Context: an optimization exercise on an open-source flow, tuned for small area and a short achievable clock period. The choices shown serve that exercise and are no tape-out recipe. Only simulation tests tie the RTL to the original design; equivalence was not proved. Not every run is shown, and edits may drop behaviour that the tests do not exercise. Power and IR drop assume default switching activity.

--- flow/run.sh ---
#!/bin/bash
# synth_recipe.tcl (not shown) runs the flow's synth.tcl, then flattens the netlist and writes it again
# the make line also repeats each setting of config.mk as NAME=value (left out here)
make -C /OpenROAD-flow-scripts/flow DESIGN_CONFIG=/design/flow/config.mk WORK_HOME=/design/flow/orfs CLKGATE_MAP_FILE= SYNTH_SCRIPT=/design/flow/synth_recipe.tcl finish
--- flow/config.mk ---
export PLATFORM = sky130hd
export DESIGN_NAME = APB_top
export DESIGN_NICKNAME = APB_top
export VERILOG_FILES = /design/flow/design.v
export SDC_FILE = /design/flow/constraint.sdc
export NUM_CORES = 8
export LEC_CHECK = 0
export CAP_MARGIN = 20
export CORE_MARGIN = 2
export CORE_UTILIZATION = 55
export CTS_CLUSTER_DIAMETER = 60
export CTS_CLUSTER_SIZE = 20
export PLACE_DENSITY = 0.65
export SETUP_SLACK_MARGIN = 3.0
export SLEW_MARGIN = 20
export SYNTH_HIERARCHICAL = 1
export SYNTH_MEMORY_MAX_BITS = 65536
--- flow/constraint.sdc ---
create_clock -name core_clock -period 7.0 [get_ports {PCLK}]
set_input_delay 1.4000 -clock core_clock [delete_from_list [all_inputs] [get_ports {PCLK}]]
set_output_delay 1.4000 -clock core_clock [all_outputs]
set_load 0.01 [all_outputs]
--- flow/design.v ---
module APB_master (
    input PCLK,
    input PRESETn,
    input psel1,
    input [3:0] pstrb,
    input Transfer,
    input pwrite,
    input [31:0] pwdata,
    output ld,                  
    output reg wv,              
    output rd_en,               
    output reg [31:0] wd        
    );
    reg s_setup, s_access, s_hung;
    wire s_idle = ~(s_setup | s_access | s_hung);
    always @(posedge PCLK or negedge PRESETn) begin
        if (!PRESETn) begin
            s_setup  <= 1'b0;
            s_access <= 1'b0;
            s_hung   <= 1'b0;
        end else begin
            s_setup  <= (s_idle | s_access) & Transfer;
            s_access <= s_setup & psel1;
            s_hung   <= s_hung | (s_setup & ~psel1);
        end
    end
    assign ld = s_setup;
    reg wr;
    always @(posedge PCLK)
        if (s_setup)
            wr <= pwrite;
    function [31:0] encode(input [31:0] d, input [3:0] s);
        case (s)
            4'b0001: encode = {{24{d[7]}}, d[7:0]};
            4'b0010: encode = {{16{d[15]}}, d[15:8], 8'h00};
            4'b0011: encode = {{16{d[15]}}, d[15:0]};
            4'b0100: encode = {{16{d[23]}}, d[23:16], 8'h00};
            4'b0101: encode = {{8{d[23]}}, d[23:16], 8'h00, d[7:0]};
            4'b0110: encode = {{8{d[23]}}, d[23:8], 8'h00};
            4'b0111: encode = {{8{d[23]}}, d[23:0]};
            4'b1000: encode = {d[31:24], 24'h000000};
            4'b1001: encode = {d[31:24], 16'h0000, d[7:0]};
            4'b1010: encode = {d[30:23], 8'h00, d[15:8], 8'h00};
            4'b1011: encode = {d[30:23], 8'h00, d[15:0]};
            4'b1100: encode = {d[31:16], 16'h0000};
            4'b1101: encode = {d[31:16], 8'h00, d[7:0]};
            4'b1110: encode = {d[31:8], 8'h00};
            4'b1111: encode = d;
            default: encode = 32'h00000000;
        endcase
    endfunction
    always @(posedge PCLK) begin
        if (s_setup)
            wd <= pwdata;
        else if (s_access)
            wd <= encode(wd, pstrb);
    end
    always @(posedge PCLK)
        wv <= s_access & wr;
    assign rd_en = s_access & ~wr & (pstrb == 4'b0000);
endmodule
module APB_Slave (
    input PCLK,
    input PRESETn,
    input [31:0] paddr,
    input ld,                   
    input wv,                   
    input rd_en,                
    input [31:0] wd,
    output reg [31:0] PRDATA
    );
    wire in_range = ~|paddr[31:10];
    wire [8*32-1:0] qrd;
    genvar j;
    generate
        for (j = 0; j < 8; j = j + 1) begin : q
            APB_memquad quad (
                .PCLK(PCLK), .ld(ld),
                .sel_in(in_range & (paddr[9:7] == j)), .a_in(paddr[6:0]),
                .wv(wv), .wd(wd), .rd(qrd[32*j +: 32])
            );
        end
    endgenerate
    wire [31:0] n0, n1, n2, n3, p0, p1, rd_n;
    APB_nor2 o0 (.a(qrd[0 +: 32]),   .b(qrd[32 +: 32]),  .y(n0));
    APB_nor2 o1 (.a(qrd[64 +: 32]),  .b(qrd[96 +: 32]),  .y(n1));
    APB_nor2 o2 (.a(qrd[128 +: 32]), .b(qrd[160 +: 32]), .y(n2));
    APB_nor2 o3 (.a(qrd[192 +: 32]), .b(qrd[224 +: 32]), .y(n3));
    APB_nand2 a0 (.a(n0), .b(n1), .y(p0));
    APB_nand2 a1 (.a(n2), .b(n3), .y(p1));
    APB_nor2 o4 (.a(p0), .b(p1), .y(rd_n));
    always @(posedge PCLK or negedge PRESETn) begin
        if (!PRESETn)
            PRDATA <= 32'h00000000;
        else if (rd_en)
            PRDATA <= ~rd_n;
    end
endmodule
module APB_memquad (
    input PCLK,
    input ld,
    input sel_in,
    input [6:0] a_in,
    input wv,
    input [31:0] wd,
    output [31:0] rd
    );
    wire [4*32-1:0] grd;
    genvar j;
    generate
        for (j = 0; j < 4; j = j + 1) begin : g
            APB_memgroup grp (
                .PCLK(PCLK), .ld(ld),
                .sel_in(sel_in & (a_in[6:5] == j)), .a_in(a_in[4:0]),
                .wv(wv), .wd(wd), .rd(grd[32*j +: 32])
            );
        end
    endgenerate
    wire [31:0] n0, n1;
    APB_nor2 o0 (.a(grd[0 +: 32]),  .b(grd[32 +: 32]), .y(n0));
    APB_nor2 o1 (.a(grd[64 +: 32]), .b(grd[96 +: 32]), .y(n1));
    APB_nand2 a0 (.a(n0), .b(n1), .y(rd));
endmodule
module APB_memgroup (
    input PCLK,
    input ld,
    input sel_in,
    input [4:0] a_in,
    input wv,
    input [31:0] wd,
    output [31:0] rd
    );
    reg [3:0] h;
    reg [7:0] l;
    always @(posedge PCLK)
        if (ld) begin
            h <= {3'd0, sel_in} << a_in[4:3];
            l <= 8'd1 << a_in[2:0];
        end
    wire [31:0] s;
    wire [31:0] we;
    wire [32*32-1:0] q;
    genvar k;
    generate
        for (k = 0; k < 32; k = k + 1) begin : w
            assign s[k]  = h[k/8] & l[k%8];
            assign we[k] = s[k] & wv;
            APB_memword word (.PCLK(PCLK), .we(we[k]), .keep(~we[k]), .wd(wd),
                              .q(q[32*k +: 32]));
        end
    endgenerate
    wire [4*32-1:0] r8;
    generate
        for (k = 0; k < 4; k = k + 1) begin : m
            APB_rdmux8 mux (.s(s[8*k +: 8]), .q(q[256*k +: 256]), .rd(r8[32*k +: 32]));
        end
    endgenerate
    wire [31:0] n0, n1;
    APB_nor2 o0 (.a(r8[0 +: 32]),  .b(r8[32 +: 32]), .y(n0));
    APB_nor2 o1 (.a(r8[64 +: 32]), .b(r8[96 +: 32]), .y(n1));
    APB_nand2 a0 (.a(n0), .b(n1), .y(rd));
endmodule
module APB_rdmux8 (
    input [7:0] s,
    input [8*32-1:0] q,
    output [31:0] rd
    );
    assign rd = (q[0 +: 32]   & {32{s[0]}}) | (q[32 +: 32]  & {32{s[1]}}) |
                (q[64 +: 32]  & {32{s[2]}}) | (q[96 +: 32]  & {32{s[3]}}) |
                (q[128 +: 32] & {32{s[4]}}) | (q[160 +: 32] & {32{s[5]}}) |
                (q[192 +: 32] & {32{s[6]}}) | (q[224 +: 32] & {32{s[7]}});
endmodule
module APB_memword (
    input PCLK,
    input we,
    input keep,
    input [31:0] wd,
    output reg [31:0] q
    );
    always @(posedge PCLK)
        q <= (q & {32{keep}}) | (wd & {32{we}});
endmodule
module APB_nor2 (
    input [31:0] a,
    input [31:0] b,
    output [31:0] y
    );
    assign y = ~(a | b);
endmodule
module APB_nand2 (
    input [31:0] a,
    input [31:0] b,
    output [31:0] y
    );
    assign y = ~(a & b);
endmodule
module APB_top #(
        parameter ADDR_WIDTH = 32,
        parameter DATA_WIDTH = 32
    ) (
    input PCLK,
    input PRESETn,
    input [ADDR_WIDTH-1:0] paddr,
    input psel1,
    input [(DATA_WIDTH/8)-1:0] pstrb,
    input Transfer,
    input pwrite,
    input [DATA_WIDTH-1:0] pwdata,
    output [31:0] PRDATA
    );
    wire        ld;
    wire        wv;
    wire        rd_en;
    wire [31:0] wd;
    APB_master Master (
        .PCLK(PCLK), .PRESETn(PRESETn),
        .psel1(psel1), .pstrb(pstrb), .Transfer(Transfer),
        .pwrite(pwrite), .pwdata(pwdata),
        .ld(ld), .wv(wv), .rd_en(rd_en), .wd(wd)
    );
    APB_Slave Slave (
        .PCLK(PCLK), .PRESETn(PRESETn),
        .paddr(paddr), .ld(ld), .wv(wv), .rd_en(rd_en), .wd(wd),
        .PRDATA(PRDATA)
    );
endmodule
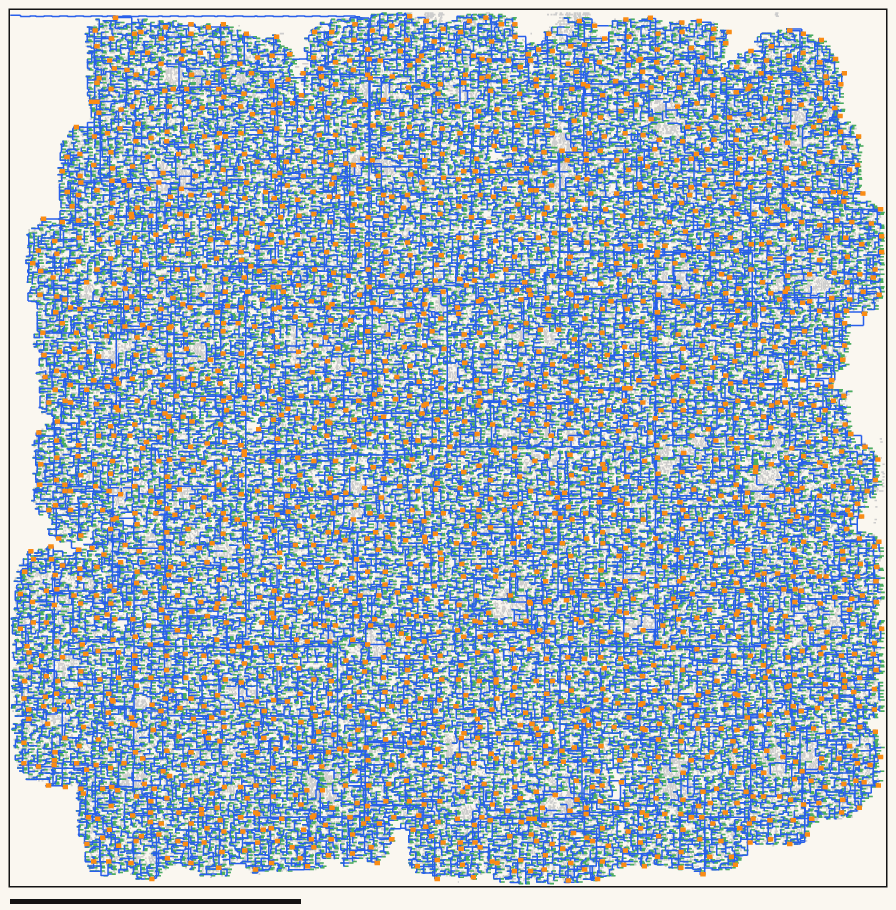
Figure 1: run 1, routed clock nets over the placement.
The bar under the picture is 500 microns long.
[green] flip-flops | count: 33,221
[blue] clock wires | length: 351 mm
[orange] cells driving clock nets | count: 2,224
flops lie: all over the die

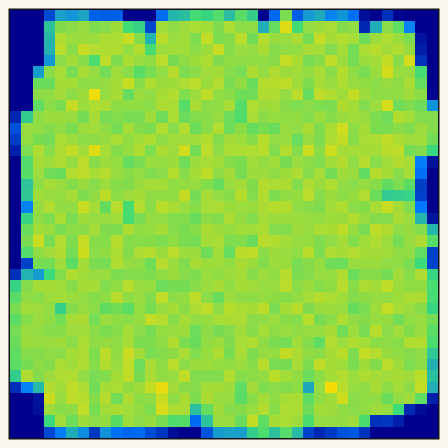
Figure 2: run 1, cell area per tile.
38 x 38 tiles, from dark blue (low) to red (high), 0 to 100% covered.
fullest tile: 74%
nearly empty tiles: 5.3%
mean over tiles: 55%

==> flow_summary.toml, run 1 <==
[critical_path]
cp_slowest_stage_delay_ps = 580
path_cells = "buf_4 > and2_1 > buf_4 > a22oi_1 > nand4_1 > nor2_2 > nand2_1 > nor2_1 > nand2_2 > nor2_4 > nand2_1 > nor2_1 > mux2i_1"
crit_path_top_delay_cell = "nor2_1"
crit_fanout = 32
cp.arrival_ps = 5790
criticalPathCategory = "reg2reg"
reg2reg_from = "Slave.q[1].quad.g[3].grp.h[3]"
worst-path-buf-inv = 2
endpoint = "Slave.PRDATA[9]"
crit_cells = 13
regToRegEndpoint = "Slave.PRDATA[9]"
startpoint = "Slave.q[1].quad.g[3].grp.h[3]"
end_kind = "flop"
critPathRequiredTime_ps = 8540
worstRegToRegCells = 13
r2r_slack_ps = 2760

[synthesis]
synth_cell_type_count = 48
synthAdderAreaFrac_pct = 0
synthesis.nets = 104000
yosysWarningCount = 10
dominantRegCellSynth = "dfxtp_1"
ys_top_cells_by_area = "dfxtp_1 (53%), a22o_1 (22%), a22oi_1 (9.9%), buf_6 (6.4%), nand4_1 (2.1%)"
synth_async_sr_flop_share_pct = 0.105
synth_top_cell_by_area = "dfxtp_1"
synth_top_family_by_area = "compound AO/OA/AOI/OAI gates"
synth_mux_area_share_pct = 0.0250
synth_top_area_share_pct = 52.9
yosysMostFrequentCell = "dfxtp_1"
synth_area_per_cell_sq_um = 11.9
ys_ff_latch = 33200
synth-compound-area-share_pct = 33.3

[drt]
ant_nets = 0
drt_wl_total_microns = 4510000
wl_met1_microns = 1790000
wire_per_inst_microns = 34.3
first_pass_iters = 8
drt_drc_violations_left = 0
met3_length_microns = 512000

[timing]
fin_worst_skew_ps = 82.5
rsz0062_at_grt = "true"
worst_slack_ps = 2760
finalSetupTns_ps = 0
slew_viol_final = 0
finalSetupViolations = 0
min_period_ps = 4240
hold_ws_ps = 303
fmax_mhz = 236

[pwr]
pwr-share-comb_pct = 21.6
fin_total_pwr_uw = 501000
clkPwrFrac_pct = 27.9
comb-power_uw = 108000
power_clock_uw = 140000
p_sw_uw = 155000
top_power_group = "sequential cells"
p_per_area_nw_per_um2 = 388
power_frac_seq_pct = 50.6

[final_layout]
buffer_area_share_pct = 2.34
seq_share_pct = 51.8
final_cell_area_sq_um = 1290000
inverters = 35
multi_input_area_share_pct = 37.3
layout_commonest_cell = "dfxtp_1"
area_delta_synth_final_pct = 4.30
multi_input_area_sq_um = 482000
ff_latch_area_sq_um = 669000
clk_share_pct = 5.64
nFillCells = 188000
finish.net_count = 100000
layout-drive-gt1-share_pct = 11.0
largestRegisters = "Slave.q.quad.g.grp.w.word.q: 32768 flops, Slave.q.quad.g.grp.l: 256 flops, Slave.q.quad.g.grp.h: 128 flops"
largest_reg_flops = 32800
nClkBuffers = 2658
max_flop_register = "Slave.q.quad.g.grp.w.word.q"
final_cell_mix = "dfxtp_1 (32,800), a22o_1 (30,700), a22oi_1 (16,400)"
n_all_buffers = 3463
largestClassByArea = "registers"

[placement]
gp_congestion = 0.882
placed_area_sq_um = 1210000
place_ws_ps = 896

[min_path]
min_to = "Master.s_setup"
min_path_type = "in2reg"
holdPathStages = 2

[global_route]
grt_pass1_vias = 911000
grt_first_pass_wirelength_microns = 6470000
use_met3_pct = 9.73
grt_max_degree = 150

[die]
tap_cells = 29900
io_pins = 105
fp-row-count = 551
start_util_pct = 55.1
core_area_sq_um = 2250000
die_height_microns = 1510
dieArea_sq_um = 2270000

[clock_network]
ctsHoldBuffers = 1
clk_latency_ps = 1690
cts-root-buf = "clkbuf_16"
htree_levels = 8
cts_resized = 1160
max-clock-path-buffers = 6

[job]
cap_violations = 0

[status]
outcome = "no timing/DRC/antenna violations"
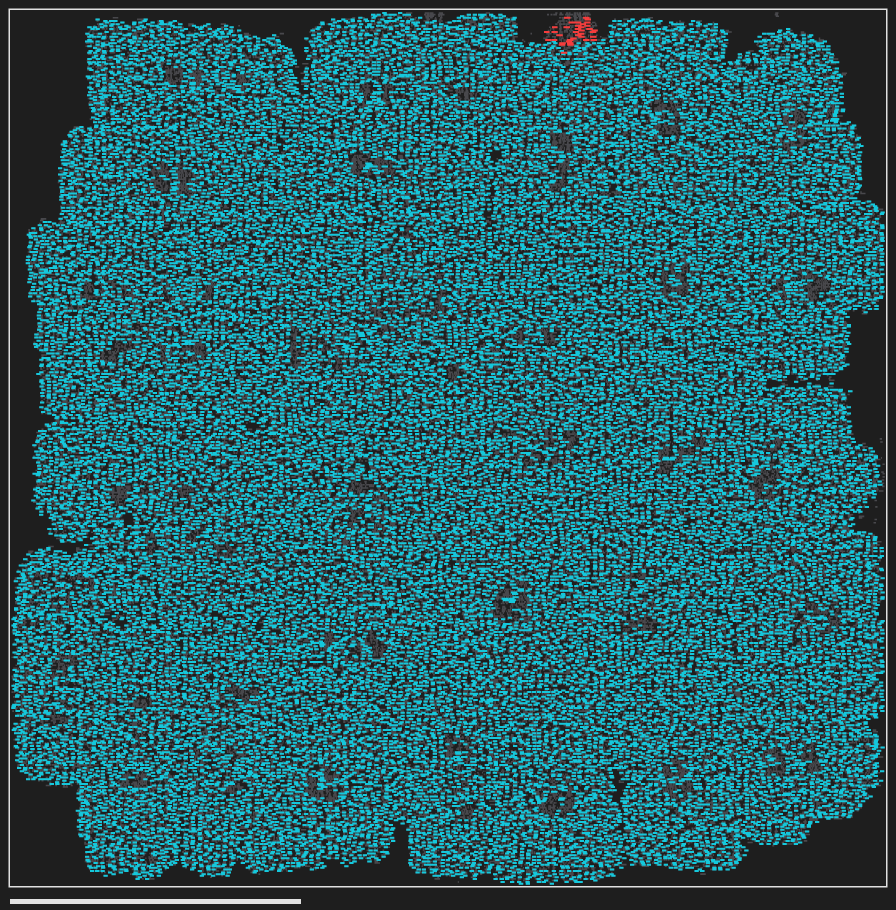
Figure 3: run 1, flops by top-level scope.
The bar under the picture is 500 microns long. Other cells in gray.
[red] `Master` | sequential cells: 37
[cyan] `Slave` | sequential cells: 33,184 | where: all over the die

Figure 4. I/O nets highlighted (run 1).
The bar under the picture is 500 microns long.
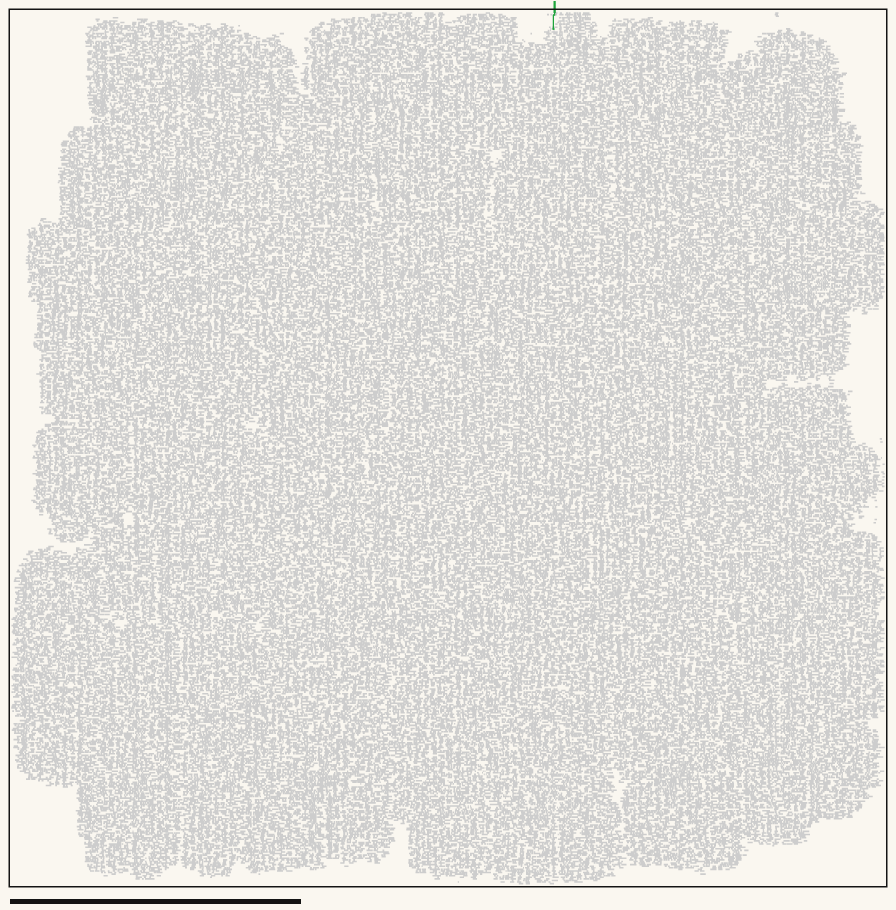

--- run 2 (diff from run 1) ---
--- a/flow/config.mk
+++ b/flow/config.mk
@@ -7,10 +7,10 @@
 export LEC_CHECK = 0
 export CAP_MARGIN = 20
 export CORE_MARGIN = 2
-export CORE_UTILIZATION = 55
+export CORE_UTILIZATION = 65
 export CTS_CLUSTER_DIAMETER = 60
 export CTS_CLUSTER_SIZE = 20
-export PLACE_DENSITY = 0.65
+export PLACE_DENSITY = 0.72
 export SETUP_SLACK_MARGIN = 3.0
 export SLEW_MARGIN = 20
 export SYNTH_HIERARCHICAL = 1
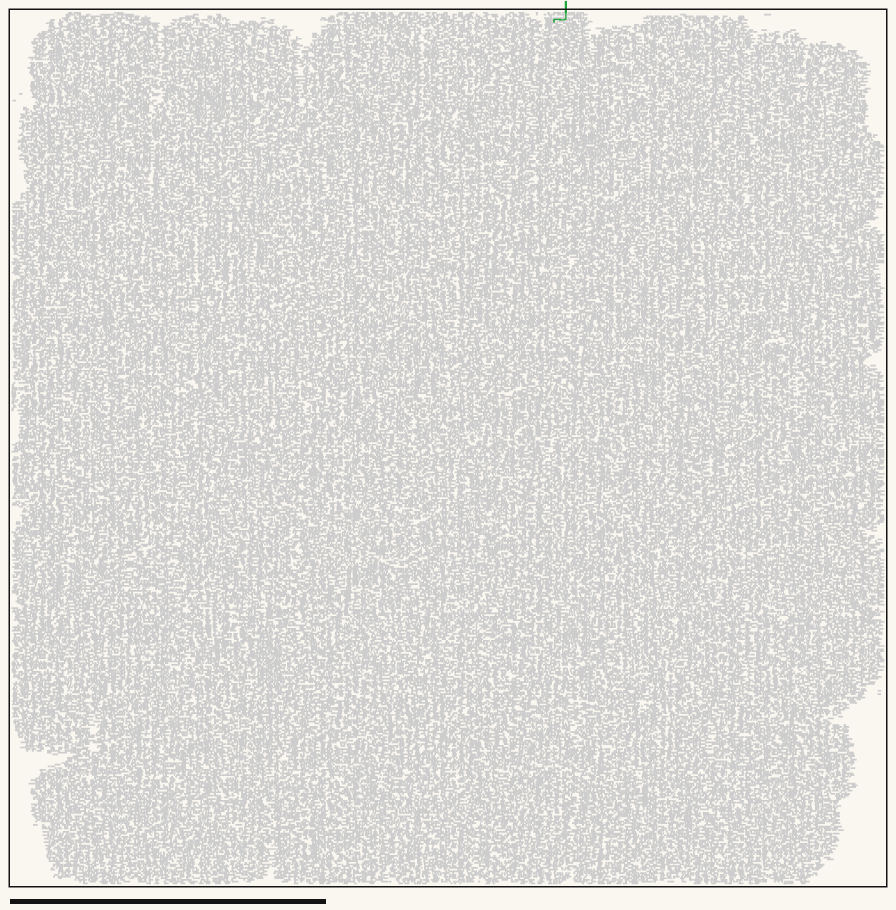
Figure 5: run 2, I/O nets highlighted.
The bar under the picture is 500 microns long.
[green] `Transfer` | direction: input | edge: top | end cells: 1 | buffers: 1 | wire: 41.0 microns

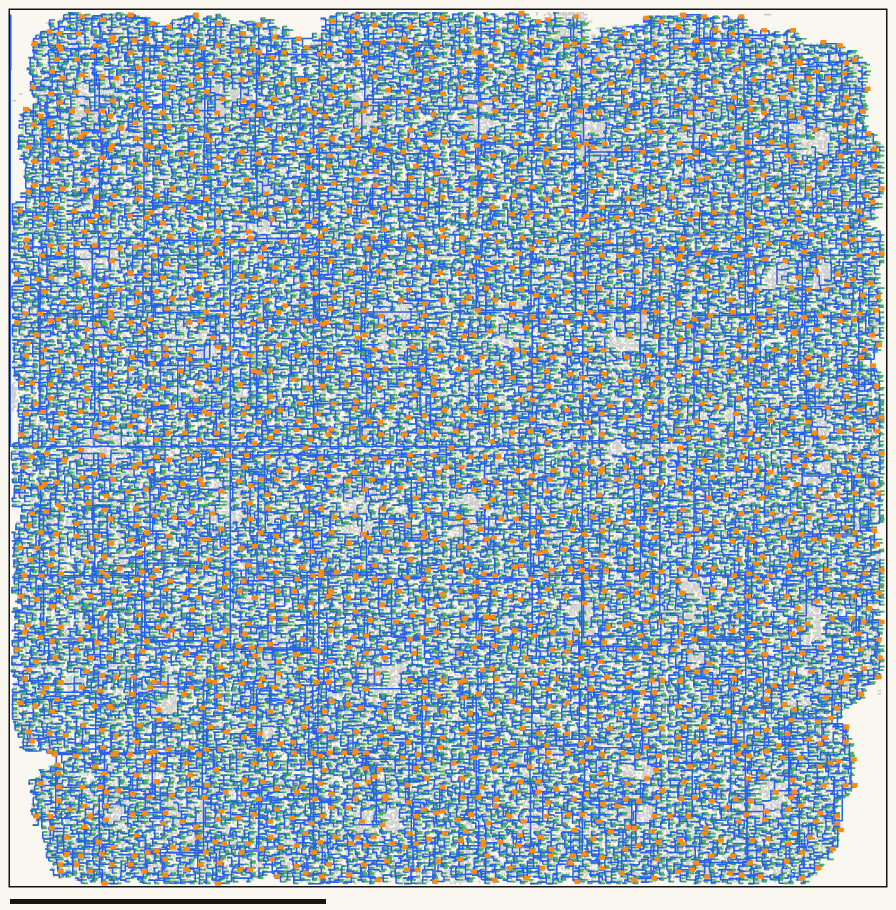
Figure 6: run 2, routed clock nets over the placement.
The bar under the picture is 500 microns long.
[blue] clock wires | length: 341 mm
[orange] cells driving clock nets | count: 2,262
[green] flip-flops | count: 33,221
routed clock nets: 2,263
flops lie: all over the die

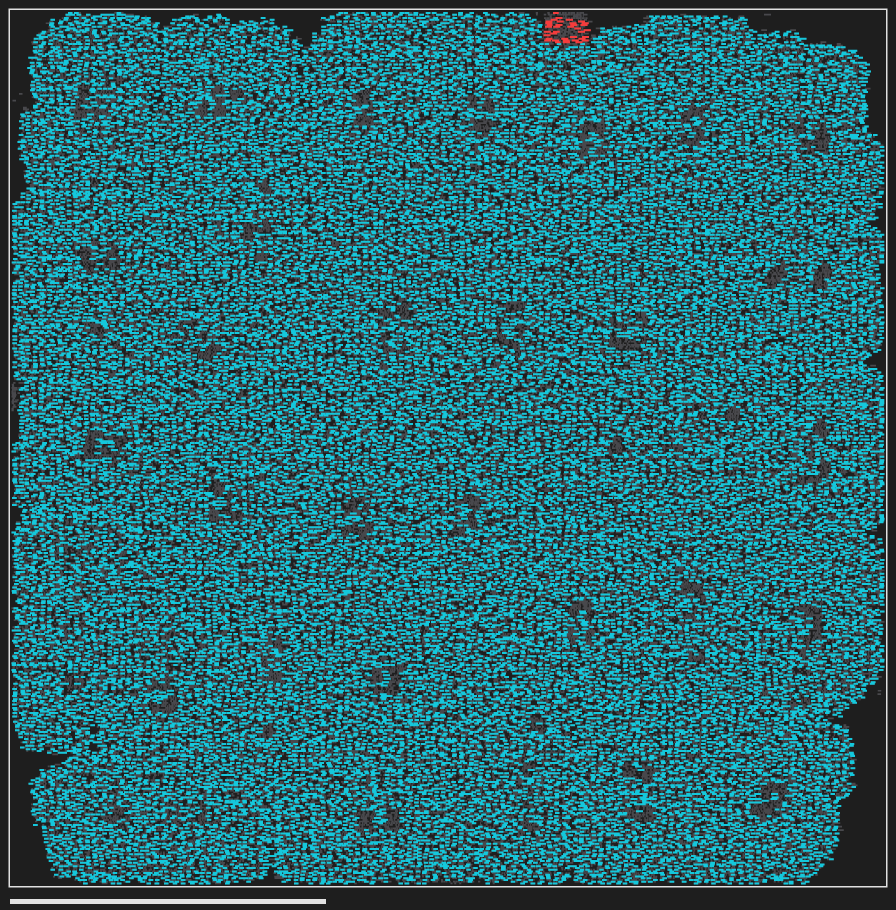
Figure 7: run 2, flops by top-level scope.
The bar under the picture is 500 microns long. Other cells in gray.
[red] `Master` | sequential cells: 37
[cyan] `Slave` | sequential cells: 33,184 | where: all over the die

==> flow_summary.toml, run 2 <==
[drt]
met3_length_microns = 552000
wl_met1_microns = 1660000
drt_wl_total_microns = 4380000
drt_drc_violations_left = 0
ant_nets = 1

[clock_network]
cts-root-buf = "clkbuf_16"
htree_levels = 8
ctsHoldBuffers = 1
max-clock-path-buffers = 6
clk_latency_ps = 1500
cts_resized = 975

[synthesis]
yosysWarningCount = 10
synthAdderAreaFrac_pct = 0
synth_async_sr_flop_share_pct = 0.105
dominantRegCellSynth = "dfxtp_1"
synth_top_cell_by_area = "dfxtp_1"
synth-compound-area-share_pct = 33.3
synth_top_area_share_pct = 52.9
synth_area_per_cell_sq_um = 11.9
synth_cell_type_count = 48
synth_mux_area_share_pct = 0.0250
yosysMostFrequentCell = "dfxtp_1"

[die]
core_area_sq_um = 1900000
die_height_microns = 1390
io_pins = 105
dieArea_sq_um = 1920000
fp-row-count = 507
tap_cells = 25500

[timing]
fmax_mhz = 235
slew_viol_final = 0
min_period_ps = 4260
finalSetupTns_ps = 0
rsz0062_at_grt = "true"

[final_layout]
buffer_area_share_pct = 2.28
seq_share_pct = 51.9
n_all_buffers = 3360
area_delta_synth_final_pct = 3.99
largestClassByArea = "registers"
multi_input_area_share_pct = 37.4
layout_commonest_cell = "dfxtp_1"
final_cell_area_sq_um = 1290000
clk_share_pct = 5.89
layout-drive-gt1-share_pct = 10.8
ff_latch_area_sq_um = 669000
multi_input_area_sq_um = 482000
nFillCells = 144000

[critical_path]
cp.arrival_ps = 5640
end_kind = "flop"
worstRegToRegCells = 12
cp_slowest_stage_delay_ps = 610
worst-path-buf-inv = 1
crit_cells = 12
regToRegEndpoint = "Slave.PRDATA[0]"
critPathRequiredTime_ps = 8380
criticalPathCategory = "reg2reg"
endpoint = "Slave.PRDATA[0]"
path_cells = "and2_1 > buf_4 > a22oi_1 > nand4_1 > nor2_1 > nand2_1 > nor2_1 > nand2_1 > nor2_1 > nand2_1 > nor2_1 > mux2i_1"

[placement]
gp_congestion = 0.910
place_ws_ps = 1130
placed_area_sq_um = 1210000

[pwr]
fin_total_pwr_uw = 505000
power_frac_seq_pct = 50.3
p_per_area_nw_per_um2 = 391
clkPwrFrac_pct = 28.4
comb-power_uw = 108000
pwr-share-comb_pct = 21.3
p_sw_uw = 154000

[job]
cap_violations = 0

[status]
so_faults = "antenna violations"
outcome = "complete, but fails checks"

[global_route]
grt_pass1_vias = 918000
use_met3_pct = 12.2
grt_max_degree = 159
Figure 8. Cell area per tile (run 2).
35 x 35 tiles, from dark blue (low) to red (high), 0 to 100% covered.
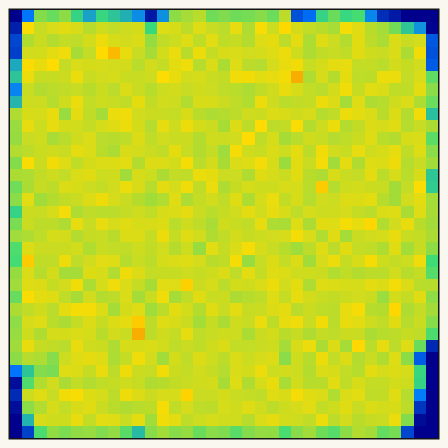

--- run 3 (diff from run 2) ---
--- a/flow/design.v
+++ b/flow/design.v
@@ -7,7 +7,7 @@
     input pwrite,
     input [31:0] pwdata,
     output ld,                  
-    output reg wv,              
+    output wc,                  
     output rd_en,               
     output reg [31:0] wd        
     );
@@ -55,8 +55,7 @@
         else if (s_access)
             wd <= encode(wd, pstrb);
     end
-    always @(posedge PCLK)
-        wv <= s_access & wr;
+    assign wc = s_access & wr;
     assign rd_en = s_access & ~wr & (pstrb == 4'b0000);
 endmodule
 module APB_Slave (
@@ -64,7 +63,7 @@
     input PRESETn,
     input [31:0] paddr,
     input ld,                   
-    input wv,                   
+    input wc,                   
     input rd_en,                
     input [31:0] wd,
     output reg [31:0] PRDATA
@@ -77,7 +76,7 @@
             APB_memquad quad (
                 .PCLK(PCLK), .ld(ld),
                 .sel_in(in_range & (paddr[9:7] == j)), .a_in(paddr[6:0]),
-                .wv(wv), .wd(wd), .rd(qrd[32*j +: 32])
+                .wc(wc), .wd(wd), .rd(qrd[32*j +: 32])
             );
         end
     endgenerate
@@ -101,7 +100,7 @@
     input ld,
     input sel_in,
     input [6:0] a_in,
-    input wv,
+    input wc,
     input [31:0] wd,
     output [31:0] rd
     );
@@ -112,7 +111,7 @@
             APB_memgroup grp (
                 .PCLK(PCLK), .ld(ld),
                 .sel_in(sel_in & (a_in[6:5] == j)), .a_in(a_in[4:0]),
-                .wv(wv), .wd(wd), .rd(grd[32*j +: 32])
+                .wc(wc), .wd(wd), .rd(grd[32*j +: 32])
             );
         end
     endgenerate
@@ -126,10 +125,13 @@
     input ld,
     input sel_in,
     input [4:0] a_in,
-    input wv,
+    input wc,                   
     input [31:0] wd,
     output [31:0] rd
     );
+    reg wv;
+    always @(posedge PCLK)
+        wv <= wc;
     reg [3:0] h;
     reg [7:0] l;
     always @(posedge PCLK)
@@ -209,18 +211,18 @@
     output [31:0] PRDATA
     );
     wire        ld;
-    wire        wv;
+    wire        wc;
     wire        rd_en;
     wire [31:0] wd;
     APB_master Master (
         .PCLK(PCLK), .PRESETn(PRESETn),
         .psel1(psel1), .pstrb(pstrb), .Transfer(Transfer),
         .pwrite(pwrite), .pwdata(pwdata),
-        .ld(ld), .wv(wv), .rd_en(rd_en), .wd(wd)
+        .ld(ld), .wc(wc), .rd_en(rd_en), .wd(wd)
     );
     APB_Slave Slave (
         .PCLK(PCLK), .PRESETn(PRESETn),
-        .paddr(paddr), .ld(ld), .wv(wv), .rd_en(rd_en), .wd(wd),
+        .paddr(paddr), .ld(ld), .wc(wc), .rd_en(rd_en), .wd(wd),
         .PRDATA(PRDATA)
     );
 endmodule
==> flow/config.mk (replaced) <==
export PLATFORM = sky130hd
export DESIGN_NAME = APB_top
export DESIGN_NICKNAME = APB_top
export VERILOG_FILES = /design/flow/design.v
export SDC_FILE = /design/flow/constraint.sdc
export NUM_CORES = 8
export LEC_CHECK = 0
export CAP_MARGIN = 20
export CORE_MARGIN = 2
export CORE_UTILIZATION = 55
export CTS_CLUSTER_DIAMETER = 80
export CTS_CLUSTER_SIZE = 25
export PLACE_DENSITY = 0.65
export SETUP_SLACK_MARGIN = 3.5
export SLEW_MARGIN = 20
export SYNTH_HIERARCHICAL = 1
export SYNTH_MEMORY_MAX_BITS = 65536
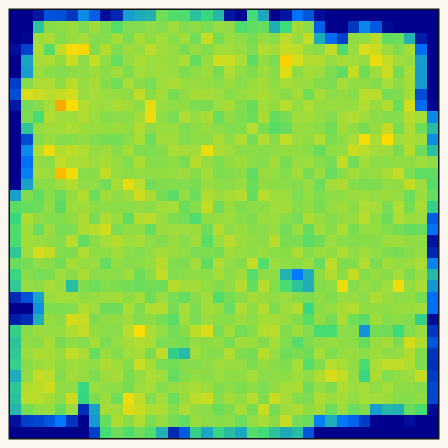
Figure 9: run 3, cell area per tile.
38 x 38 tiles, from dark blue (low) to red (high), 0 to 100% covered.
tiles over 75% full: 0.30%
nearly empty tiles: 4.6%
fullest tile: 81%
mean over tiles: 55%

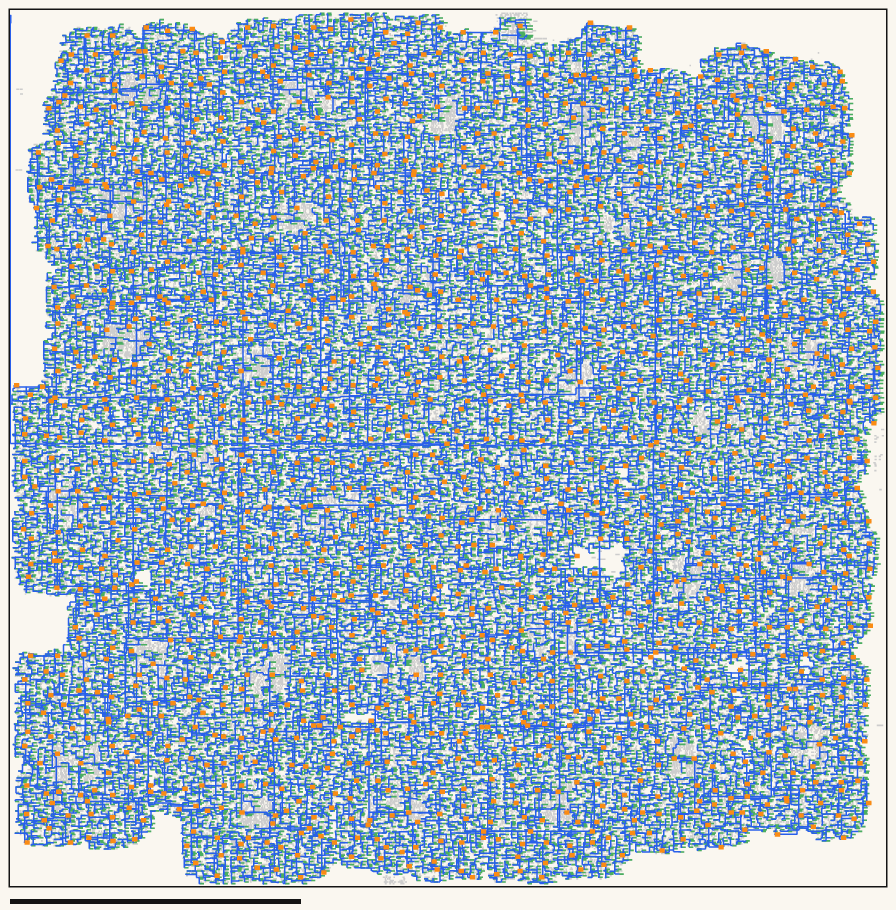
Figure 10: run 3, routed clock nets over the placement.
The bar under the picture is 500 microns long.
[green] flip-flops | count: 33,252
[blue] clock wires | length: 338 mm
[orange] cells driving clock nets | count: 1,619
flops lie: all over the die

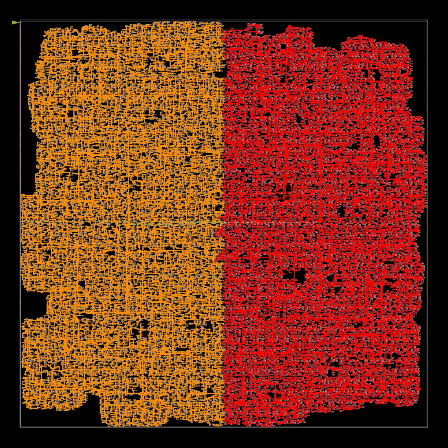
Figure 11: run 3, CTS result over the die.
seq_cells: 33,300
CTS H-tree lvls: 7

==> flow_summary.toml, run 3 <==
[status]
outcome = "complete, but fails checks"
so_faults = "max-slew violations"

[synthesis]
synth_async_sr_flop_share_pct = 0.105
yosysWarningCount = 10
ys_ff_latch = 33300
synth_top_family_by_area = "compound AO/OA/AOI/OAI gates"
yosysMostFrequentCell = "dfxtp_1"
synth_top_area_share_pct = 52.9
dominantRegCellSynth = "dfxtp_1"
synth_area_per_cell_sq_um = 11.9
synthAdderAreaFrac_pct = 0
synth-compound-area-share_pct = 33.3
synth_top_cell_by_area = "dfxtp_1"
synth_mux_area_share_pct = 0.0250
synthesis.nets = 104000

[global_route]
use_met3_pct = 9.46
grt_first_pass_wirelength_microns = 6470000
top_usage_layer = "met2"
use_met2_pct = 54.3
grt_max_degree = 137
grt_antenna_before_repair = 148
grt_pass1_vias = 909000

[final_layout]
final_cell_mix = "dfxtp_1 (32,800), a22o_1 (30,700), a22oi_1 (16,100)"
multi_input_area_share_pct = 37.9
layout_commonest_cell = "dfxtp_1"
largestRegisters = "Slave.q.quad.g.grp.w.word.q: 32768 flops, Slave.q.quad.g.grp.l: 256 flops, Slave.q.quad.g.grp.h: 128 flops"
seq_share_pct = 52.0
max_flop_register = "Slave.q.quad.g.grp.w.word.q"
multi_input_area_sq_um = 488000
layout-drive-gt1-share_pct = 11.6
nFillCells = 188000
final_cell_area_sq_um = 1290000
n_all_buffers = 4492
inverters = 35
buffer_area_share_pct = 3.27
nClkBuffers = 1830
ff_latch_area_sq_um = 670000
largestClassByArea = "registers"
largest_reg_flops = 32800
area_delta_synth_final_pct = 3.85
finish.net_count = 100000

[timing]
fmax_mhz = 249
rsz0062_at_grt = "true"
min_period_ps = 4010
finalSetupTns_ps = 0
hold_ws_ps = 230
finalSetupViolations = 0
tightest_slew_ps = 1520
slew_viol_final = 1
worst_slack_ps = 2990
fin_worst_skew_ps = 76.7

[pwr]
top_power_group = "sequential cells"
power_clock_uw = 112000
power_frac_seq_pct = 52.9
comb-power_uw = 113000
clkPwrFrac_pct = 23.4
p_sw_share_pct = 31.7
peakVddDrop_v = 0.000255
p_per_area_nw_per_um2 = 372
p_sw_uw = 152000
p_int_uw = 327000
pwr-share-comb_pct = 23.6
fin_total_pwr_uw = 479000

[critical_path]
r2r_slack_ps = 2990
start_kind = "flop"
reg2reg_from = "Slave.q[4].quad.g[2].grp.l[7]"
crit_cells = 13
worstRegToRegCells = 13
end_kind = "flop"
cp_slowest_stage_delay_ps = 630
crit_fanout = 32
critPathRequiredTime_ps = 8490
criticalPathCategory = "reg2reg"
endpoint = "Slave.PRDATA[17]"
cp.arrival_ps = 5510
startpoint = "Slave.q[4].quad.g[2].grp.l[7]"
path_cells = "buf_4 > and2_1 > buf_4 > a22oi_1 > nand4_1 > nor2_2 > nand2_2 > nor2_4 > nand2_4 > nor2_4 > nand2_8 > nor2_1 > mux2i_1"
crit_path_top_delay_cell = "nor2_4"
regToRegEndpoint = "Slave.PRDATA[17]"
worst-path-buf-inv = 2

[drt]
drt_drc_violations_left = 0
first_pass_iters = 13
wl_met1_microns = 1810000
ant_nets = 0
wire_per_inst_microns = 34.5
met3_length_microns = 527000
drt_wl_total_microns = 4530000

[job]
cap_violations = 0

[die]
dieArea_sq_um = 2270000
core_area_sq_um = 2250000
die_height_microns = 1510
start_util_pct = 55.1
fp-row-count = 551
io_pins = 105
tap_cells = 29900

[clock_network]
max-clock-path-buffers = 6
clk_pin_slew_ps = 100
clk_latency_ps = 1640
ctsHoldBuffers = 1
cts-root-buf = "clkbuf_16"
cts_resized = 2751

[placement]
gp_congestion = 0.882
hpwl_microns = 2560000
placed_area_sq_um = 1210000

[min_path]
min_path_type = "in2async"
Figure 12. I/O nets highlighted (run 3).
The bar under the picture is 500 microns long.
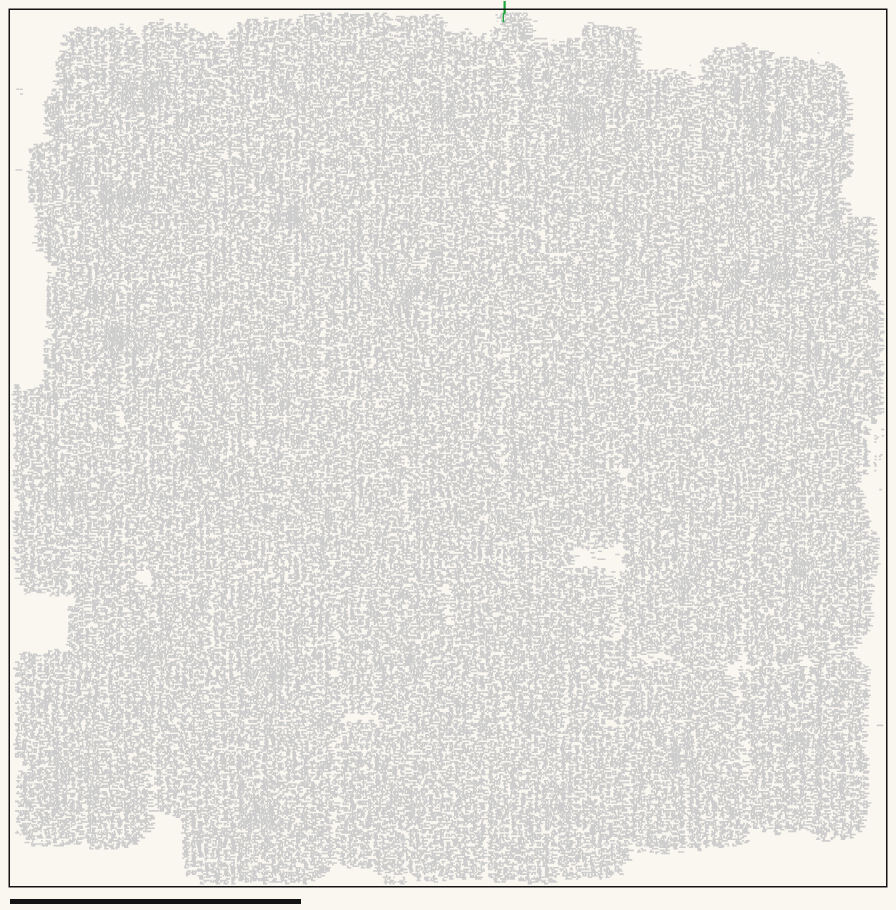

--- run 4 (diff from run 3) ---
--- a/flow/config.mk
+++ b/flow/config.mk
@@ -5,13 +5,13 @@
 export SDC_FILE = /design/flow/constraint.sdc
 export NUM_CORES = 8
 export LEC_CHECK = 0
-export CAP_MARGIN = 20
+export CAP_MARGIN = 35
 export CORE_MARGIN = 2
 export CORE_UTILIZATION = 55
 export CTS_CLUSTER_DIAMETER = 80
 export CTS_CLUSTER_SIZE = 25
 export PLACE_DENSITY = 0.65
 export SETUP_SLACK_MARGIN = 3.5
-export SLEW_MARGIN = 20
+export SLEW_MARGIN = 35
 export SYNTH_HIERARCHICAL = 1
 export SYNTH_MEMORY_MAX_BITS = 65536
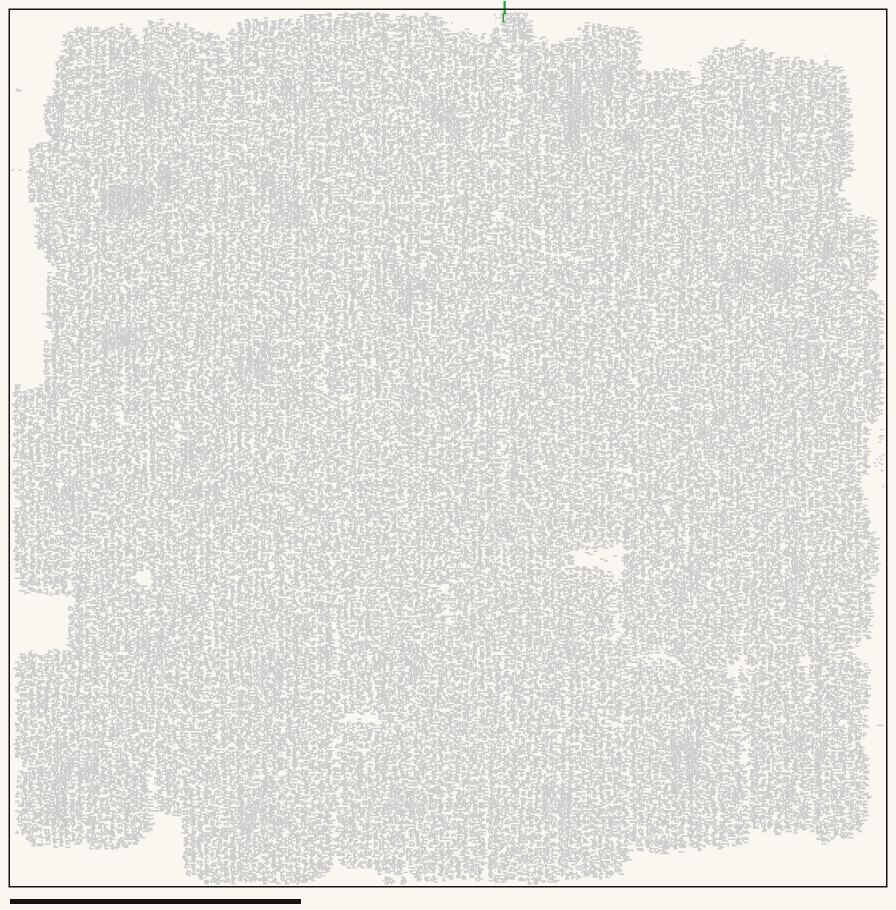
Figure 13: run 4, I/O nets highlighted.
The bar under the picture is 500 microns long.
[green] `Transfer` | direction: input | edge: top | end cells: 1 | buffers: 1 | wire: 24.0 microns

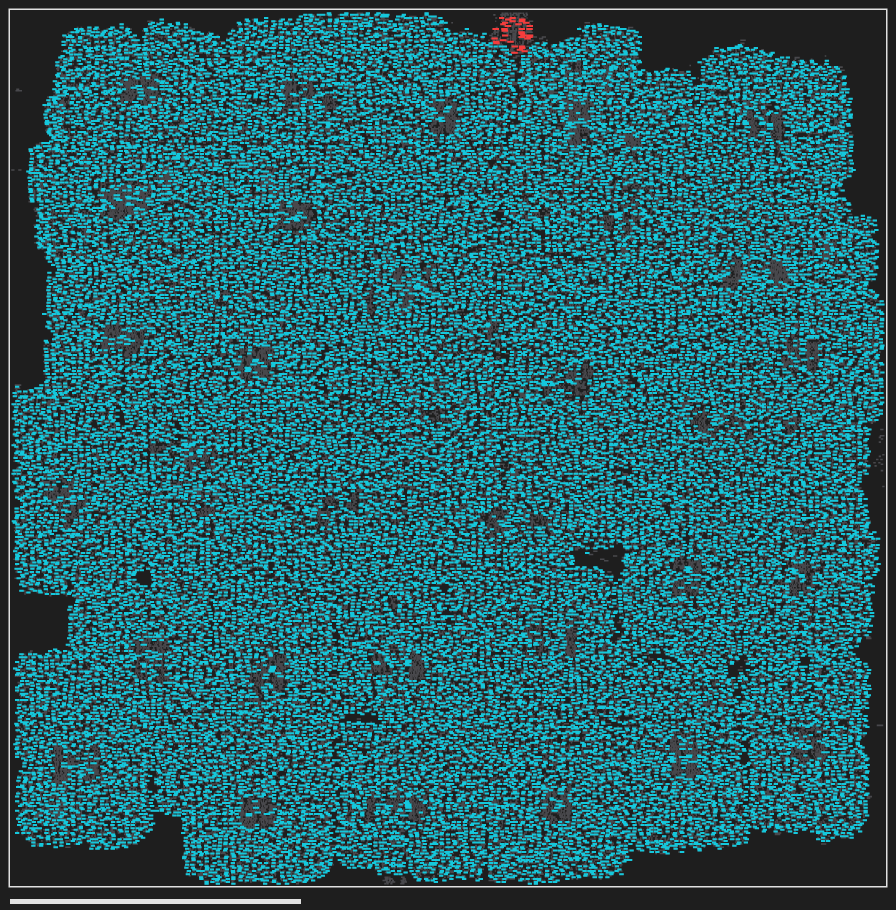
Figure 14: run 4, flops by top-level scope.
The bar under the picture is 500 microns long. Other cells in gray.
[red] `Master` | sequential cells: 36 | where: top center
[cyan] `Slave` | sequential cells: 33,216 | where: all over the die

==> flow_summary.toml, run 4 <==
[clock_network]
clk_pin_slew_ps = 100
ctsHoldBuffers = 1
tritoncts = "built"
clk_latency_ps = 1710
htree_levels = 7
max-clock-path-buffers = 6
cts_setup_buffers = 890
cts_resized = 2874

[synthesis]
synth_area_per_cell_sq_um = 11.9
synth-compound-area-share_pct = 33.3
yosysWarningCount = 10
syn-cell-area_sq_um = 1240000
dominantRegCellSynth = "dfxtp_1"
synth_top_cell_by_area = "dfxtp_1"
synthesis.nets = 104000
yosys.area_share.simple_pct = 5.04
synth_top_family_by_area = "compound AO/OA/AOI/OAI gates"
synth_cell_type_count = 48
ys_top_cells_by_area = "dfxtp_1 (53%), a22o_1 (22%), a22oi_1 (9.9%), buf_6 (6.4%), nand4_1 (2.1%)"
synth_top_area_share_pct = 52.9
synth_async_sr_flop_share_pct = 0.105
yosysMostFrequentCell = "dfxtp_1"
synth_mux_area_share_pct = 0.0250
synth_cells = 104000
ys_ff_latch = 33300
synthAdderAreaFrac_pct = 0
synth_common_cells = "dfxtp_1 (32,800), a22o_1 (30,700), a22oi_1 (16,400)"

[die]
dieArea_sq_um = 2270000
die_height_microns = 1510
io_pins = 105
start_util_pct = 55.1
tap_cells = 29900
core_area_sq_um = 2250000
fp-row-count = 551
die_w_microns = 1510

[drt]
drt_wl_total_microns = 4540000
wl_met1_microns = 1810000
ant_nets = 0
drt_drc_violations_left = 0
first_pass_iters = 9
met3_length_microns = 531000
highest_layer = "met5"
drt_first_iter_violations = 126000
routed-wl-met2_microns = 1900000
wire_per_inst_microns = 34.5
vias = 962000

[global_route]
grt_max_degree = 137
use_met2_pct = 54.4
grt_first_pass_wirelength_microns = 6470000
grt_overflow = 0
top_usage_layer = "met2"
grt_usage_pct = 37.4
grt_use_met1_pct = 50.1
use_met3_pct = 10.1
grt_antenna_before_repair = 145
grt_pass1_vias = 910000

[timing]
slew_viol_final = 0
fmax_mhz = 252
tightest_slew_ps = 1390
rsz0062_at_grt = "true"
finalSetupViolations = 0
slew_headroom_pct = 7.61
min_period_ps = 3980
finalCritPeriodShare_pct = 56.8
worst_slack_ps = 3020
fin_worst_skew_ps = 101
finalHoldViolCount = 0
finalSetupTns_ps = 0
hold_ws_ps = 236

[placement]
gp_congestion = 0.882
placed_area_sq_um = 1220000
hpwl_microns = 2570000
placed_cells = 127000
numPortBuffers = 104
place_ws_ps = 1290

[critical_path]
crit_cells = 13
cp.arrival_ps = 5490
path_cells = "buf_4 > and2_4 > buf_4 > a22oi_1 > nand4_1 > nor2_1 > nand2_2 > nor2_2 > nand2_1 > nor2_4 > nand2_2 > nor2_1 > mux2i_1"
critPathRequiredTime_ps = 8520
cp_slowest_stage_delay_ps = 500
worstRegToRegCells = 13
worst-path-buf-inv = 2
crit_family = "simple AND/OR/NAND/NOR gates"
crit_path_top_delay_cell = "nor2_4"
crit_fanout = 17
endpoint = "Slave.PRDATA[6]"
start_kind = "flop"
regToRegEndpoint = "Slave.PRDATA[6]"
criticalPathCategory = "reg2reg"
end_kind = "flop"
reg2reg_from = "Slave.q[5].quad.g[0].grp.h[1]"
startpoint = "Slave.q[5].quad.g[0].grp.h[1]"
r2r_slack_ps = 3020

[final_layout]
multi_input_area_sq_um = 489000
max_flop_register = "Slave.q.quad.g.grp.w.word.q"
nClkBuffers = 1855
area_delta_synth_final_pct = 4.21
layout-drive-gt1-share_pct = 11.8
inverters = 35
largest_reg_flops = 32800
finish.net_count = 101000
nMultiInputCombCells = 61000
fin_util_pct = 57.5
ff_latch_area_sq_um = 670000
multi_input_area_share_pct = 37.9
layout_commonest_cell = "dfxtp_1"
largestClassByArea = "registers"
final_cell_area_sq_um = 1290000
seq_cell_count = 33300
clk_share_pct = 3.87
largestRegisters = "Slave.q.quad.g.grp.w.word.q: 32768 flops, Slave.q.quad.g.grp.l: 256 flops, Slave.q.quad.g.grp.h: 128 flops"
n_all_buffers = 4659
seq_share_pct = 51.8
final_cell_mix = "dfxtp_1 (32,800), a22o_1 (30,700), a22oi_1 (16,100)"
nFillCells = 188000
final_cells = 131000
buffer_area_share_pct = 3.48

[pwr]
top_power_group = "sequential cells"
power_frac_seq_pct = 52.8
seq_cell_power_uw = 254000
power_clock_uw = 113000
p_leak_uw = 0.486
comb-power_uw = 114000
p_per_area_nw_per_um2 = 371
p_sw_share_pct = 31.8
peakVddDrop_v = 0.000262
p_int_uw = 328000
p_sw_uw = 152000
clkPwrFrac_pct = 23.5
pwr-share-comb_pct = 23.7
fin_total_pwr_uw = 480000

[status]
outcome = "no timing/DRC/antenna violations"

[min_path]
min_path_type = "in2async"

[job]
cap_violations = 0
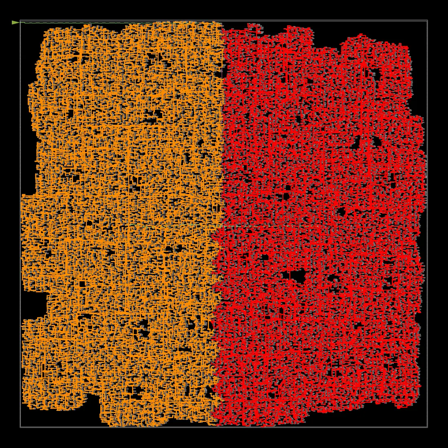
Figure 15: run 4, CTS result over the die.
clock sinks: 33,300
clock root buffer: clkbuf_16
Num CTS Buffers: 1,621

Figure 16. Routed clock nets over the placement (run 4).
The bar under the picture is 500 microns long.
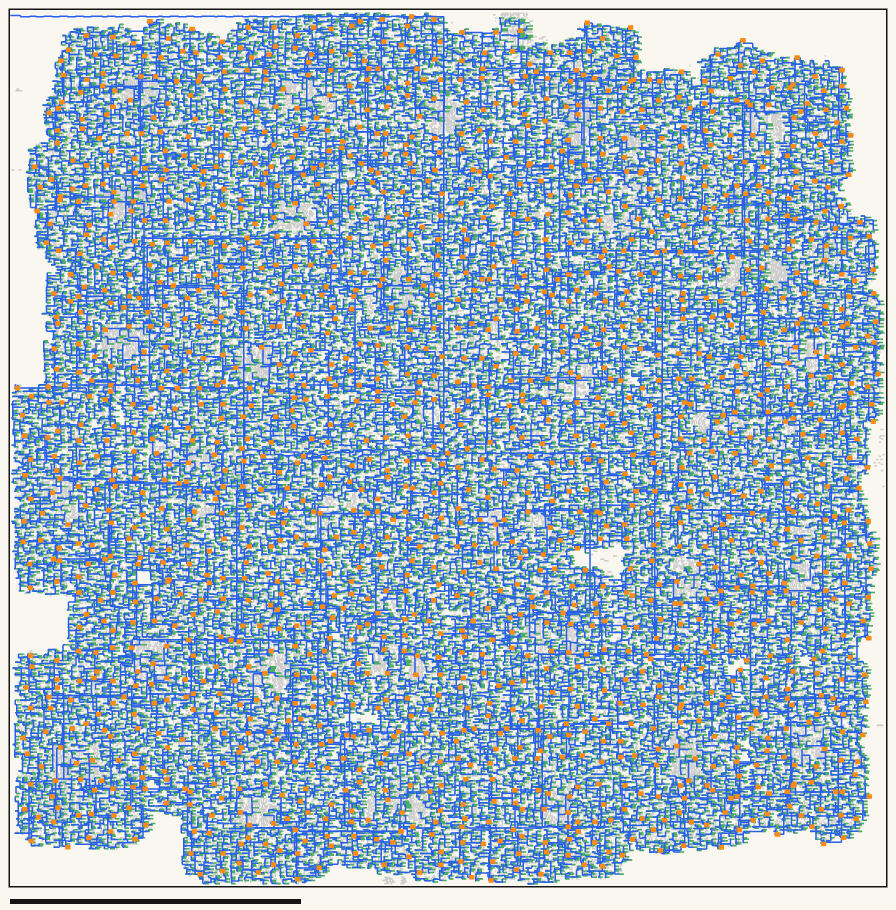

--- run 5 (diff from run 4) ---
--- a/flow/config.mk
+++ b/flow/config.mk
@@ -11,7 +11,7 @@
 export CTS_CLUSTER_DIAMETER = 80
 export CTS_CLUSTER_SIZE = 25
 export PLACE_DENSITY = 0.65
-export SETUP_SLACK_MARGIN = 3.5
+export SETUP_SLACK_MARGIN = 3.2
 export SLEW_MARGIN = 35
 export SYNTH_HIERARCHICAL = 1
 export SYNTH_MEMORY_MAX_BITS = 65536
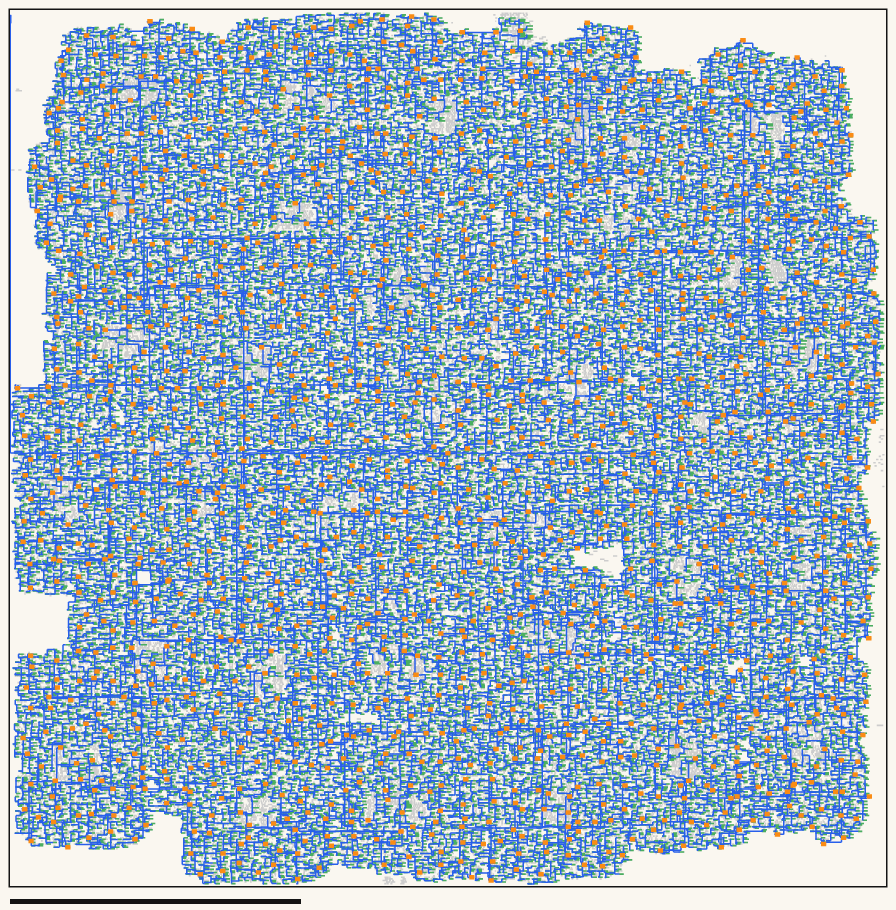
Figure 17: run 5, routed clock nets over the placement.
The bar under the picture is 500 microns long.
[orange] cells driving clock nets | count: 1,621
[blue] clock wires | length: 337 mm
[green] flip-flops | count: 33,252
routed clock nets: 1,622

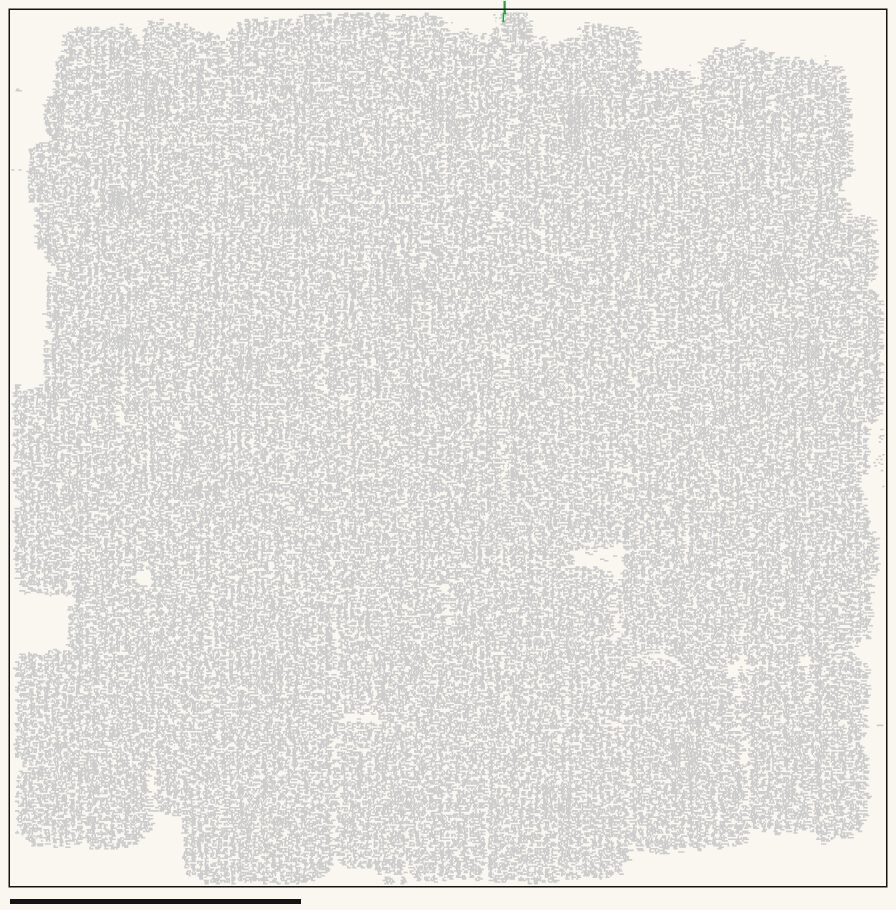
Figure 18: run 5, I/O nets highlighted.
The bar under the picture is 500 microns long.
[green] `Transfer` | direction: input | edge: top | end cells: 1 | buffers: 1 | wire: 24.0 microns

==> flow_summary.toml, run 5 <==
[status]
outcome = "complete, but fails checks"
so_faults = "antenna violations"

[timing]
rsz0062_at_grt = "true"
min_period_ps = 3940
fin_worst_skew_ps = 99.6
hold_ws_ps = 246
slew_headroom_pct = 8.20
worst_slack_ps = 3060
finalCritPeriodShare_pct = 56.4
fmax_mhz = 253
tightest_slew_ps = 1380
finalHoldViolCount = 0

[synthesis]
synth_top_cell_by_area = "dfxtp_1"
yosysMostFrequentCell = "dfxtp_1"
synth_common_cells = "dfxtp_1 (32,800), a22o_1 (30,700), a22oi_1 (16,400)"

[critical_path]
crit_path_top_delay_cell = "edfxtp_1"
path_cells = "and2_1 > buf_4 > a22oi_1 > nand4_1 > nor2_1 > nand2_1 > nor2_2 > nand2_1 > nor2_4 > nand2_2 > nor2_1 > mux2i_1"
regToRegEndpoint = "Slave.PRDATA[9]"
crit_family = "simple AND/OR/NAND/NOR gates"
critPathRequiredTime_ps = 8480
cp_slowest_stage_delay_ps = 570
crit_cells = 12
reg2reg_from = "Slave.q[1].quad.g[3].grp.h[3]"
criticalPathCategory = "reg2reg"
cp.arrival_ps = 5430

[final_layout]
fin_util_pct = 56.9
layout_commonest_cell = "dfxtp_1"
area_delta_synth_final_pct = 3.11
max_flop_register = "Slave.q.quad.g.grp.w.word.q"
seq_share_pct = 52.4
seq_cell_count = 33300
largestRegisters = "Slave.q.quad.g.grp.w.word.q: 32768 flops, Slave.q.quad.g.grp.l: 256 flops, Slave.q.quad.g.grp.h: 128 flops"
nFillCells = 189000
nClkBuffers = 1855
n_all_buffers = 4075
multi_input_area_share_pct = 37.9

[clock_network]
ctsHoldBuffers = 1
clk_latency_ps = 1700
htree_levels = 7
cts.sinks = 33300
tritoncts = "built"
max-clock-path-buffers = 6
cts-root-buf = "clkbuf_16"

[job]
cap_violations = 0

[die]
dieArea_sq_um = 2270000
tap_cells = 29900

[min_path]
min_path_type = "in2async"

[pwr]
seq_cell_power_uw = 254000
p_sw_share_pct = 31.5
p_sw_uw = 150000
fin_total_pwr_uw = 476000
p_leak_uw = 0.481
p_int_uw = 326000
power_frac_seq_pct = 53.2

[drt]
drt_first_iter_violations = 124000
met3_length_microns = 523000
routed-wl-met2_microns = 1880000
ant_nets = 3
wl_met1_microns = 1800000

[global_route]
grt_pass1_vias = 905000
grt_antenna_before_repair = 160
grt_overflow = 0
grt_first_pass_wirelength_microns = 6430000

[placement]
placed_area_sq_um = 1220000
hpwl_microns = 2570000
placed_cells = 127000
numPortBuffers = 104
place_ws_ps = 1290
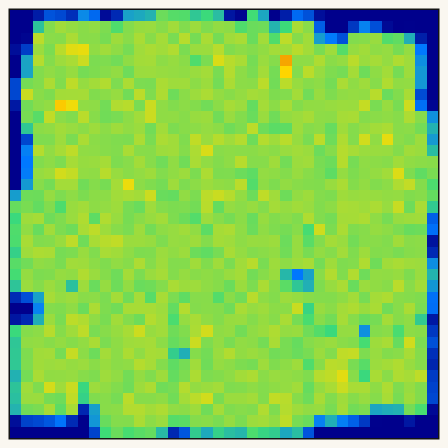
Figure 19: run 5, cell area per tile.
38 x 38 tiles, from dark blue (low) to red (high), 0 to 100% covered.
tiles over 75% full: 0.20%
nearly empty tiles: 4.6%
fullest tile: 81%
mean over tiles: 55%

Figure 20. CTS result over the die (run 5).
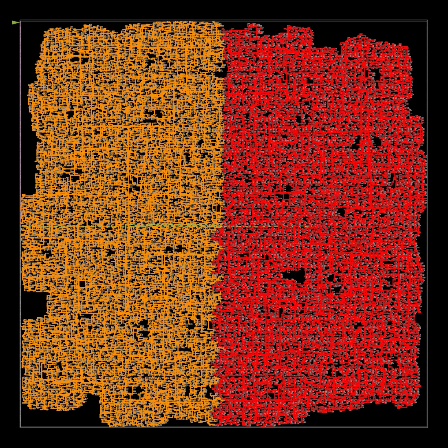

--- run 6 (diff from run 5) ---
--- a/flow/config.mk
+++ b/flow/config.mk
@@ -11,7 +11,7 @@
 export CTS_CLUSTER_DIAMETER = 80
 export CTS_CLUSTER_SIZE = 25
 export PLACE_DENSITY = 0.65
-export SETUP_SLACK_MARGIN = 3.2
+export SETUP_SLACK_MARGIN = 3.3
 export SLEW_MARGIN = 35
 export SYNTH_HIERARCHICAL = 1
 export SYNTH_MEMORY_MAX_BITS = 65536
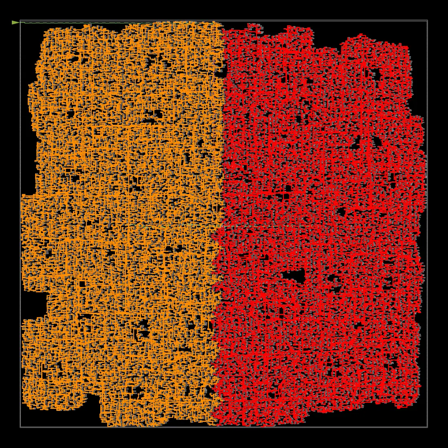
Figure 21: run 6, CTS result over the die.

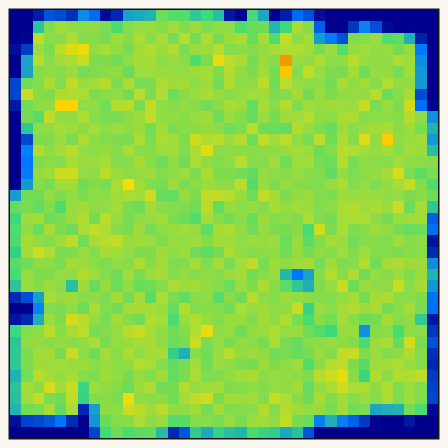
Figure 22: run 6, cell area per tile.
38 x 38 tiles, from dark blue (low) to red (high), 0 to 100% covered.
nearly empty tiles: 4.6%
tiles over 75% full: 0.30%
mean over tiles: 55%
fullest tile: 83%

==> flow_summary.toml, run 6 <==
[timing]
slew_headroom_pct = 9.42
hold_ws_ps = 226
fmax_mhz = 254
min_period_ps = 3930
worst_slack_ps = 3070
rsz0062_at_grt = "true"
tightest_slew_ps = 1360
fin_worst_skew_ps = 102
slew_viol_final = 0

[final_layout]
final_cell_area_sq_um = 1280000
inverters = 35
n_all_buffers = 4244
final_cell_mix = "dfxtp_1 (32,800), a22o_1 (30,700), a22oi_1 (16,300)"
seq_share_pct = 52.3
final_cells = 131000
largestClassByArea = "registers"
seq_cell_count = 33300
buffer_area_share_pct = 3.01
multi_input_area_share_pct = 37.9
clk_share_pct = 3.90

[drt]
routed-wl-met2_microns = 1880000
vias = 959000
first_pass_iters = 7
ant_nets = 0
drt_first_iter_violations = 124000
drt_wl_total_microns = 4500000

[pwr]
peakVddDrop_v = 0.000266
p_per_area_nw_per_um2 = 372
clkPwrFrac_pct = 23.6
seq_cell_power_uw = 253000
comb-power_uw = 111000
p_leak_uw = 0.482
pwr-share-comb_pct = 23.3

[critical_path]
start_kind = "flop"
crit_family = "flip-flops"
path_cells = "buf_12"
end_kind = "output port"
regToRegEndpoint = "Slave.PRDATA[21]"
cp_slowest_stage_delay_ps = 620
worst-path-buf-inv = 1
worstRegToRegCells = 13

[synthesis]
synth_cells = 104000
ys_ff_latch = 33300
synth_async_sr_flop_share_pct = 0.105
synth_top_area_share_pct = 52.9
synth_cell_type_count = 48
synth_mux_area_share_pct = 0.0250
synthesis.nets = 104000
yosysWarningCount = 10
synth_top_cell_by_area = "dfxtp_1"
yosysMostFrequentCell = "dfxtp_1"
synthAdderAreaFrac_pct = 0
synth_area_per_cell_sq_um = 11.9
synth_common_cells = "dfxtp_1 (32,800), a22o_1 (30,700), a22oi_1 (16,400)"

[die]
die_w_microns = 1510
core_area_sq_um = 2250000
tap_cells = 29900
dieArea_sq_um = 2270000

[clock_network]
clk_latency_ps = 1710
ctsHoldBuffers = 1
cts-root-buf = "clkbuf_16"
max-clock-path-buffers = 6
cts_resized = 1784
cts.sinks = 33300
numCtsBuffers = 1621

[global_route]
grt_overflow = 0
top_usage_layer = "met2"
use_met2_pct = 54.1

[job]
cap_violations = 0

[placement]
numPortBuffers = 104
hpwl_microns = 2570000

[status]
outcome = "no timing/DRC/antenna violations"
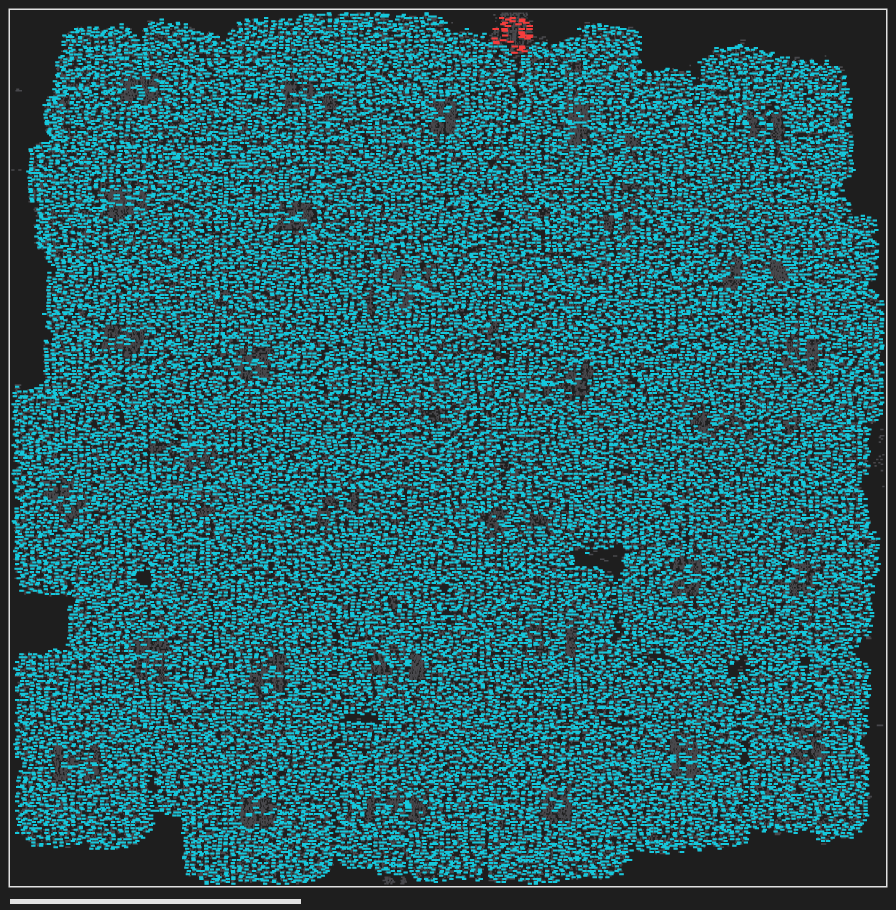
Figure 23: run 6, flops by top-level scope.
The bar under the picture is 500 microns long. Other cells in gray.
[cyan] `Slave` | sequential cells: 33,216 | where: all over the die
[red] `Master` | sequential cells: 36 | where: top center

Figure 24. Routed clock nets over the placement (run 6).
The bar under the picture is 500 microns long.
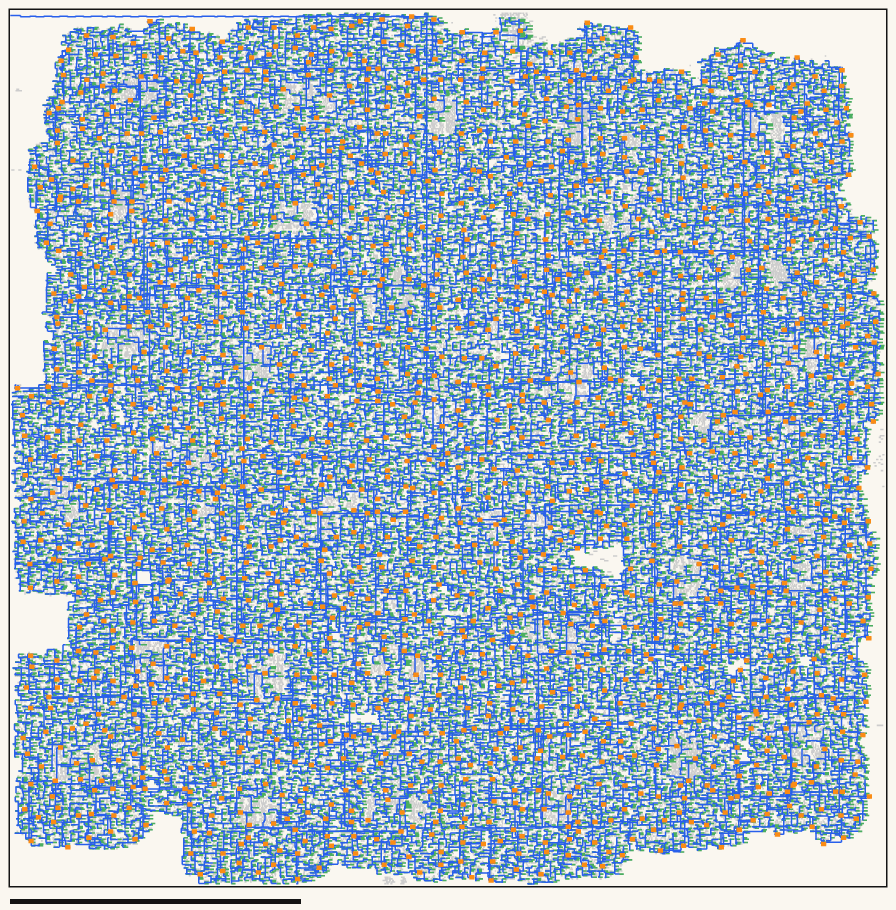

--- run 7 (diff from run 6) ---
--- a/flow/config.mk
+++ b/flow/config.mk
@@ -5,13 +5,13 @@
 export SDC_FILE = /design/flow/constraint.sdc
 export NUM_CORES = 8
 export LEC_CHECK = 0
-export CAP_MARGIN = 35
+export CAP_MARGIN = 28
 export CORE_MARGIN = 2
 export CORE_UTILIZATION = 55
 export CTS_CLUSTER_DIAMETER = 80
 export CTS_CLUSTER_SIZE = 25
 export PLACE_DENSITY = 0.65
 export SETUP_SLACK_MARGIN = 3.3
-export SLEW_MARGIN = 35
+export SLEW_MARGIN = 28
 export SYNTH_HIERARCHICAL = 1
 export SYNTH_MEMORY_MAX_BITS = 65536
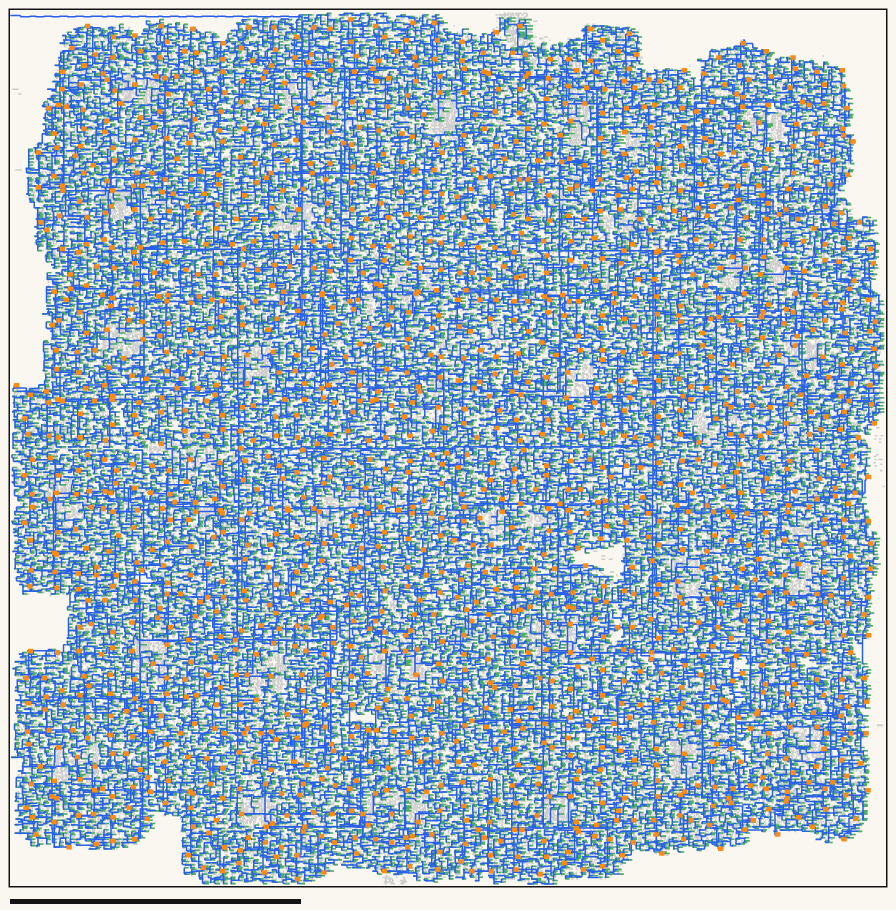
Figure 25: run 7, routed clock nets over the placement.
The bar under the picture is 500 microns long.
[green] flip-flops | count: 33,252
[blue] clock wires | length: 338 mm
[orange] cells driving clock nets | count: 1,620
flops lie: all over the die
routed clock nets: 1,621

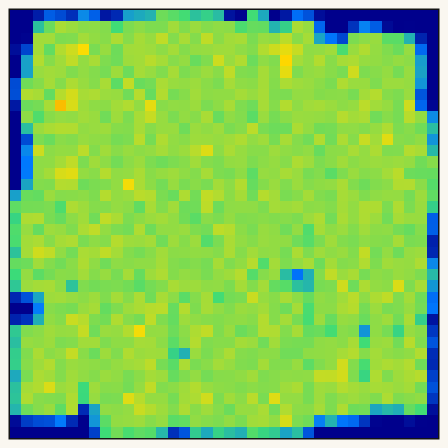
Figure 26: run 7, cell area per tile.
38 x 38 tiles, from dark blue (low) to red (high), 0 to 100% covered.
fullest tile: 79%
nearly empty tiles: 4.6%
tiles over 75% full: 0.10%
mean over tiles: 55%

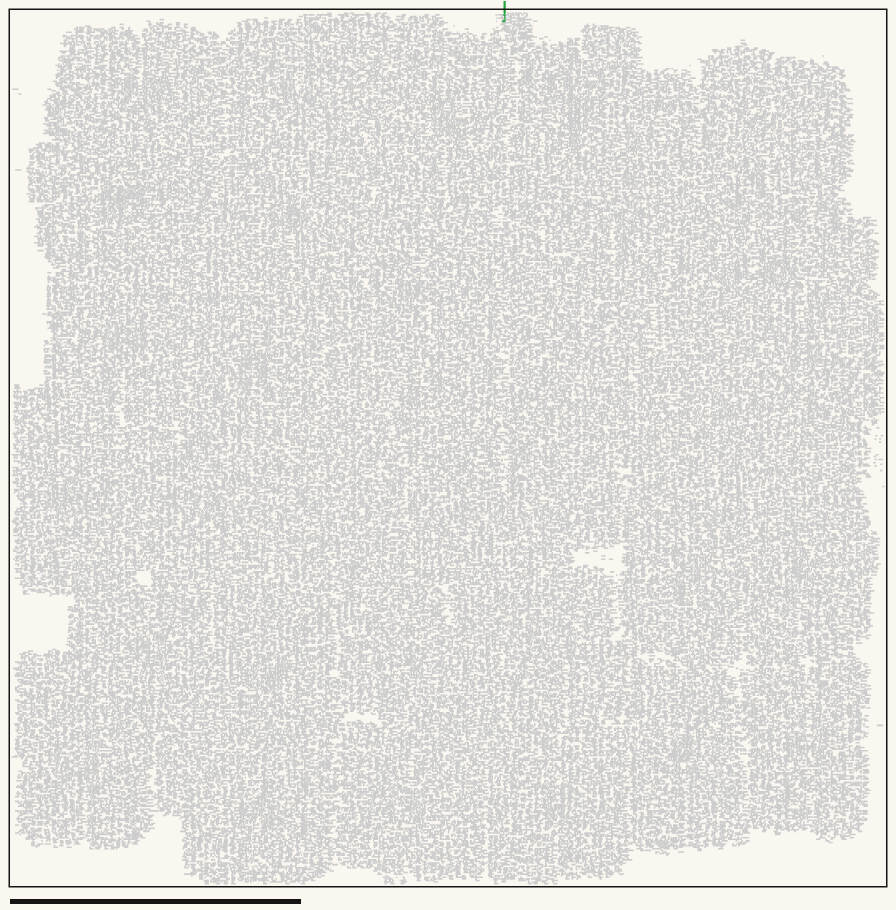
Figure 27: run 7, I/O nets highlighted.
The bar under the picture is 500 microns long.
[green] `Transfer` | direction: input | edge: top | end cells: 1 | buffers: 1 | wire: 25.6 microns

==> flow_summary.toml, run 7 <==
[status]
outcome = "no timing/DRC/antenna violations"

[clock_network]
cts-root-buf = "clkbuf_16"
ctsHoldBuffers = 1
clk_latency_ps = 1690
cts_setup_buffers = 498
clk_pin_slew_ps = 100
max-clock-path-buffers = 6
numCtsBuffers = 1620
cts_resized = 1819
htree_levels = 7
tritoncts = "built"
cts.sinks = 33300

[drt]
vias = 957000
ant_nets = 0
drt_wl_total_microns = 4500000
met3_length_microns = 521000
highest_layer = "met5"
first_pass_iters = 7
routed-wl-met2_microns = 1880000
wire_per_inst_microns = 34.4
drt_first_iter_violations = 124000
drt_drc_violations_left = 0
drt-vias-per-instance = 7.31
wl_met1_microns = 1800000

[synthesis]
ys_top_cells_by_area = "dfxtp_1 (53%), a22o_1 (22%), a22oi_1 (9.9%), buf_6 (6.4%), nand4_1 (2.1%)"
synth_common_cells = "dfxtp_1 (32,800), a22o_1 (30,700), a22oi_1 (16,400)"
synthAdderAreaFrac_pct = 0
synth_cell_type_count = 48
synth_top_family_by_area = "compound AO/OA/AOI/OAI gates"
synth-compound-area-share_pct = 33.3
synth_top_cell_by_area = "dfxtp_1"
yosysSeqAreaShare_pct = 54.0
yosys.area_share.simple_pct = 5.04
synth_cells = 104000
synth_area_per_cell_sq_um = 11.9
synth_top_area_share_pct = 52.9
yosysWarningCount = 10
synth_async_sr_flop_share_pct = 0.105
ys_ff_latch = 33300
dominantRegCellSynth = "dfxtp_1"
synthesis.nets = 104000
syn-cell-area_sq_um = 1240000
synth_xor_area_share_pct = 0.000706
synth_mux_area_share_pct = 0.0250
synth-edff-count = 417
yosysMostFrequentCell = "dfxtp_1"

[pwr]
p_int_uw = 326000
seq_cell_power_uw = 253000
peakVddDrop_v = 0.000303
pwr-share-comb_pct = 23.3
power_clock_uw = 113000
clkPwrFrac_pct = 23.6
top_power_group = "sequential cells"
power_frac_seq_pct = 53.1
fin_total_pwr_uw = 477000
p_sw_uw = 151000
p_per_area_nw_per_um2 = 373
p_leak_uw = 0.482
p_sw_share_pct = 31.6
comb-power_uw = 111000

[final_layout]
nClkBuffers = 1843
seq_cell_count = 33300
clk_share_pct = 3.90
largestRegisters = "Slave.q.quad.g.grp.w.word.q: 32768 flops, Slave.q.quad.g.grp.l: 256 flops, Slave.q.quad.g.grp.h: 128 flops"
n_all_buffers = 4228
largest_reg_flops = 32800
final_cell_area_sq_um = 1280000
final_cells = 131000
ff_latch_area_sq_um = 670000
multi_input_area_sq_um = 485000
layout_commonest_cell = "dfxtp_1"
fin_util_pct = 56.9
buffer_area_share_pct = 2.93
seq_share_pct = 52.3
n_antenna_cell = 163
largestClassByArea = "registers"
inverters = 35
layout-drive-gt1-share_pct = 10.8
area_delta_synth_final_pct = 3.27
nMultiInputCombCells = 61000
multi_input_area_share_pct = 37.9
final_cell_mix = "dfxtp_1 (32,800), a22o_1 (30,700), a22oi_1 (16,300)"
nFillCells = 189000
finish.net_count = 100000
max_flop_register = "Slave.q.quad.g.grp.w.word.q"

[critical_path]
crit_cells = 13
start_kind = "flop"
cp.arrival_ps = 5400
endpoint = "Slave.PRDATA[20]"
crit_path_top_delay_cell = "nor2_4"
criticalPathCategory = "reg2reg"
crit_family = "simple AND/OR/NAND/NOR gates"
cp_slowest_stage_delay_ps = 500
worst-path-buf-inv = 2
r2r_slack_ps = 3080
worstRegToRegCells = 13
startpoint = "Slave.q[0].quad.g[0].grp.h[0]"
reg2reg_from = "Slave.q[0].quad.g[0].grp.h[0]"
crit_fanout = 32
end_kind = "flop"
path_cells = "buf_1 > and2_1 > buf_4 > a22oi_1 > nand4_1 > nor2_2 > nand2_1 > nor2_4 > nand2_2 > nor2_4 > nand2_1 > nor2_1 > mux2i_1"
regToRegEndpoint = "Slave.PRDATA[20]"
critPathRequiredTime_ps = 8480

[timing]
finalCritPeriodShare_pct = 56.0
fmax_mhz = 255
finalSetupViolations = 0
worst_slack_ps = 3080
hold_ws_ps = 249
finalHoldViolCount = 0
min_period_ps = 3920
slew_viol_final = 0
finalSetupTns_ps = 0
slew_headroom_pct = 10.5
fin_worst_skew_ps = 102
tightest_slew_ps = 1340
rsz0062_at_grt = "true"

[die]
core_area_sq_um = 2250000
die_w_microns = 1510
start_util_pct = 55.1
dieArea_sq_um = 2270000
tap_cells = 29900
die_height_microns = 1510
io_pins = 105
fp-row-count = 551

[placement]
hpwl_microns = 2560000
place_ws_ps = 1300
gp_congestion = 0.882
placed_cells = 127000
placed_area_sq_um = 1210000
numPortBuffers = 104

[global_route]
grt_usage_pct = 37.2
grt_overflow = 0
grt_max_degree = 137
top_usage_layer = "met2"
grt_use_met1_pct = 50.0
grt_pass1_vias = 905000
use_met3_pct = 9.98
grt_antenna_before_repair = 152
grt_first_pass_wirelength_microns = 6440000
use_met2_pct = 54.0

[job]
cap_violations = 0

[min_path]
min_path_type = "in2async"
Figure 28. Flops by top-level scope (run 7).
The bar under the picture is 500 microns long. Other cells in gray.
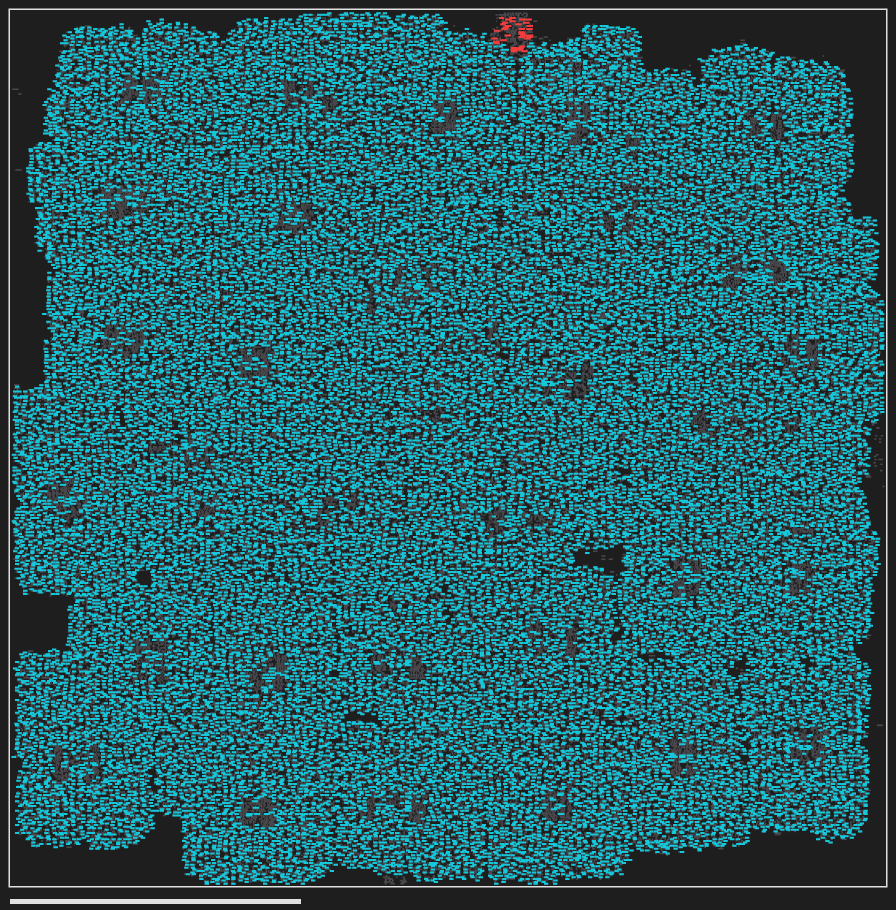

--- run 8 (diff from run 7) ---
--- a/flow/config.mk
+++ b/flow/config.mk
@@ -5,13 +5,13 @@
 export SDC_FILE = /design/flow/constraint.sdc
 export NUM_CORES = 8
 export LEC_CHECK = 0
-export CAP_MARGIN = 28
+export CAP_MARGIN = 25
 export CORE_MARGIN = 2
 export CORE_UTILIZATION = 55
 export CTS_CLUSTER_DIAMETER = 80
 export CTS_CLUSTER_SIZE = 25
 export PLACE_DENSITY = 0.65
 export SETUP_SLACK_MARGIN = 3.3
-export SLEW_MARGIN = 28
+export SLEW_MARGIN = 25
 export SYNTH_HIERARCHICAL = 1
 export SYNTH_MEMORY_MAX_BITS = 65536
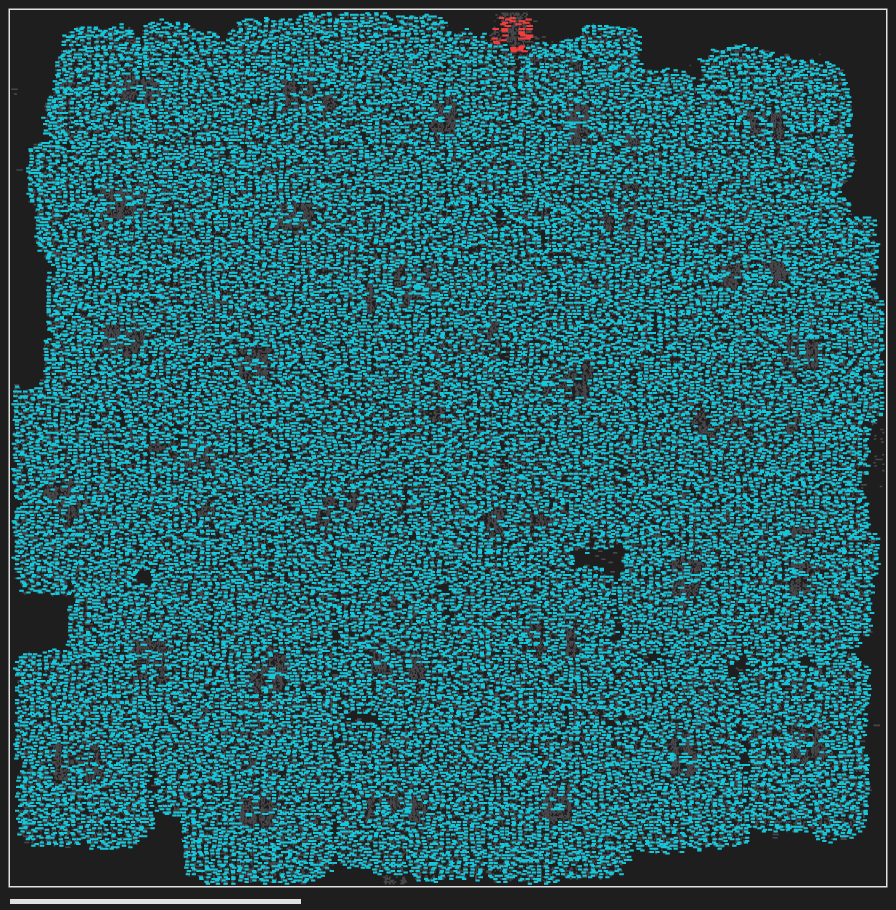
Figure 29: run 8, flops by top-level scope.
The bar under the picture is 500 microns long. Other cells in gray.
[red] `Master` | sequential cells: 36 | where: top center
[cyan] `Slave` | sequential cells: 33,216 | where: all over the die

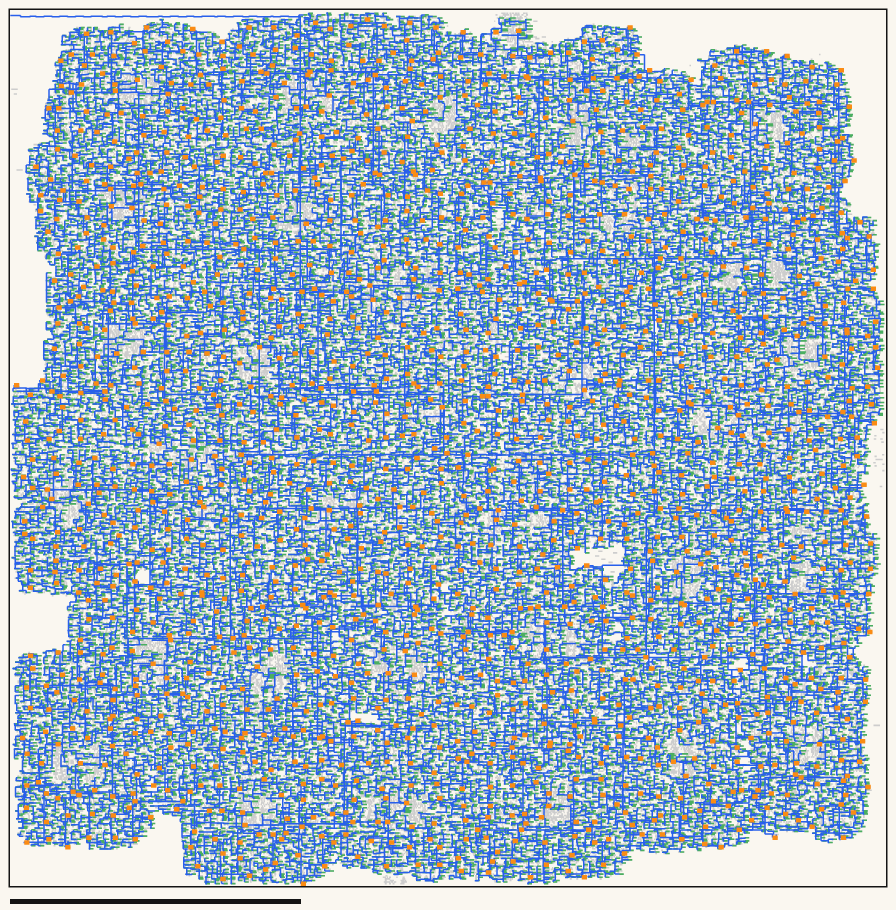
Figure 30: run 8, routed clock nets over the placement.
The bar under the picture is 500 microns long.
[blue] clock wires | length: 339 mm
[green] flip-flops | count: 33,252
[orange] cells driving clock nets | count: 1,625
routed clock nets: 1,626

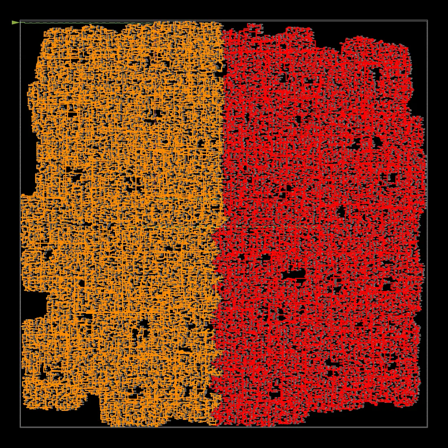
Figure 31: run 8, CTS result over the die.
Num CTS Buffers: 1,625

==> flow_summary.toml, run 8 <==
[drt]
vias = 957000
drt_drc_violations_left = 0
drt_wl_total_microns = 4500000
met3_length_microns = 525000
drt-vias-per-instance = 7.31
routed-wl-met2_microns = 1880000
highest_layer = "met5"
drt_first_iter_violations = 122000
ant_nets = 0
first_pass_iters = 9
wl_met1_microns = 1800000
wire_per_inst_microns = 34.4

[critical_path]
crit_path_top_delay_cell = "nor2_4"
critPathRequiredTime_ps = 8530
crit_cells = 13
cp.arrival_ps = 5510
start_kind = "flop"
cp_slowest_stage_delay_ps = 450
criticalPathCategory = "reg2reg"
startpoint = "Slave.q[0].quad.g[3].grp.h[3]"
r2r_slack_ps = 3020
worstRegToRegCells = 13
endpoint = "Slave.PRDATA[6]"
crit_fanout = 32
crit_family = "simple AND/OR/NAND/NOR gates"
end_kind = "flop"
reg2reg_from = "Slave.q[0].quad.g[3].grp.h[3]"
regToRegEndpoint = "Slave.PRDATA[6]"

[global_route]
use_met3_pct = 10.0
grt_max_degree = 137
grt_usage_pct = 37.2
top_usage_layer = "met2"
grt_overflow = 0
grt_antenna_before_repair = 147
grt_use_met1_pct = 50.0
grt_first_pass_wirelength_microns = 6440000
use_met2_pct = 54.0
grt_pass1_vias = 905000

[final_layout]
buffer_area_share_pct = 2.79
largest_reg_flops = 32800
final_cell_area_sq_um = 1280000
fin_util_pct = 56.8
largestClassByArea = "registers"
nMultiInputCombCells = 61000
final_cell_mix = "dfxtp_1 (32,800), a22o_1 (30,700), a22oi_1 (16,300)"
clk_share_pct = 3.91
multi_input_area_share_pct = 37.9
nFillCells = 189000
finish.net_count = 100000
inverters = 35
ff_latch_area_sq_um = 670000
layout-drive-gt1-share_pct = 10.7
multi_input_area_sq_um = 485000
n_antenna_cell = 187
seq_share_pct = 52.4
layout_commonest_cell = "dfxtp_1"
final_cells = 131000
max_flop_register = "Slave.q.quad.g.grp.w.word.q"
nClkBuffers = 1839
largestRegisters = "Slave.q.quad.g.grp.w.word.q: 32768 flops, Slave.q.quad.g.grp.l: 256 flops, Slave.q.quad.g.grp.h: 128 flops"

[clock_network]
cts-root-buf = "clkbuf_16"
clk_latency_ps = 1690
max-clock-path-buffers = 6
tritoncts = "built"
cts_setup_buffers = 471
ctsHoldBuffers = 1
cts_resized = 1757
cts.sinks = 33300
htree_levels = 7

[synthesis]
synthAdderAreaFrac_pct = 0
synth_area_per_cell_sq_um = 11.9
syn-cell-area_sq_um = 1240000
yosysMostFrequentCell = "dfxtp_1"
ys_top_cells_by_area = "dfxtp_1 (53%), a22o_1 (22%), a22oi_1 (9.9%), buf_6 (6.4%), nand4_1 (2.1%)"
synth_top_area_share_pct = 52.9
synth-edff-count = 417
synthesis.nets = 104000
dominantRegCellSynth = "dfxtp_1"
synth_async_sr_flop_share_pct = 0.105
synth_cells = 104000
synth_xor_area_share_pct = 0.000706
synth_cell_type_count = 48
yosysWarningCount = 10
synth_mux_area_share_pct = 0.0250
yosys.area_share.simple_pct = 5.04
synth_common_cells = "dfxtp_1 (32,800), a22o_1 (30,700), a22oi_1 (16,400)"
synth_top_cell_by_area = "dfxtp_1"
ys_ff_latch = 33300
yosysSeqAreaShare_pct = 54.0
synth_top_family_by_area = "compound AO/OA/AOI/OAI gates"

[timing]
slew_headroom_pct = 6.03
hold_ws_ps = 211
finalCritPeriodShare_pct = 56.8
tightest_slew_ps = 1410
finalSetupTns_ps = 0
rsz0062_at_grt = "true"
fmax_mhz = 251
finalSetupViolations = 0
slew_viol_final = 0
fin_worst_skew_ps = 97.9
min_period_ps = 3980
finalHoldViolCount = 0

[pwr]
power_clock_uw = 113000
p_leak_uw = 0.481
p_int_uw = 326000
top_power_group = "sequential cells"
power_frac_seq_pct = 53.1
seq_cell_power_uw = 253000
comb-power_uw = 111000
p_per_area_nw_per_um2 = 373
p_sw_uw = 151000
p_sw_share_pct = 31.7
pwr-share-comb_pct = 23.2
peakVddDrop_v = 0.000273
clkPwrFrac_pct = 23.7

[die]
io_pins = 105
start_util_pct = 55.1
tap_cells = 29900
fp-row-count = 551
core_area_sq_um = 2250000
dieArea_sq_um = 2270000
die_height_microns = 1510
die_w_microns = 1510

[placement]
gp_congestion = 0.882
placed_area_sq_um = 1210000
numPortBuffers = 104
hpwl_microns = 2560000
place_ws_ps = 1300
placed_cells = 127000

[status]
outcome = "no timing/DRC/antenna violations"

[min_path]
min_path_type = "in2async"

[job]
cap_violations = 0
Figure 32. Cell area per tile (run 8).
38 x 38 tiles, from dark blue (low) to red (high), 0 to 100% covered.
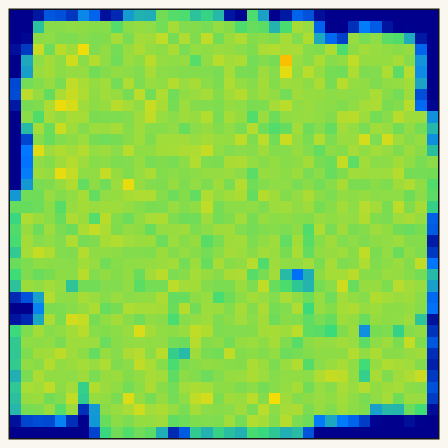

--- run 9 (diff from run 8) ---
==> flow/config.mk (replaced) <==
export PLATFORM = sky130hd
export DESIGN_NAME = APB_top
export DESIGN_NICKNAME = APB_top
export VERILOG_FILES = /design/flow/design.v
export SDC_FILE = /design/flow/constraint.sdc
export NUM_CORES = 8
export LEC_CHECK = 0
export CAP_MARGIN = 35
export CORE_MARGIN = 2
export CORE_UTILIZATION = 55
export CTS_CLUSTER_DIAMETER = 80
export CTS_CLUSTER_SIZE = 25
export PLACE_DENSITY = 0.65
export SETUP_SLACK_MARGIN = 3.1
export SLEW_MARGIN = 35
export SYNTH_HIERARCHICAL = 1
export SYNTH_MEMORY_MAX_BITS = 65536
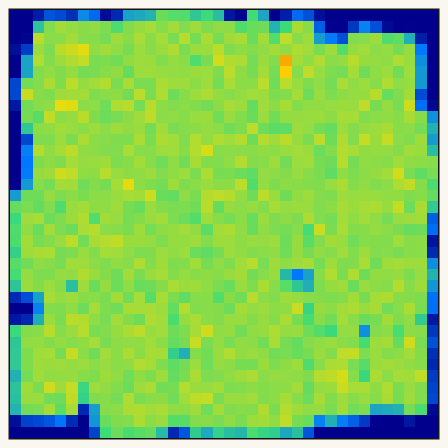
Figure 33: run 9, cell area per tile.
38 x 38 tiles, from dark blue (low) to red (high), 0 to 100% covered.
tiles over 75% full: 0.10%
nearly empty tiles: 4.6%
mean over tiles: 55%
fullest tile: 81%

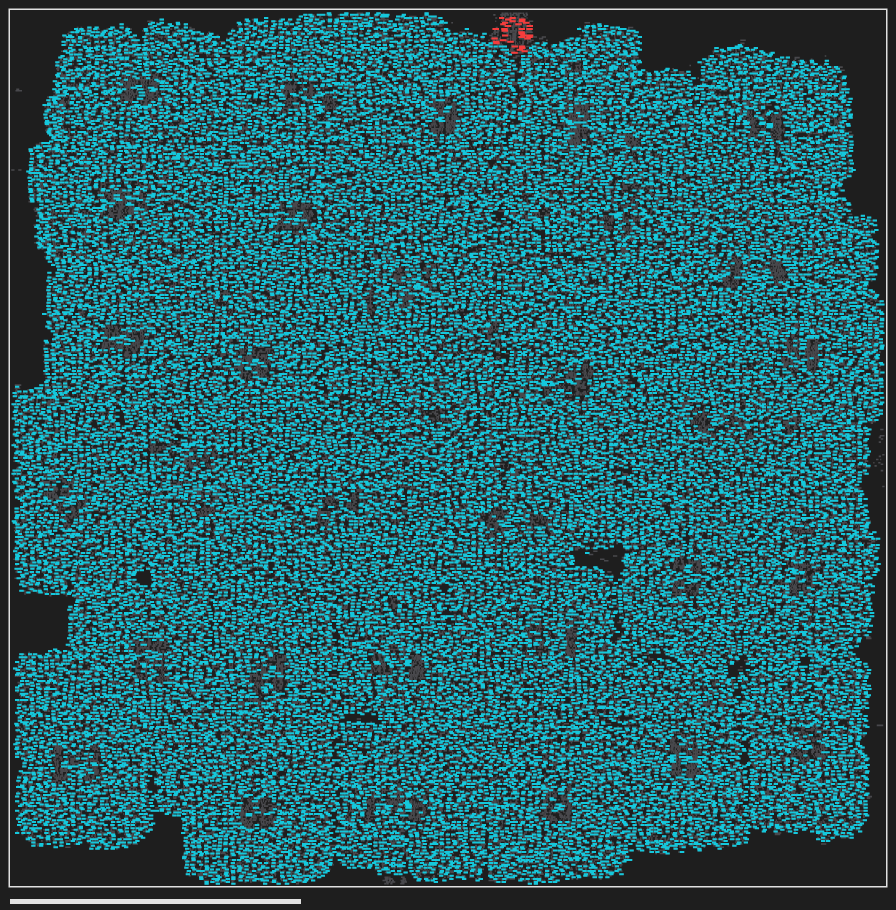
Figure 34: run 9, flops by top-level scope.
The bar under the picture is 500 microns long. Other cells in gray.
[cyan] `Slave` | sequential cells: 33,216 | where: all over the die
[red] `Master` | sequential cells: 36 | where: top center

==> flow_summary.toml, run 9 <==
[status]
outcome = "complete, but fails checks"
so_faults = "antenna violations"

[pwr]
top_power_group = "sequential cells"
p_per_area_nw_per_um2 = 372
p_int_uw = 326000
p_sw_uw = 150000
power_clock_uw = 113000
fin_total_pwr_uw = 475000
p_leak_uw = 0.480
clkPwrFrac_pct = 23.7
p_sw_share_pct = 31.5
peakVddDrop_v = 0.000262
power_frac_seq_pct = 53.4
seq_cell_power_uw = 254000

[synthesis]
yosysMostFrequentCell = "dfxtp_1"
synth_top_cell_by_area = "dfxtp_1"
yosysWarningCount = 10
synthesis.nets = 104000
synth-edff-count = 417
syn-cell-area_sq_um = 1240000
synth_xor_area_share_pct = 0.000706
yosys.area_share.simple_pct = 5.04
synth_top_area_share_pct = 52.9
synth_mux_area_share_pct = 0.0250
synth_cells = 104000
ys_ff_latch = 33300
yosysSeqAreaShare_pct = 54.0
synth_cell_type_count = 48
synth_top_family_by_area = "compound AO/OA/AOI/OAI gates"
synthAdderAreaFrac_pct = 0
dominantRegCellSynth = "dfxtp_1"
synth_async_sr_flop_share_pct = 0.105
synth_common_cells = "dfxtp_1 (32,800), a22o_1 (30,700), a22oi_1 (16,400)"

[drt]
drt_drc_violations_left = 0
drt_wl_total_microns = 4490000
wire_per_inst_microns = 34.4
met3_length_microns = 522000
wl_met1_microns = 1800000
highest_layer = "met5"
first_pass_iters = 9
ant_nets = 1
vias = 955000
routed-wl-met2_microns = 1870000

[final_layout]
final_cells = 131000
seq_share_pct = 52.5
final_cell_mix = "dfxtp_1 (32,800), a22o_1 (30,700), a22oi_1 (16,400)"
area_delta_synth_final_pct = 2.87
n_antenna_cell = 159
max_flop_register = "Slave.q.quad.g.grp.w.word.q"
clk_share_pct = 3.92
nFillCells = 189000
buffer_area_share_pct = 2.73
n_all_buffers = 3889
fin_util_pct = 56.7
layout-drive-gt1-share_pct = 10.1
largestRegisters = "Slave.q.quad.g.grp.w.word.q: 32768 flops, Slave.q.quad.g.grp.l: 256 flops, Slave.q.quad.g.grp.h: 128 flops"
inverters = 35
ff_latch_area_sq_um = 670000
largest_reg_flops = 32800
largestClassByArea = "registers"
multi_input_area_sq_um = 483000
layout_commonest_cell = "dfxtp_1"
nClkBuffers = 1855
final_cell_area_sq_um = 1280000
finish.net_count = 99800
nMultiInputCombCells = 61000

[die]
fp-row-count = 551
tap_cells = 29900
start_util_pct = 55.1
dieArea_sq_um = 2270000
core_area_sq_um = 2250000
die_height_microns = 1510
io_pins = 105
die_w_microns = 1510

[placement]
place_ws_ps = 1290
placed_area_sq_um = 1220000
hpwl_microns = 2570000
numPortBuffers = 104
placed_cells = 127000
gp_congestion = 0.882

[critical_path]
cp_slowest_stage_delay_ps = 530
crit_cells = 12
worst-path-buf-inv = 1
worstRegToRegCells = 12
crit_fanout = 32
crit_path_top_delay_cell = "nor2_4"
path_cells = "and2_1 > buf_4 > a22oi_1 > nand4_1 > nor2_2 > nand2_1 > nor2_2 > nand2_2 > nor2_4 > nand2_2 > nor2_1 > mux2i_1"
startpoint = "Slave.q[0].quad.g[3].grp.h[3]"
crit_family = "simple AND/OR/NAND/NOR gates"
r2r_slack_ps = 2900
critPathRequiredTime_ps = 8460
regToRegEndpoint = "Slave.PRDATA[19]"
criticalPathCategory = "reg2reg"
endpoint = "Slave.PRDATA[19]"
reg2reg_from = "Slave.q[0].quad.g[3].grp.h[3]"

[timing]
hold_ws_ps = 243
slew_viol_final = 0
slew_headroom_pct = 15.7
fmax_mhz = 244
finalHoldViolCount = 0
rsz0062_at_grt = "true"
fin_worst_skew_ps = 101
min_period_ps = 4100
worst_slack_ps = 2900

[global_route]
grt_overflow = 0
grt_usage_pct = 37.2
grt_use_met1_pct = 49.8
grt_pass1_vias = 903000
grt_first_pass_wirelength_microns = 6430000
grt_antenna_before_repair = 161
top_usage_layer = "met2"
use_met2_pct = 53.9

[clock_network]
cts_setup_buffers = 224
tritoncts = "built"
ctsHoldBuffers = 1
cts.sinks = 33300
cts-root-buf = "clkbuf_16"
numCtsBuffers = 1621
clk_latency_ps = 1700
max-clock-path-buffers = 6

[job]
cap_violations = 0

[min_path]
min_path_type = "in2async"
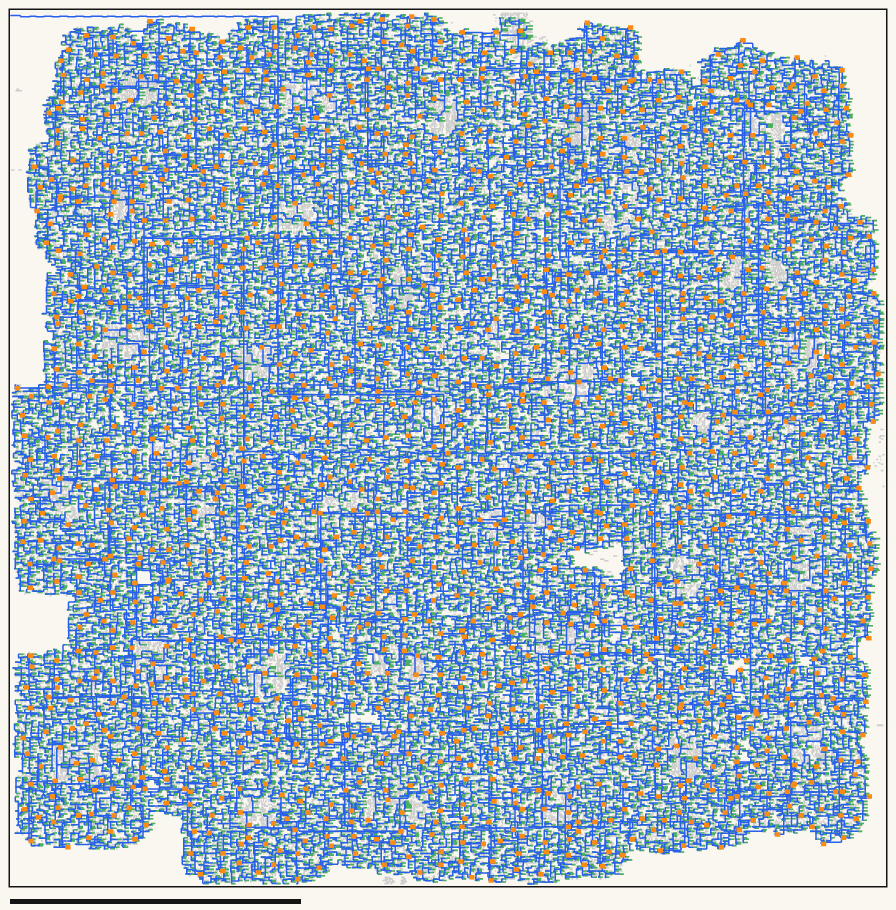
Figure 35: run 9, routed clock nets over the placement.
The bar under the picture is 500 microns long.
[blue] clock wires | length: 338 mm
[green] flip-flops | count: 33,252
[orange] cells driving clock nets | count: 1,621
flops lie: all over the die
routed clock nets: 1,622

Figure 36. CTS result over the die (run 9).
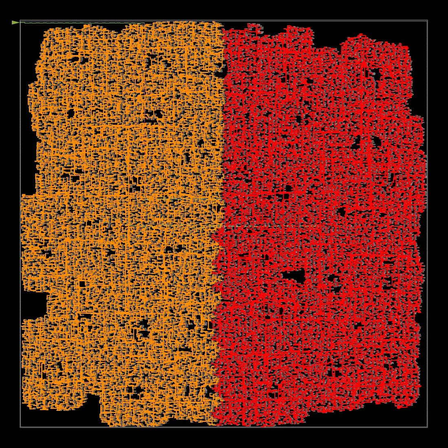

--- run 10 (diff from run 9) ---
--- a/flow/config.mk
+++ b/flow/config.mk
@@ -11,7 +11,7 @@
 export CTS_CLUSTER_DIAMETER = 80
 export CTS_CLUSTER_SIZE = 25
 export PLACE_DENSITY = 0.65
-export SETUP_SLACK_MARGIN = 3.1
+export SETUP_SLACK_MARGIN = 3.4
 export SLEW_MARGIN = 35
 export SYNTH_HIERARCHICAL = 1
 export SYNTH_MEMORY_MAX_BITS = 65536
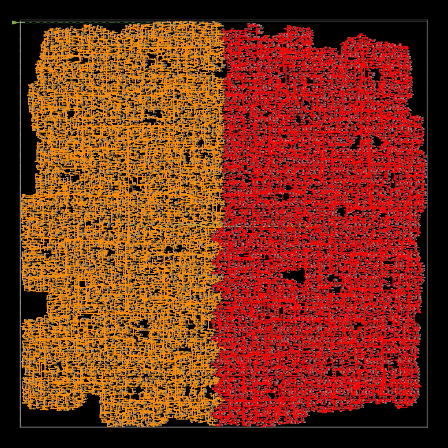
Figure 37: run 10, CTS result over the die.
Num CTS Buffers: 1,621

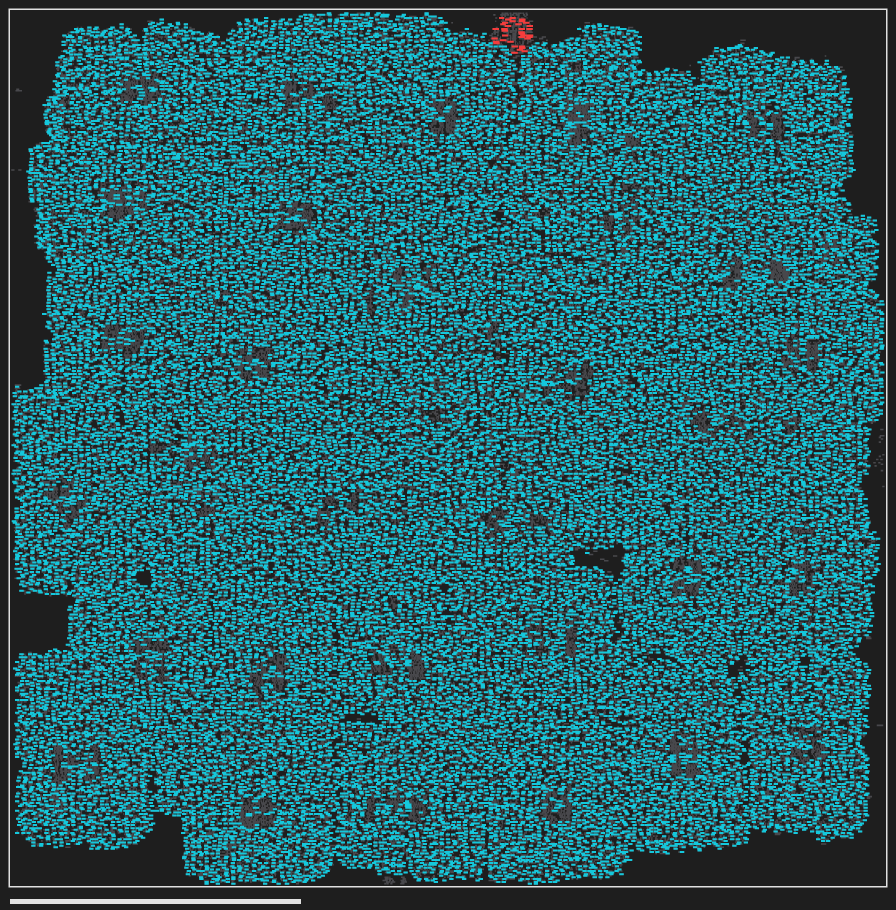
Figure 38: run 10, flops by top-level scope.
The bar under the picture is 500 microns long. Other cells in gray.
[red] `Master` | sequential cells: 36 | where: top center
[cyan] `Slave` | sequential cells: 33,216 | where: all over the die

==> flow_summary.toml, run 10 <==
[clock_network]
cts-root-buf = "clkbuf_16"
ctsHoldBuffers = 1
clk_latency_ps = 1700
clk_pin_slew_ps = 100
tritoncts = "built"
htree_levels = 7
cts_setup_buffers = 756
cts.sinks = 33300

[final_layout]
multi_input_area_share_pct = 37.9
nClkBuffers = 1855
largestRegisters = "Slave.q.quad.g.grp.w.word.q: 32768 flops, Slave.q.quad.g.grp.l: 256 flops, Slave.q.quad.g.grp.h: 128 flops"
n_antenna_cell = 197
multi_input_area_sq_um = 488000
buffer_area_share_pct = 3.24
largestClassByArea = "registers"
finish.net_count = 100000
ff_latch_area_sq_um = 670000
layout_commonest_cell = "dfxtp_1"
seq_share_pct = 52.1
final_cell_area_sq_um = 1290000
area_delta_synth_final_pct = 3.79
largest_reg_flops = 32800

[timing]
finalSetupTns_ps = 0
tightest_slew_ps = 1270
rsz0062_at_grt = "true"
finalHoldViolCount = 0
slew_headroom_pct = 15.6
min_period_ps = 4010
fin_worst_skew_ps = 102
finalCritPeriodShare_pct = 57.3
slew_viol_final = 0
finalSetupViolations = 0

[pwr]
p_sw_share_pct = 31.7
p_sw_uw = 152000
power_clock_uw = 113000
comb-power_uw = 112000
clkPwrFrac_pct = 23.6
seq_cell_power_uw = 253000
power_frac_seq_pct = 53.0
p_per_area_nw_per_um2 = 372
peakVddDrop_v = 0.000263

[critical_path]
reg2reg_from = "Slave.q[0].quad.g[2].grp.h[1]"
crit_cells = 12
crit_family = "simple AND/OR/NAND/NOR gates"
cp_slowest_stage_delay_ps = 580
crit_fanout = 19
cp.arrival_ps = 5520
startpoint = "Slave.q[0].quad.g[2].grp.h[1]"
r2r_slack_ps = 2990
critPathRequiredTime_ps = 8510
path_cells = "and2_2 > buf_4 > a22oi_1 > nand4_1 > nor2_4 > nand2_1 > nor2_4 > nand2_2 > nor2_4 > nand2_1 > nor2_1 > mux2i_1"
worstRegToRegCells = 12
worst-path-buf-inv = 1

[placement]
hpwl_microns = 2570000
placed_cells = 127000
place_ws_ps = 1290
placed_area_sq_um = 1220000

[synthesis]
yosysMostFrequentCell = "dfxtp_1"
synth_cells = 104000
ys_ff_latch = 33300
synth-edff-count = 417
yosysWarningCount = 10
synth_mux_area_share_pct = 0.0250
synth_xor_area_share_pct = 0.000706
synth_area_per_cell_sq_um = 11.9
dominantRegCellSynth = "dfxtp_1"
synthesis.nets = 104000
yosys.area_share.simple_pct = 5.04
ys_top_cells_by_area = "dfxtp_1 (53%), a22o_1 (22%), a22oi_1 (9.9%), buf_6 (6.4%), nand4_1 (2.1%)"
syn-cell-area_sq_um = 1240000
yosysSeqAreaShare_pct = 54.0
synth_top_family_by_area = "compound AO/OA/AOI/OAI gates"
synth-compound-area-share_pct = 33.3

[drt]
drt-vias-per-instance = 7.33
wl_met1_microns = 1800000
ant_nets = 0
vias = 961000
routed-wl-met2_microns = 1890000
drt_wl_total_microns = 4520000
first_pass_iters = 9
met3_length_microns = 531000
drt_drc_violations_left = 0
highest_layer = "met5"
drt_first_iter_violations = 124000

[status]
outcome = "no timing/DRC/antenna violations"

[die]
fp-row-count = 551
die_height_microns = 1510
die_w_microns = 1510
dieArea_sq_um = 2270000
core_area_sq_um = 2250000

[global_route]
top_usage_layer = "met2"
use_met3_pct = 10.1
grt_first_pass_wirelength_microns = 6460000
grt_max_degree = 137
grt_use_met1_pct = 50.0
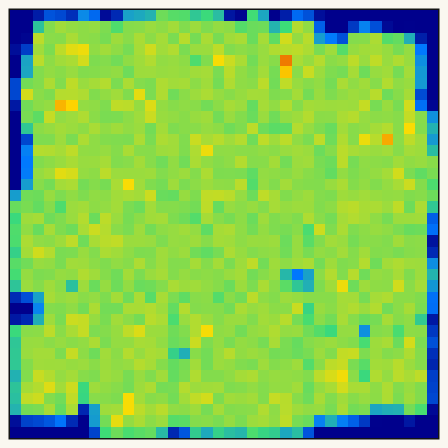
Figure 39: run 10, cell area per tile.
38 x 38 tiles, from dark blue (low) to red (high), 0 to 100% covered.
nearly empty tiles: 4.6%
tiles over 75% full: 0.30%
mean over tiles: 55%
fullest tile: 86%

Figure 40. Routed clock nets over the placement (run 10).
The bar under the picture is 500 microns long.
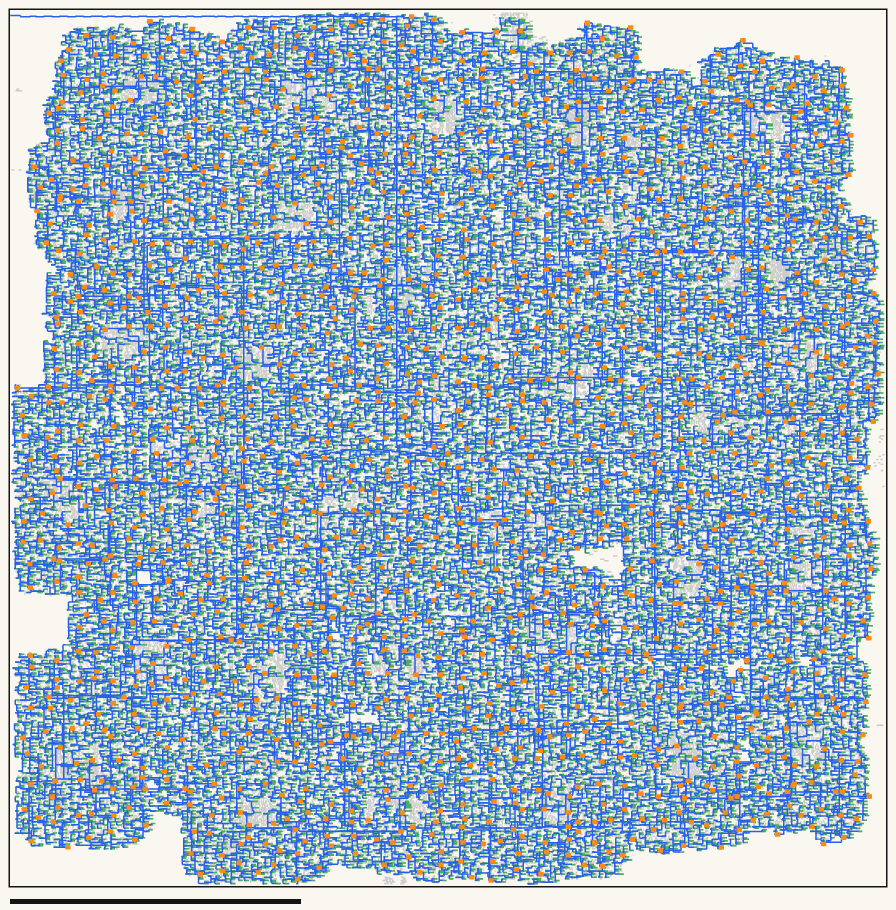

--- run 11 (diff from run 10) ---
--- a/flow/config.mk
+++ b/flow/config.mk
@@ -10,8 +10,8 @@
 export CORE_UTILIZATION = 55
 export CTS_CLUSTER_DIAMETER = 80
 export CTS_CLUSTER_SIZE = 25
-export PLACE_DENSITY = 0.65
-export SETUP_SLACK_MARGIN = 3.4
+export PLACE_DENSITY = 0.62
+export SETUP_SLACK_MARGIN = 3.3
 export SLEW_MARGIN = 35
 export SYNTH_HIERARCHICAL = 1
 export SYNTH_MEMORY_MAX_BITS = 65536
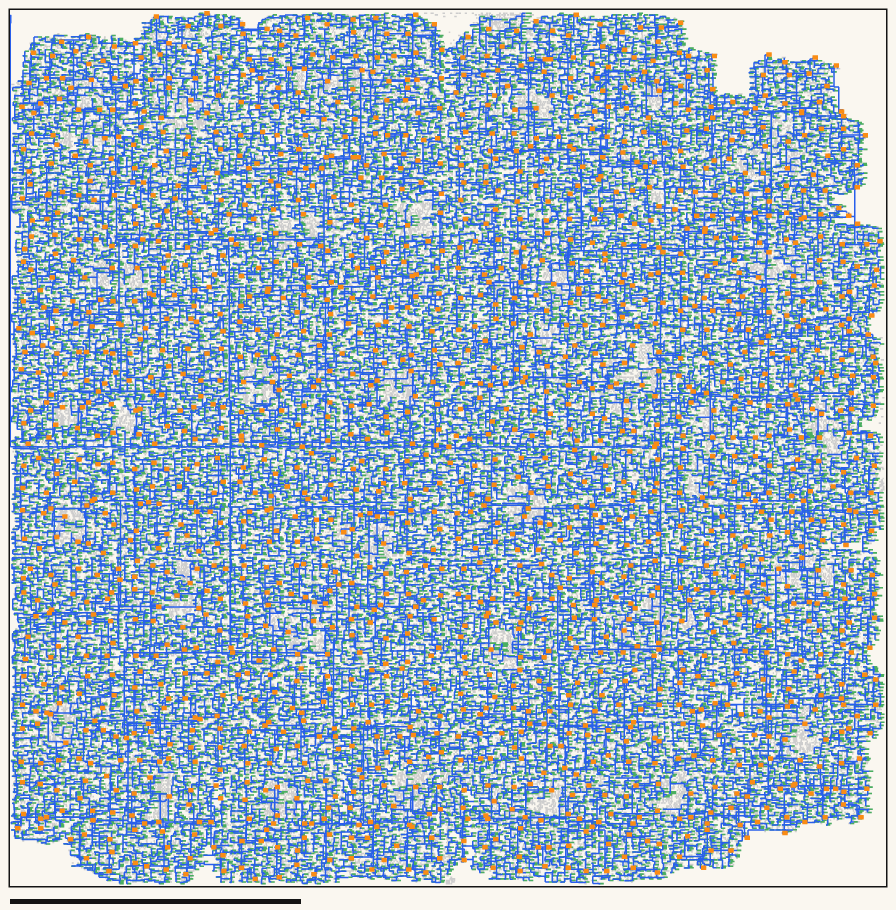
Figure 41: run 11, routed clock nets over the placement.
The bar under the picture is 500 microns long.
[orange] cells driving clock nets | count: 1,641
[blue] clock wires | length: 345 mm
[green] flip-flops | count: 33,252
routed clock nets: 1,642

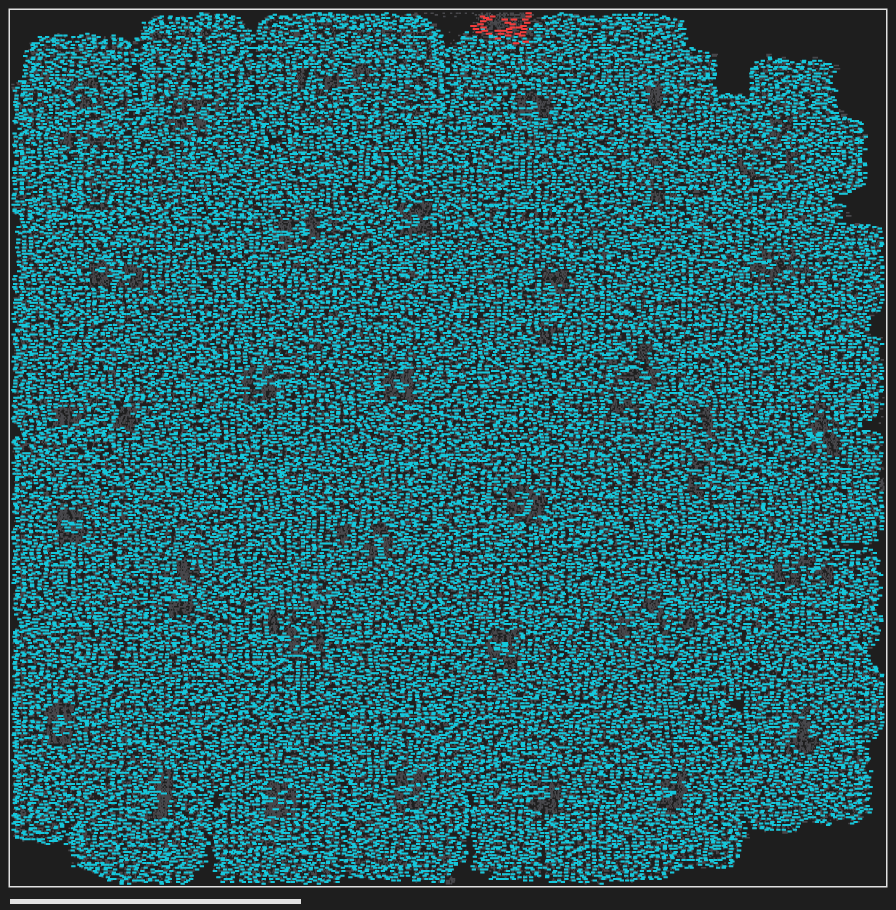
Figure 42: run 11, flops by top-level scope.
The bar under the picture is 500 microns long. Other cells in gray.
[red] `Master` | sequential cells: 36 | where: top center
[cyan] `Slave` | sequential cells: 33,216 | where: all over the die

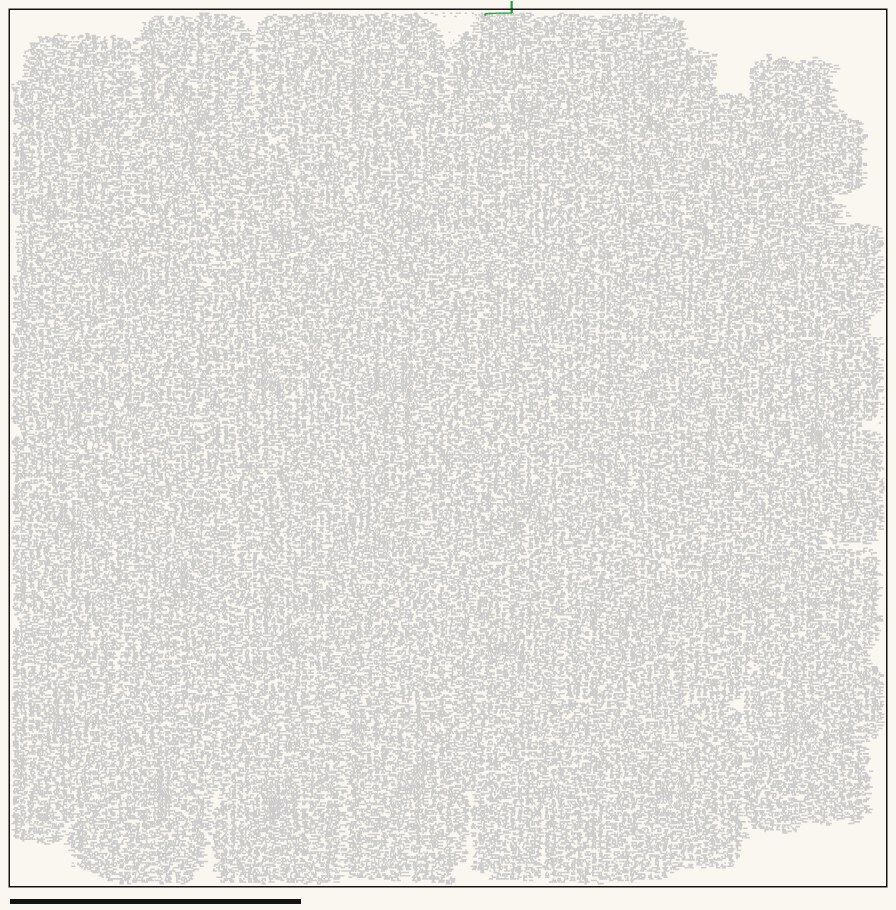
Figure 43: run 11, I/O nets highlighted.
The bar under the picture is 500 microns long.
[green] `Transfer` | direction: input | edge: top | end cells: 1 | buffers: 1 | wire: 56.4 microns

==> flow_summary.toml, run 11 <==
[status]
outcome = "no timing/DRC/antenna violations"

[drt]
highest_layer = "met5"
first_pass_iters = 7
met3_length_microns = 480000
drt_drc_violations_left = 0
routed-wl-met2_microns = 1920000
drt_wl_total_microns = 4590000

[synthesis]
synth-compound-area-share_pct = 33.3
dominantRegCellSynth = "dfxtp_1"
synth_top_family_by_area = "compound AO/OA/AOI/OAI gates"
synth_mux_area_share_pct = 0.0250
synth_area_per_cell_sq_um = 11.9
ys_ff_latch = 33300
yosys.area_share.simple_pct = 5.04
synth_xor_area_share_pct = 0.000706
synth-edff-count = 417
synth_top_cell_by_area = "dfxtp_1"
yosysMostFrequentCell = "dfxtp_1"
ys_top_cells_by_area = "dfxtp_1 (53%), a22o_1 (22%), a22oi_1 (9.9%), buf_6 (6.4%), nand4_1 (2.1%)"
synth_cell_type_count = 48
synthesis.nets = 104000

[global_route]
use_met3_pct = 8.49
grt_use_met1_pct = 51.5
grt_usage_pct = 38.1
grt_overflow = 0
use_met2_pct = 55.5
grt_max_degree = 129
grt_antenna_before_repair = 137
top_usage_layer = "met2"

[critical_path]
worstRegToRegCells = 12
worst-path-buf-inv = 1
cp.arrival_ps = 5610
crit_cells = 12
path_cells = "and2_1 > buf_4 > a22oi_1 > nand4_1 > nor2_1 > nand2_1 > nor2_1 > nand2_2 > nor2_1 > nand2_1 > nor2_1 > a21oi_1"
reg2reg_from = "Slave.q[5].quad.g[0].grp.h[0]"
crit_family = "simple AND/OR/NAND/NOR gates"
cp_slowest_stage_delay_ps = 540
regToRegEndpoint = "Slave.PRDATA[29]"
start_kind = "flop"
criticalPathCategory = "reg2reg"

[final_layout]
n_all_buffers = 4397
largestClassByArea = "registers"
buffer_area_share_pct = 3.06
seq_share_pct = 52.2
final_cells = 131000
final_cell_mix = "dfxtp_1 (32,800), a22o_1 (30,700), a22oi_1 (16,300)"
n_antenna_cell = 175
max_flop_register = "Slave.q.quad.g.grp.w.word.q"
multi_input_area_sq_um = 485000
multi_input_area_share_pct = 37.8
layout_commonest_cell = "dfxtp_1"
nFillCells = 189000
largestRegisters = "Slave.q.quad.g.grp.w.word.q: 32768 flops, Slave.q.quad.g.grp.l: 256 flops, Slave.q.quad.g.grp.h: 128 flops"
clk_share_pct = 3.97
fin_util_pct = 57.1
seq_cell_count = 33300
largest_reg_flops = 32800

[timing]
slew_headroom_pct = 18.7
finalSetupTns_ps = 0
fin_worst_skew_ps = 114
finalCritPeriodShare_pct = 58.9
worst_slack_ps = 2880
rsz0062_at_grt = "true"

[die]
dieArea_sq_um = 2270000
tap_cells = 29900
die_w_microns = 1510
io_pins = 105

[clock_network]
ctsHoldBuffers = 1
cts_resized = 2024
cts-root-buf = "clkbuf_16"
tritoncts = "built"
htree_levels = 7
cts.sinks = 33300

[placement]
hpwl_microns = 2630000
gp_congestion = 0.891
numPortBuffers = 104
placed_area_sq_um = 1220000
placed_cells = 128000

[pwr]
top_power_group = "sequential cells"
p_int_uw = 327000
power_frac_seq_pct = 52.9
p_sw_share_pct = 31.8
comb-power_uw = 112000
pwr-share-comb_pct = 23.3
seq_cell_power_uw = 253000
p_leak_uw = 0.484

[job]
cap_violations = 0

[min_path]
min_path_type = "in2async"

## afterwards: timing with drivers on the ports
In the flow no input, the clock included, has a driving cell. The finished layouts below were timed again as built, in two steps. Step 1, drivers: a clkbuf_16 drives PCLK and a buf_2 each remaining input, both assumed. Step 2 times the ports against the registers' clock, not the clock port: input delays grow and output delays shrink by t, the midpoint of the rising clock arrivals with the driver on. Slacks: ideal ports / drivers / drivers and shift; pairs: ideal ports / drivers.
run | t (ns) | setup WS [ns]
run 1 | 1.883 | 2.756 / 2.740 / 1.217
run 2 | 1.683 | 2.740 / 2.740 / 1.738
run 3 | 1.817 | 2.987 / 2.873 / 1.877
run 4 | 1.871 | 3.024 / 2.838 / 2.097
run 5 | 1.853 | 3.055 / 2.859 / 2.071
run 6 | 1.880 | 3.067 / 2.837 / 1.983
run 7 | 1.863 | 3.082 / 2.890 / 2.010
run 8 | 1.873 | 3.022 / 2.846 / 2.031
run 9 | 1.867 | 2.904 / 2.850 / 2.097
run 10 | 1.866 | 2.988 / 2.846 / 2.080
run 11 | 1.831 | 2.878 / 2.751 / 1.510
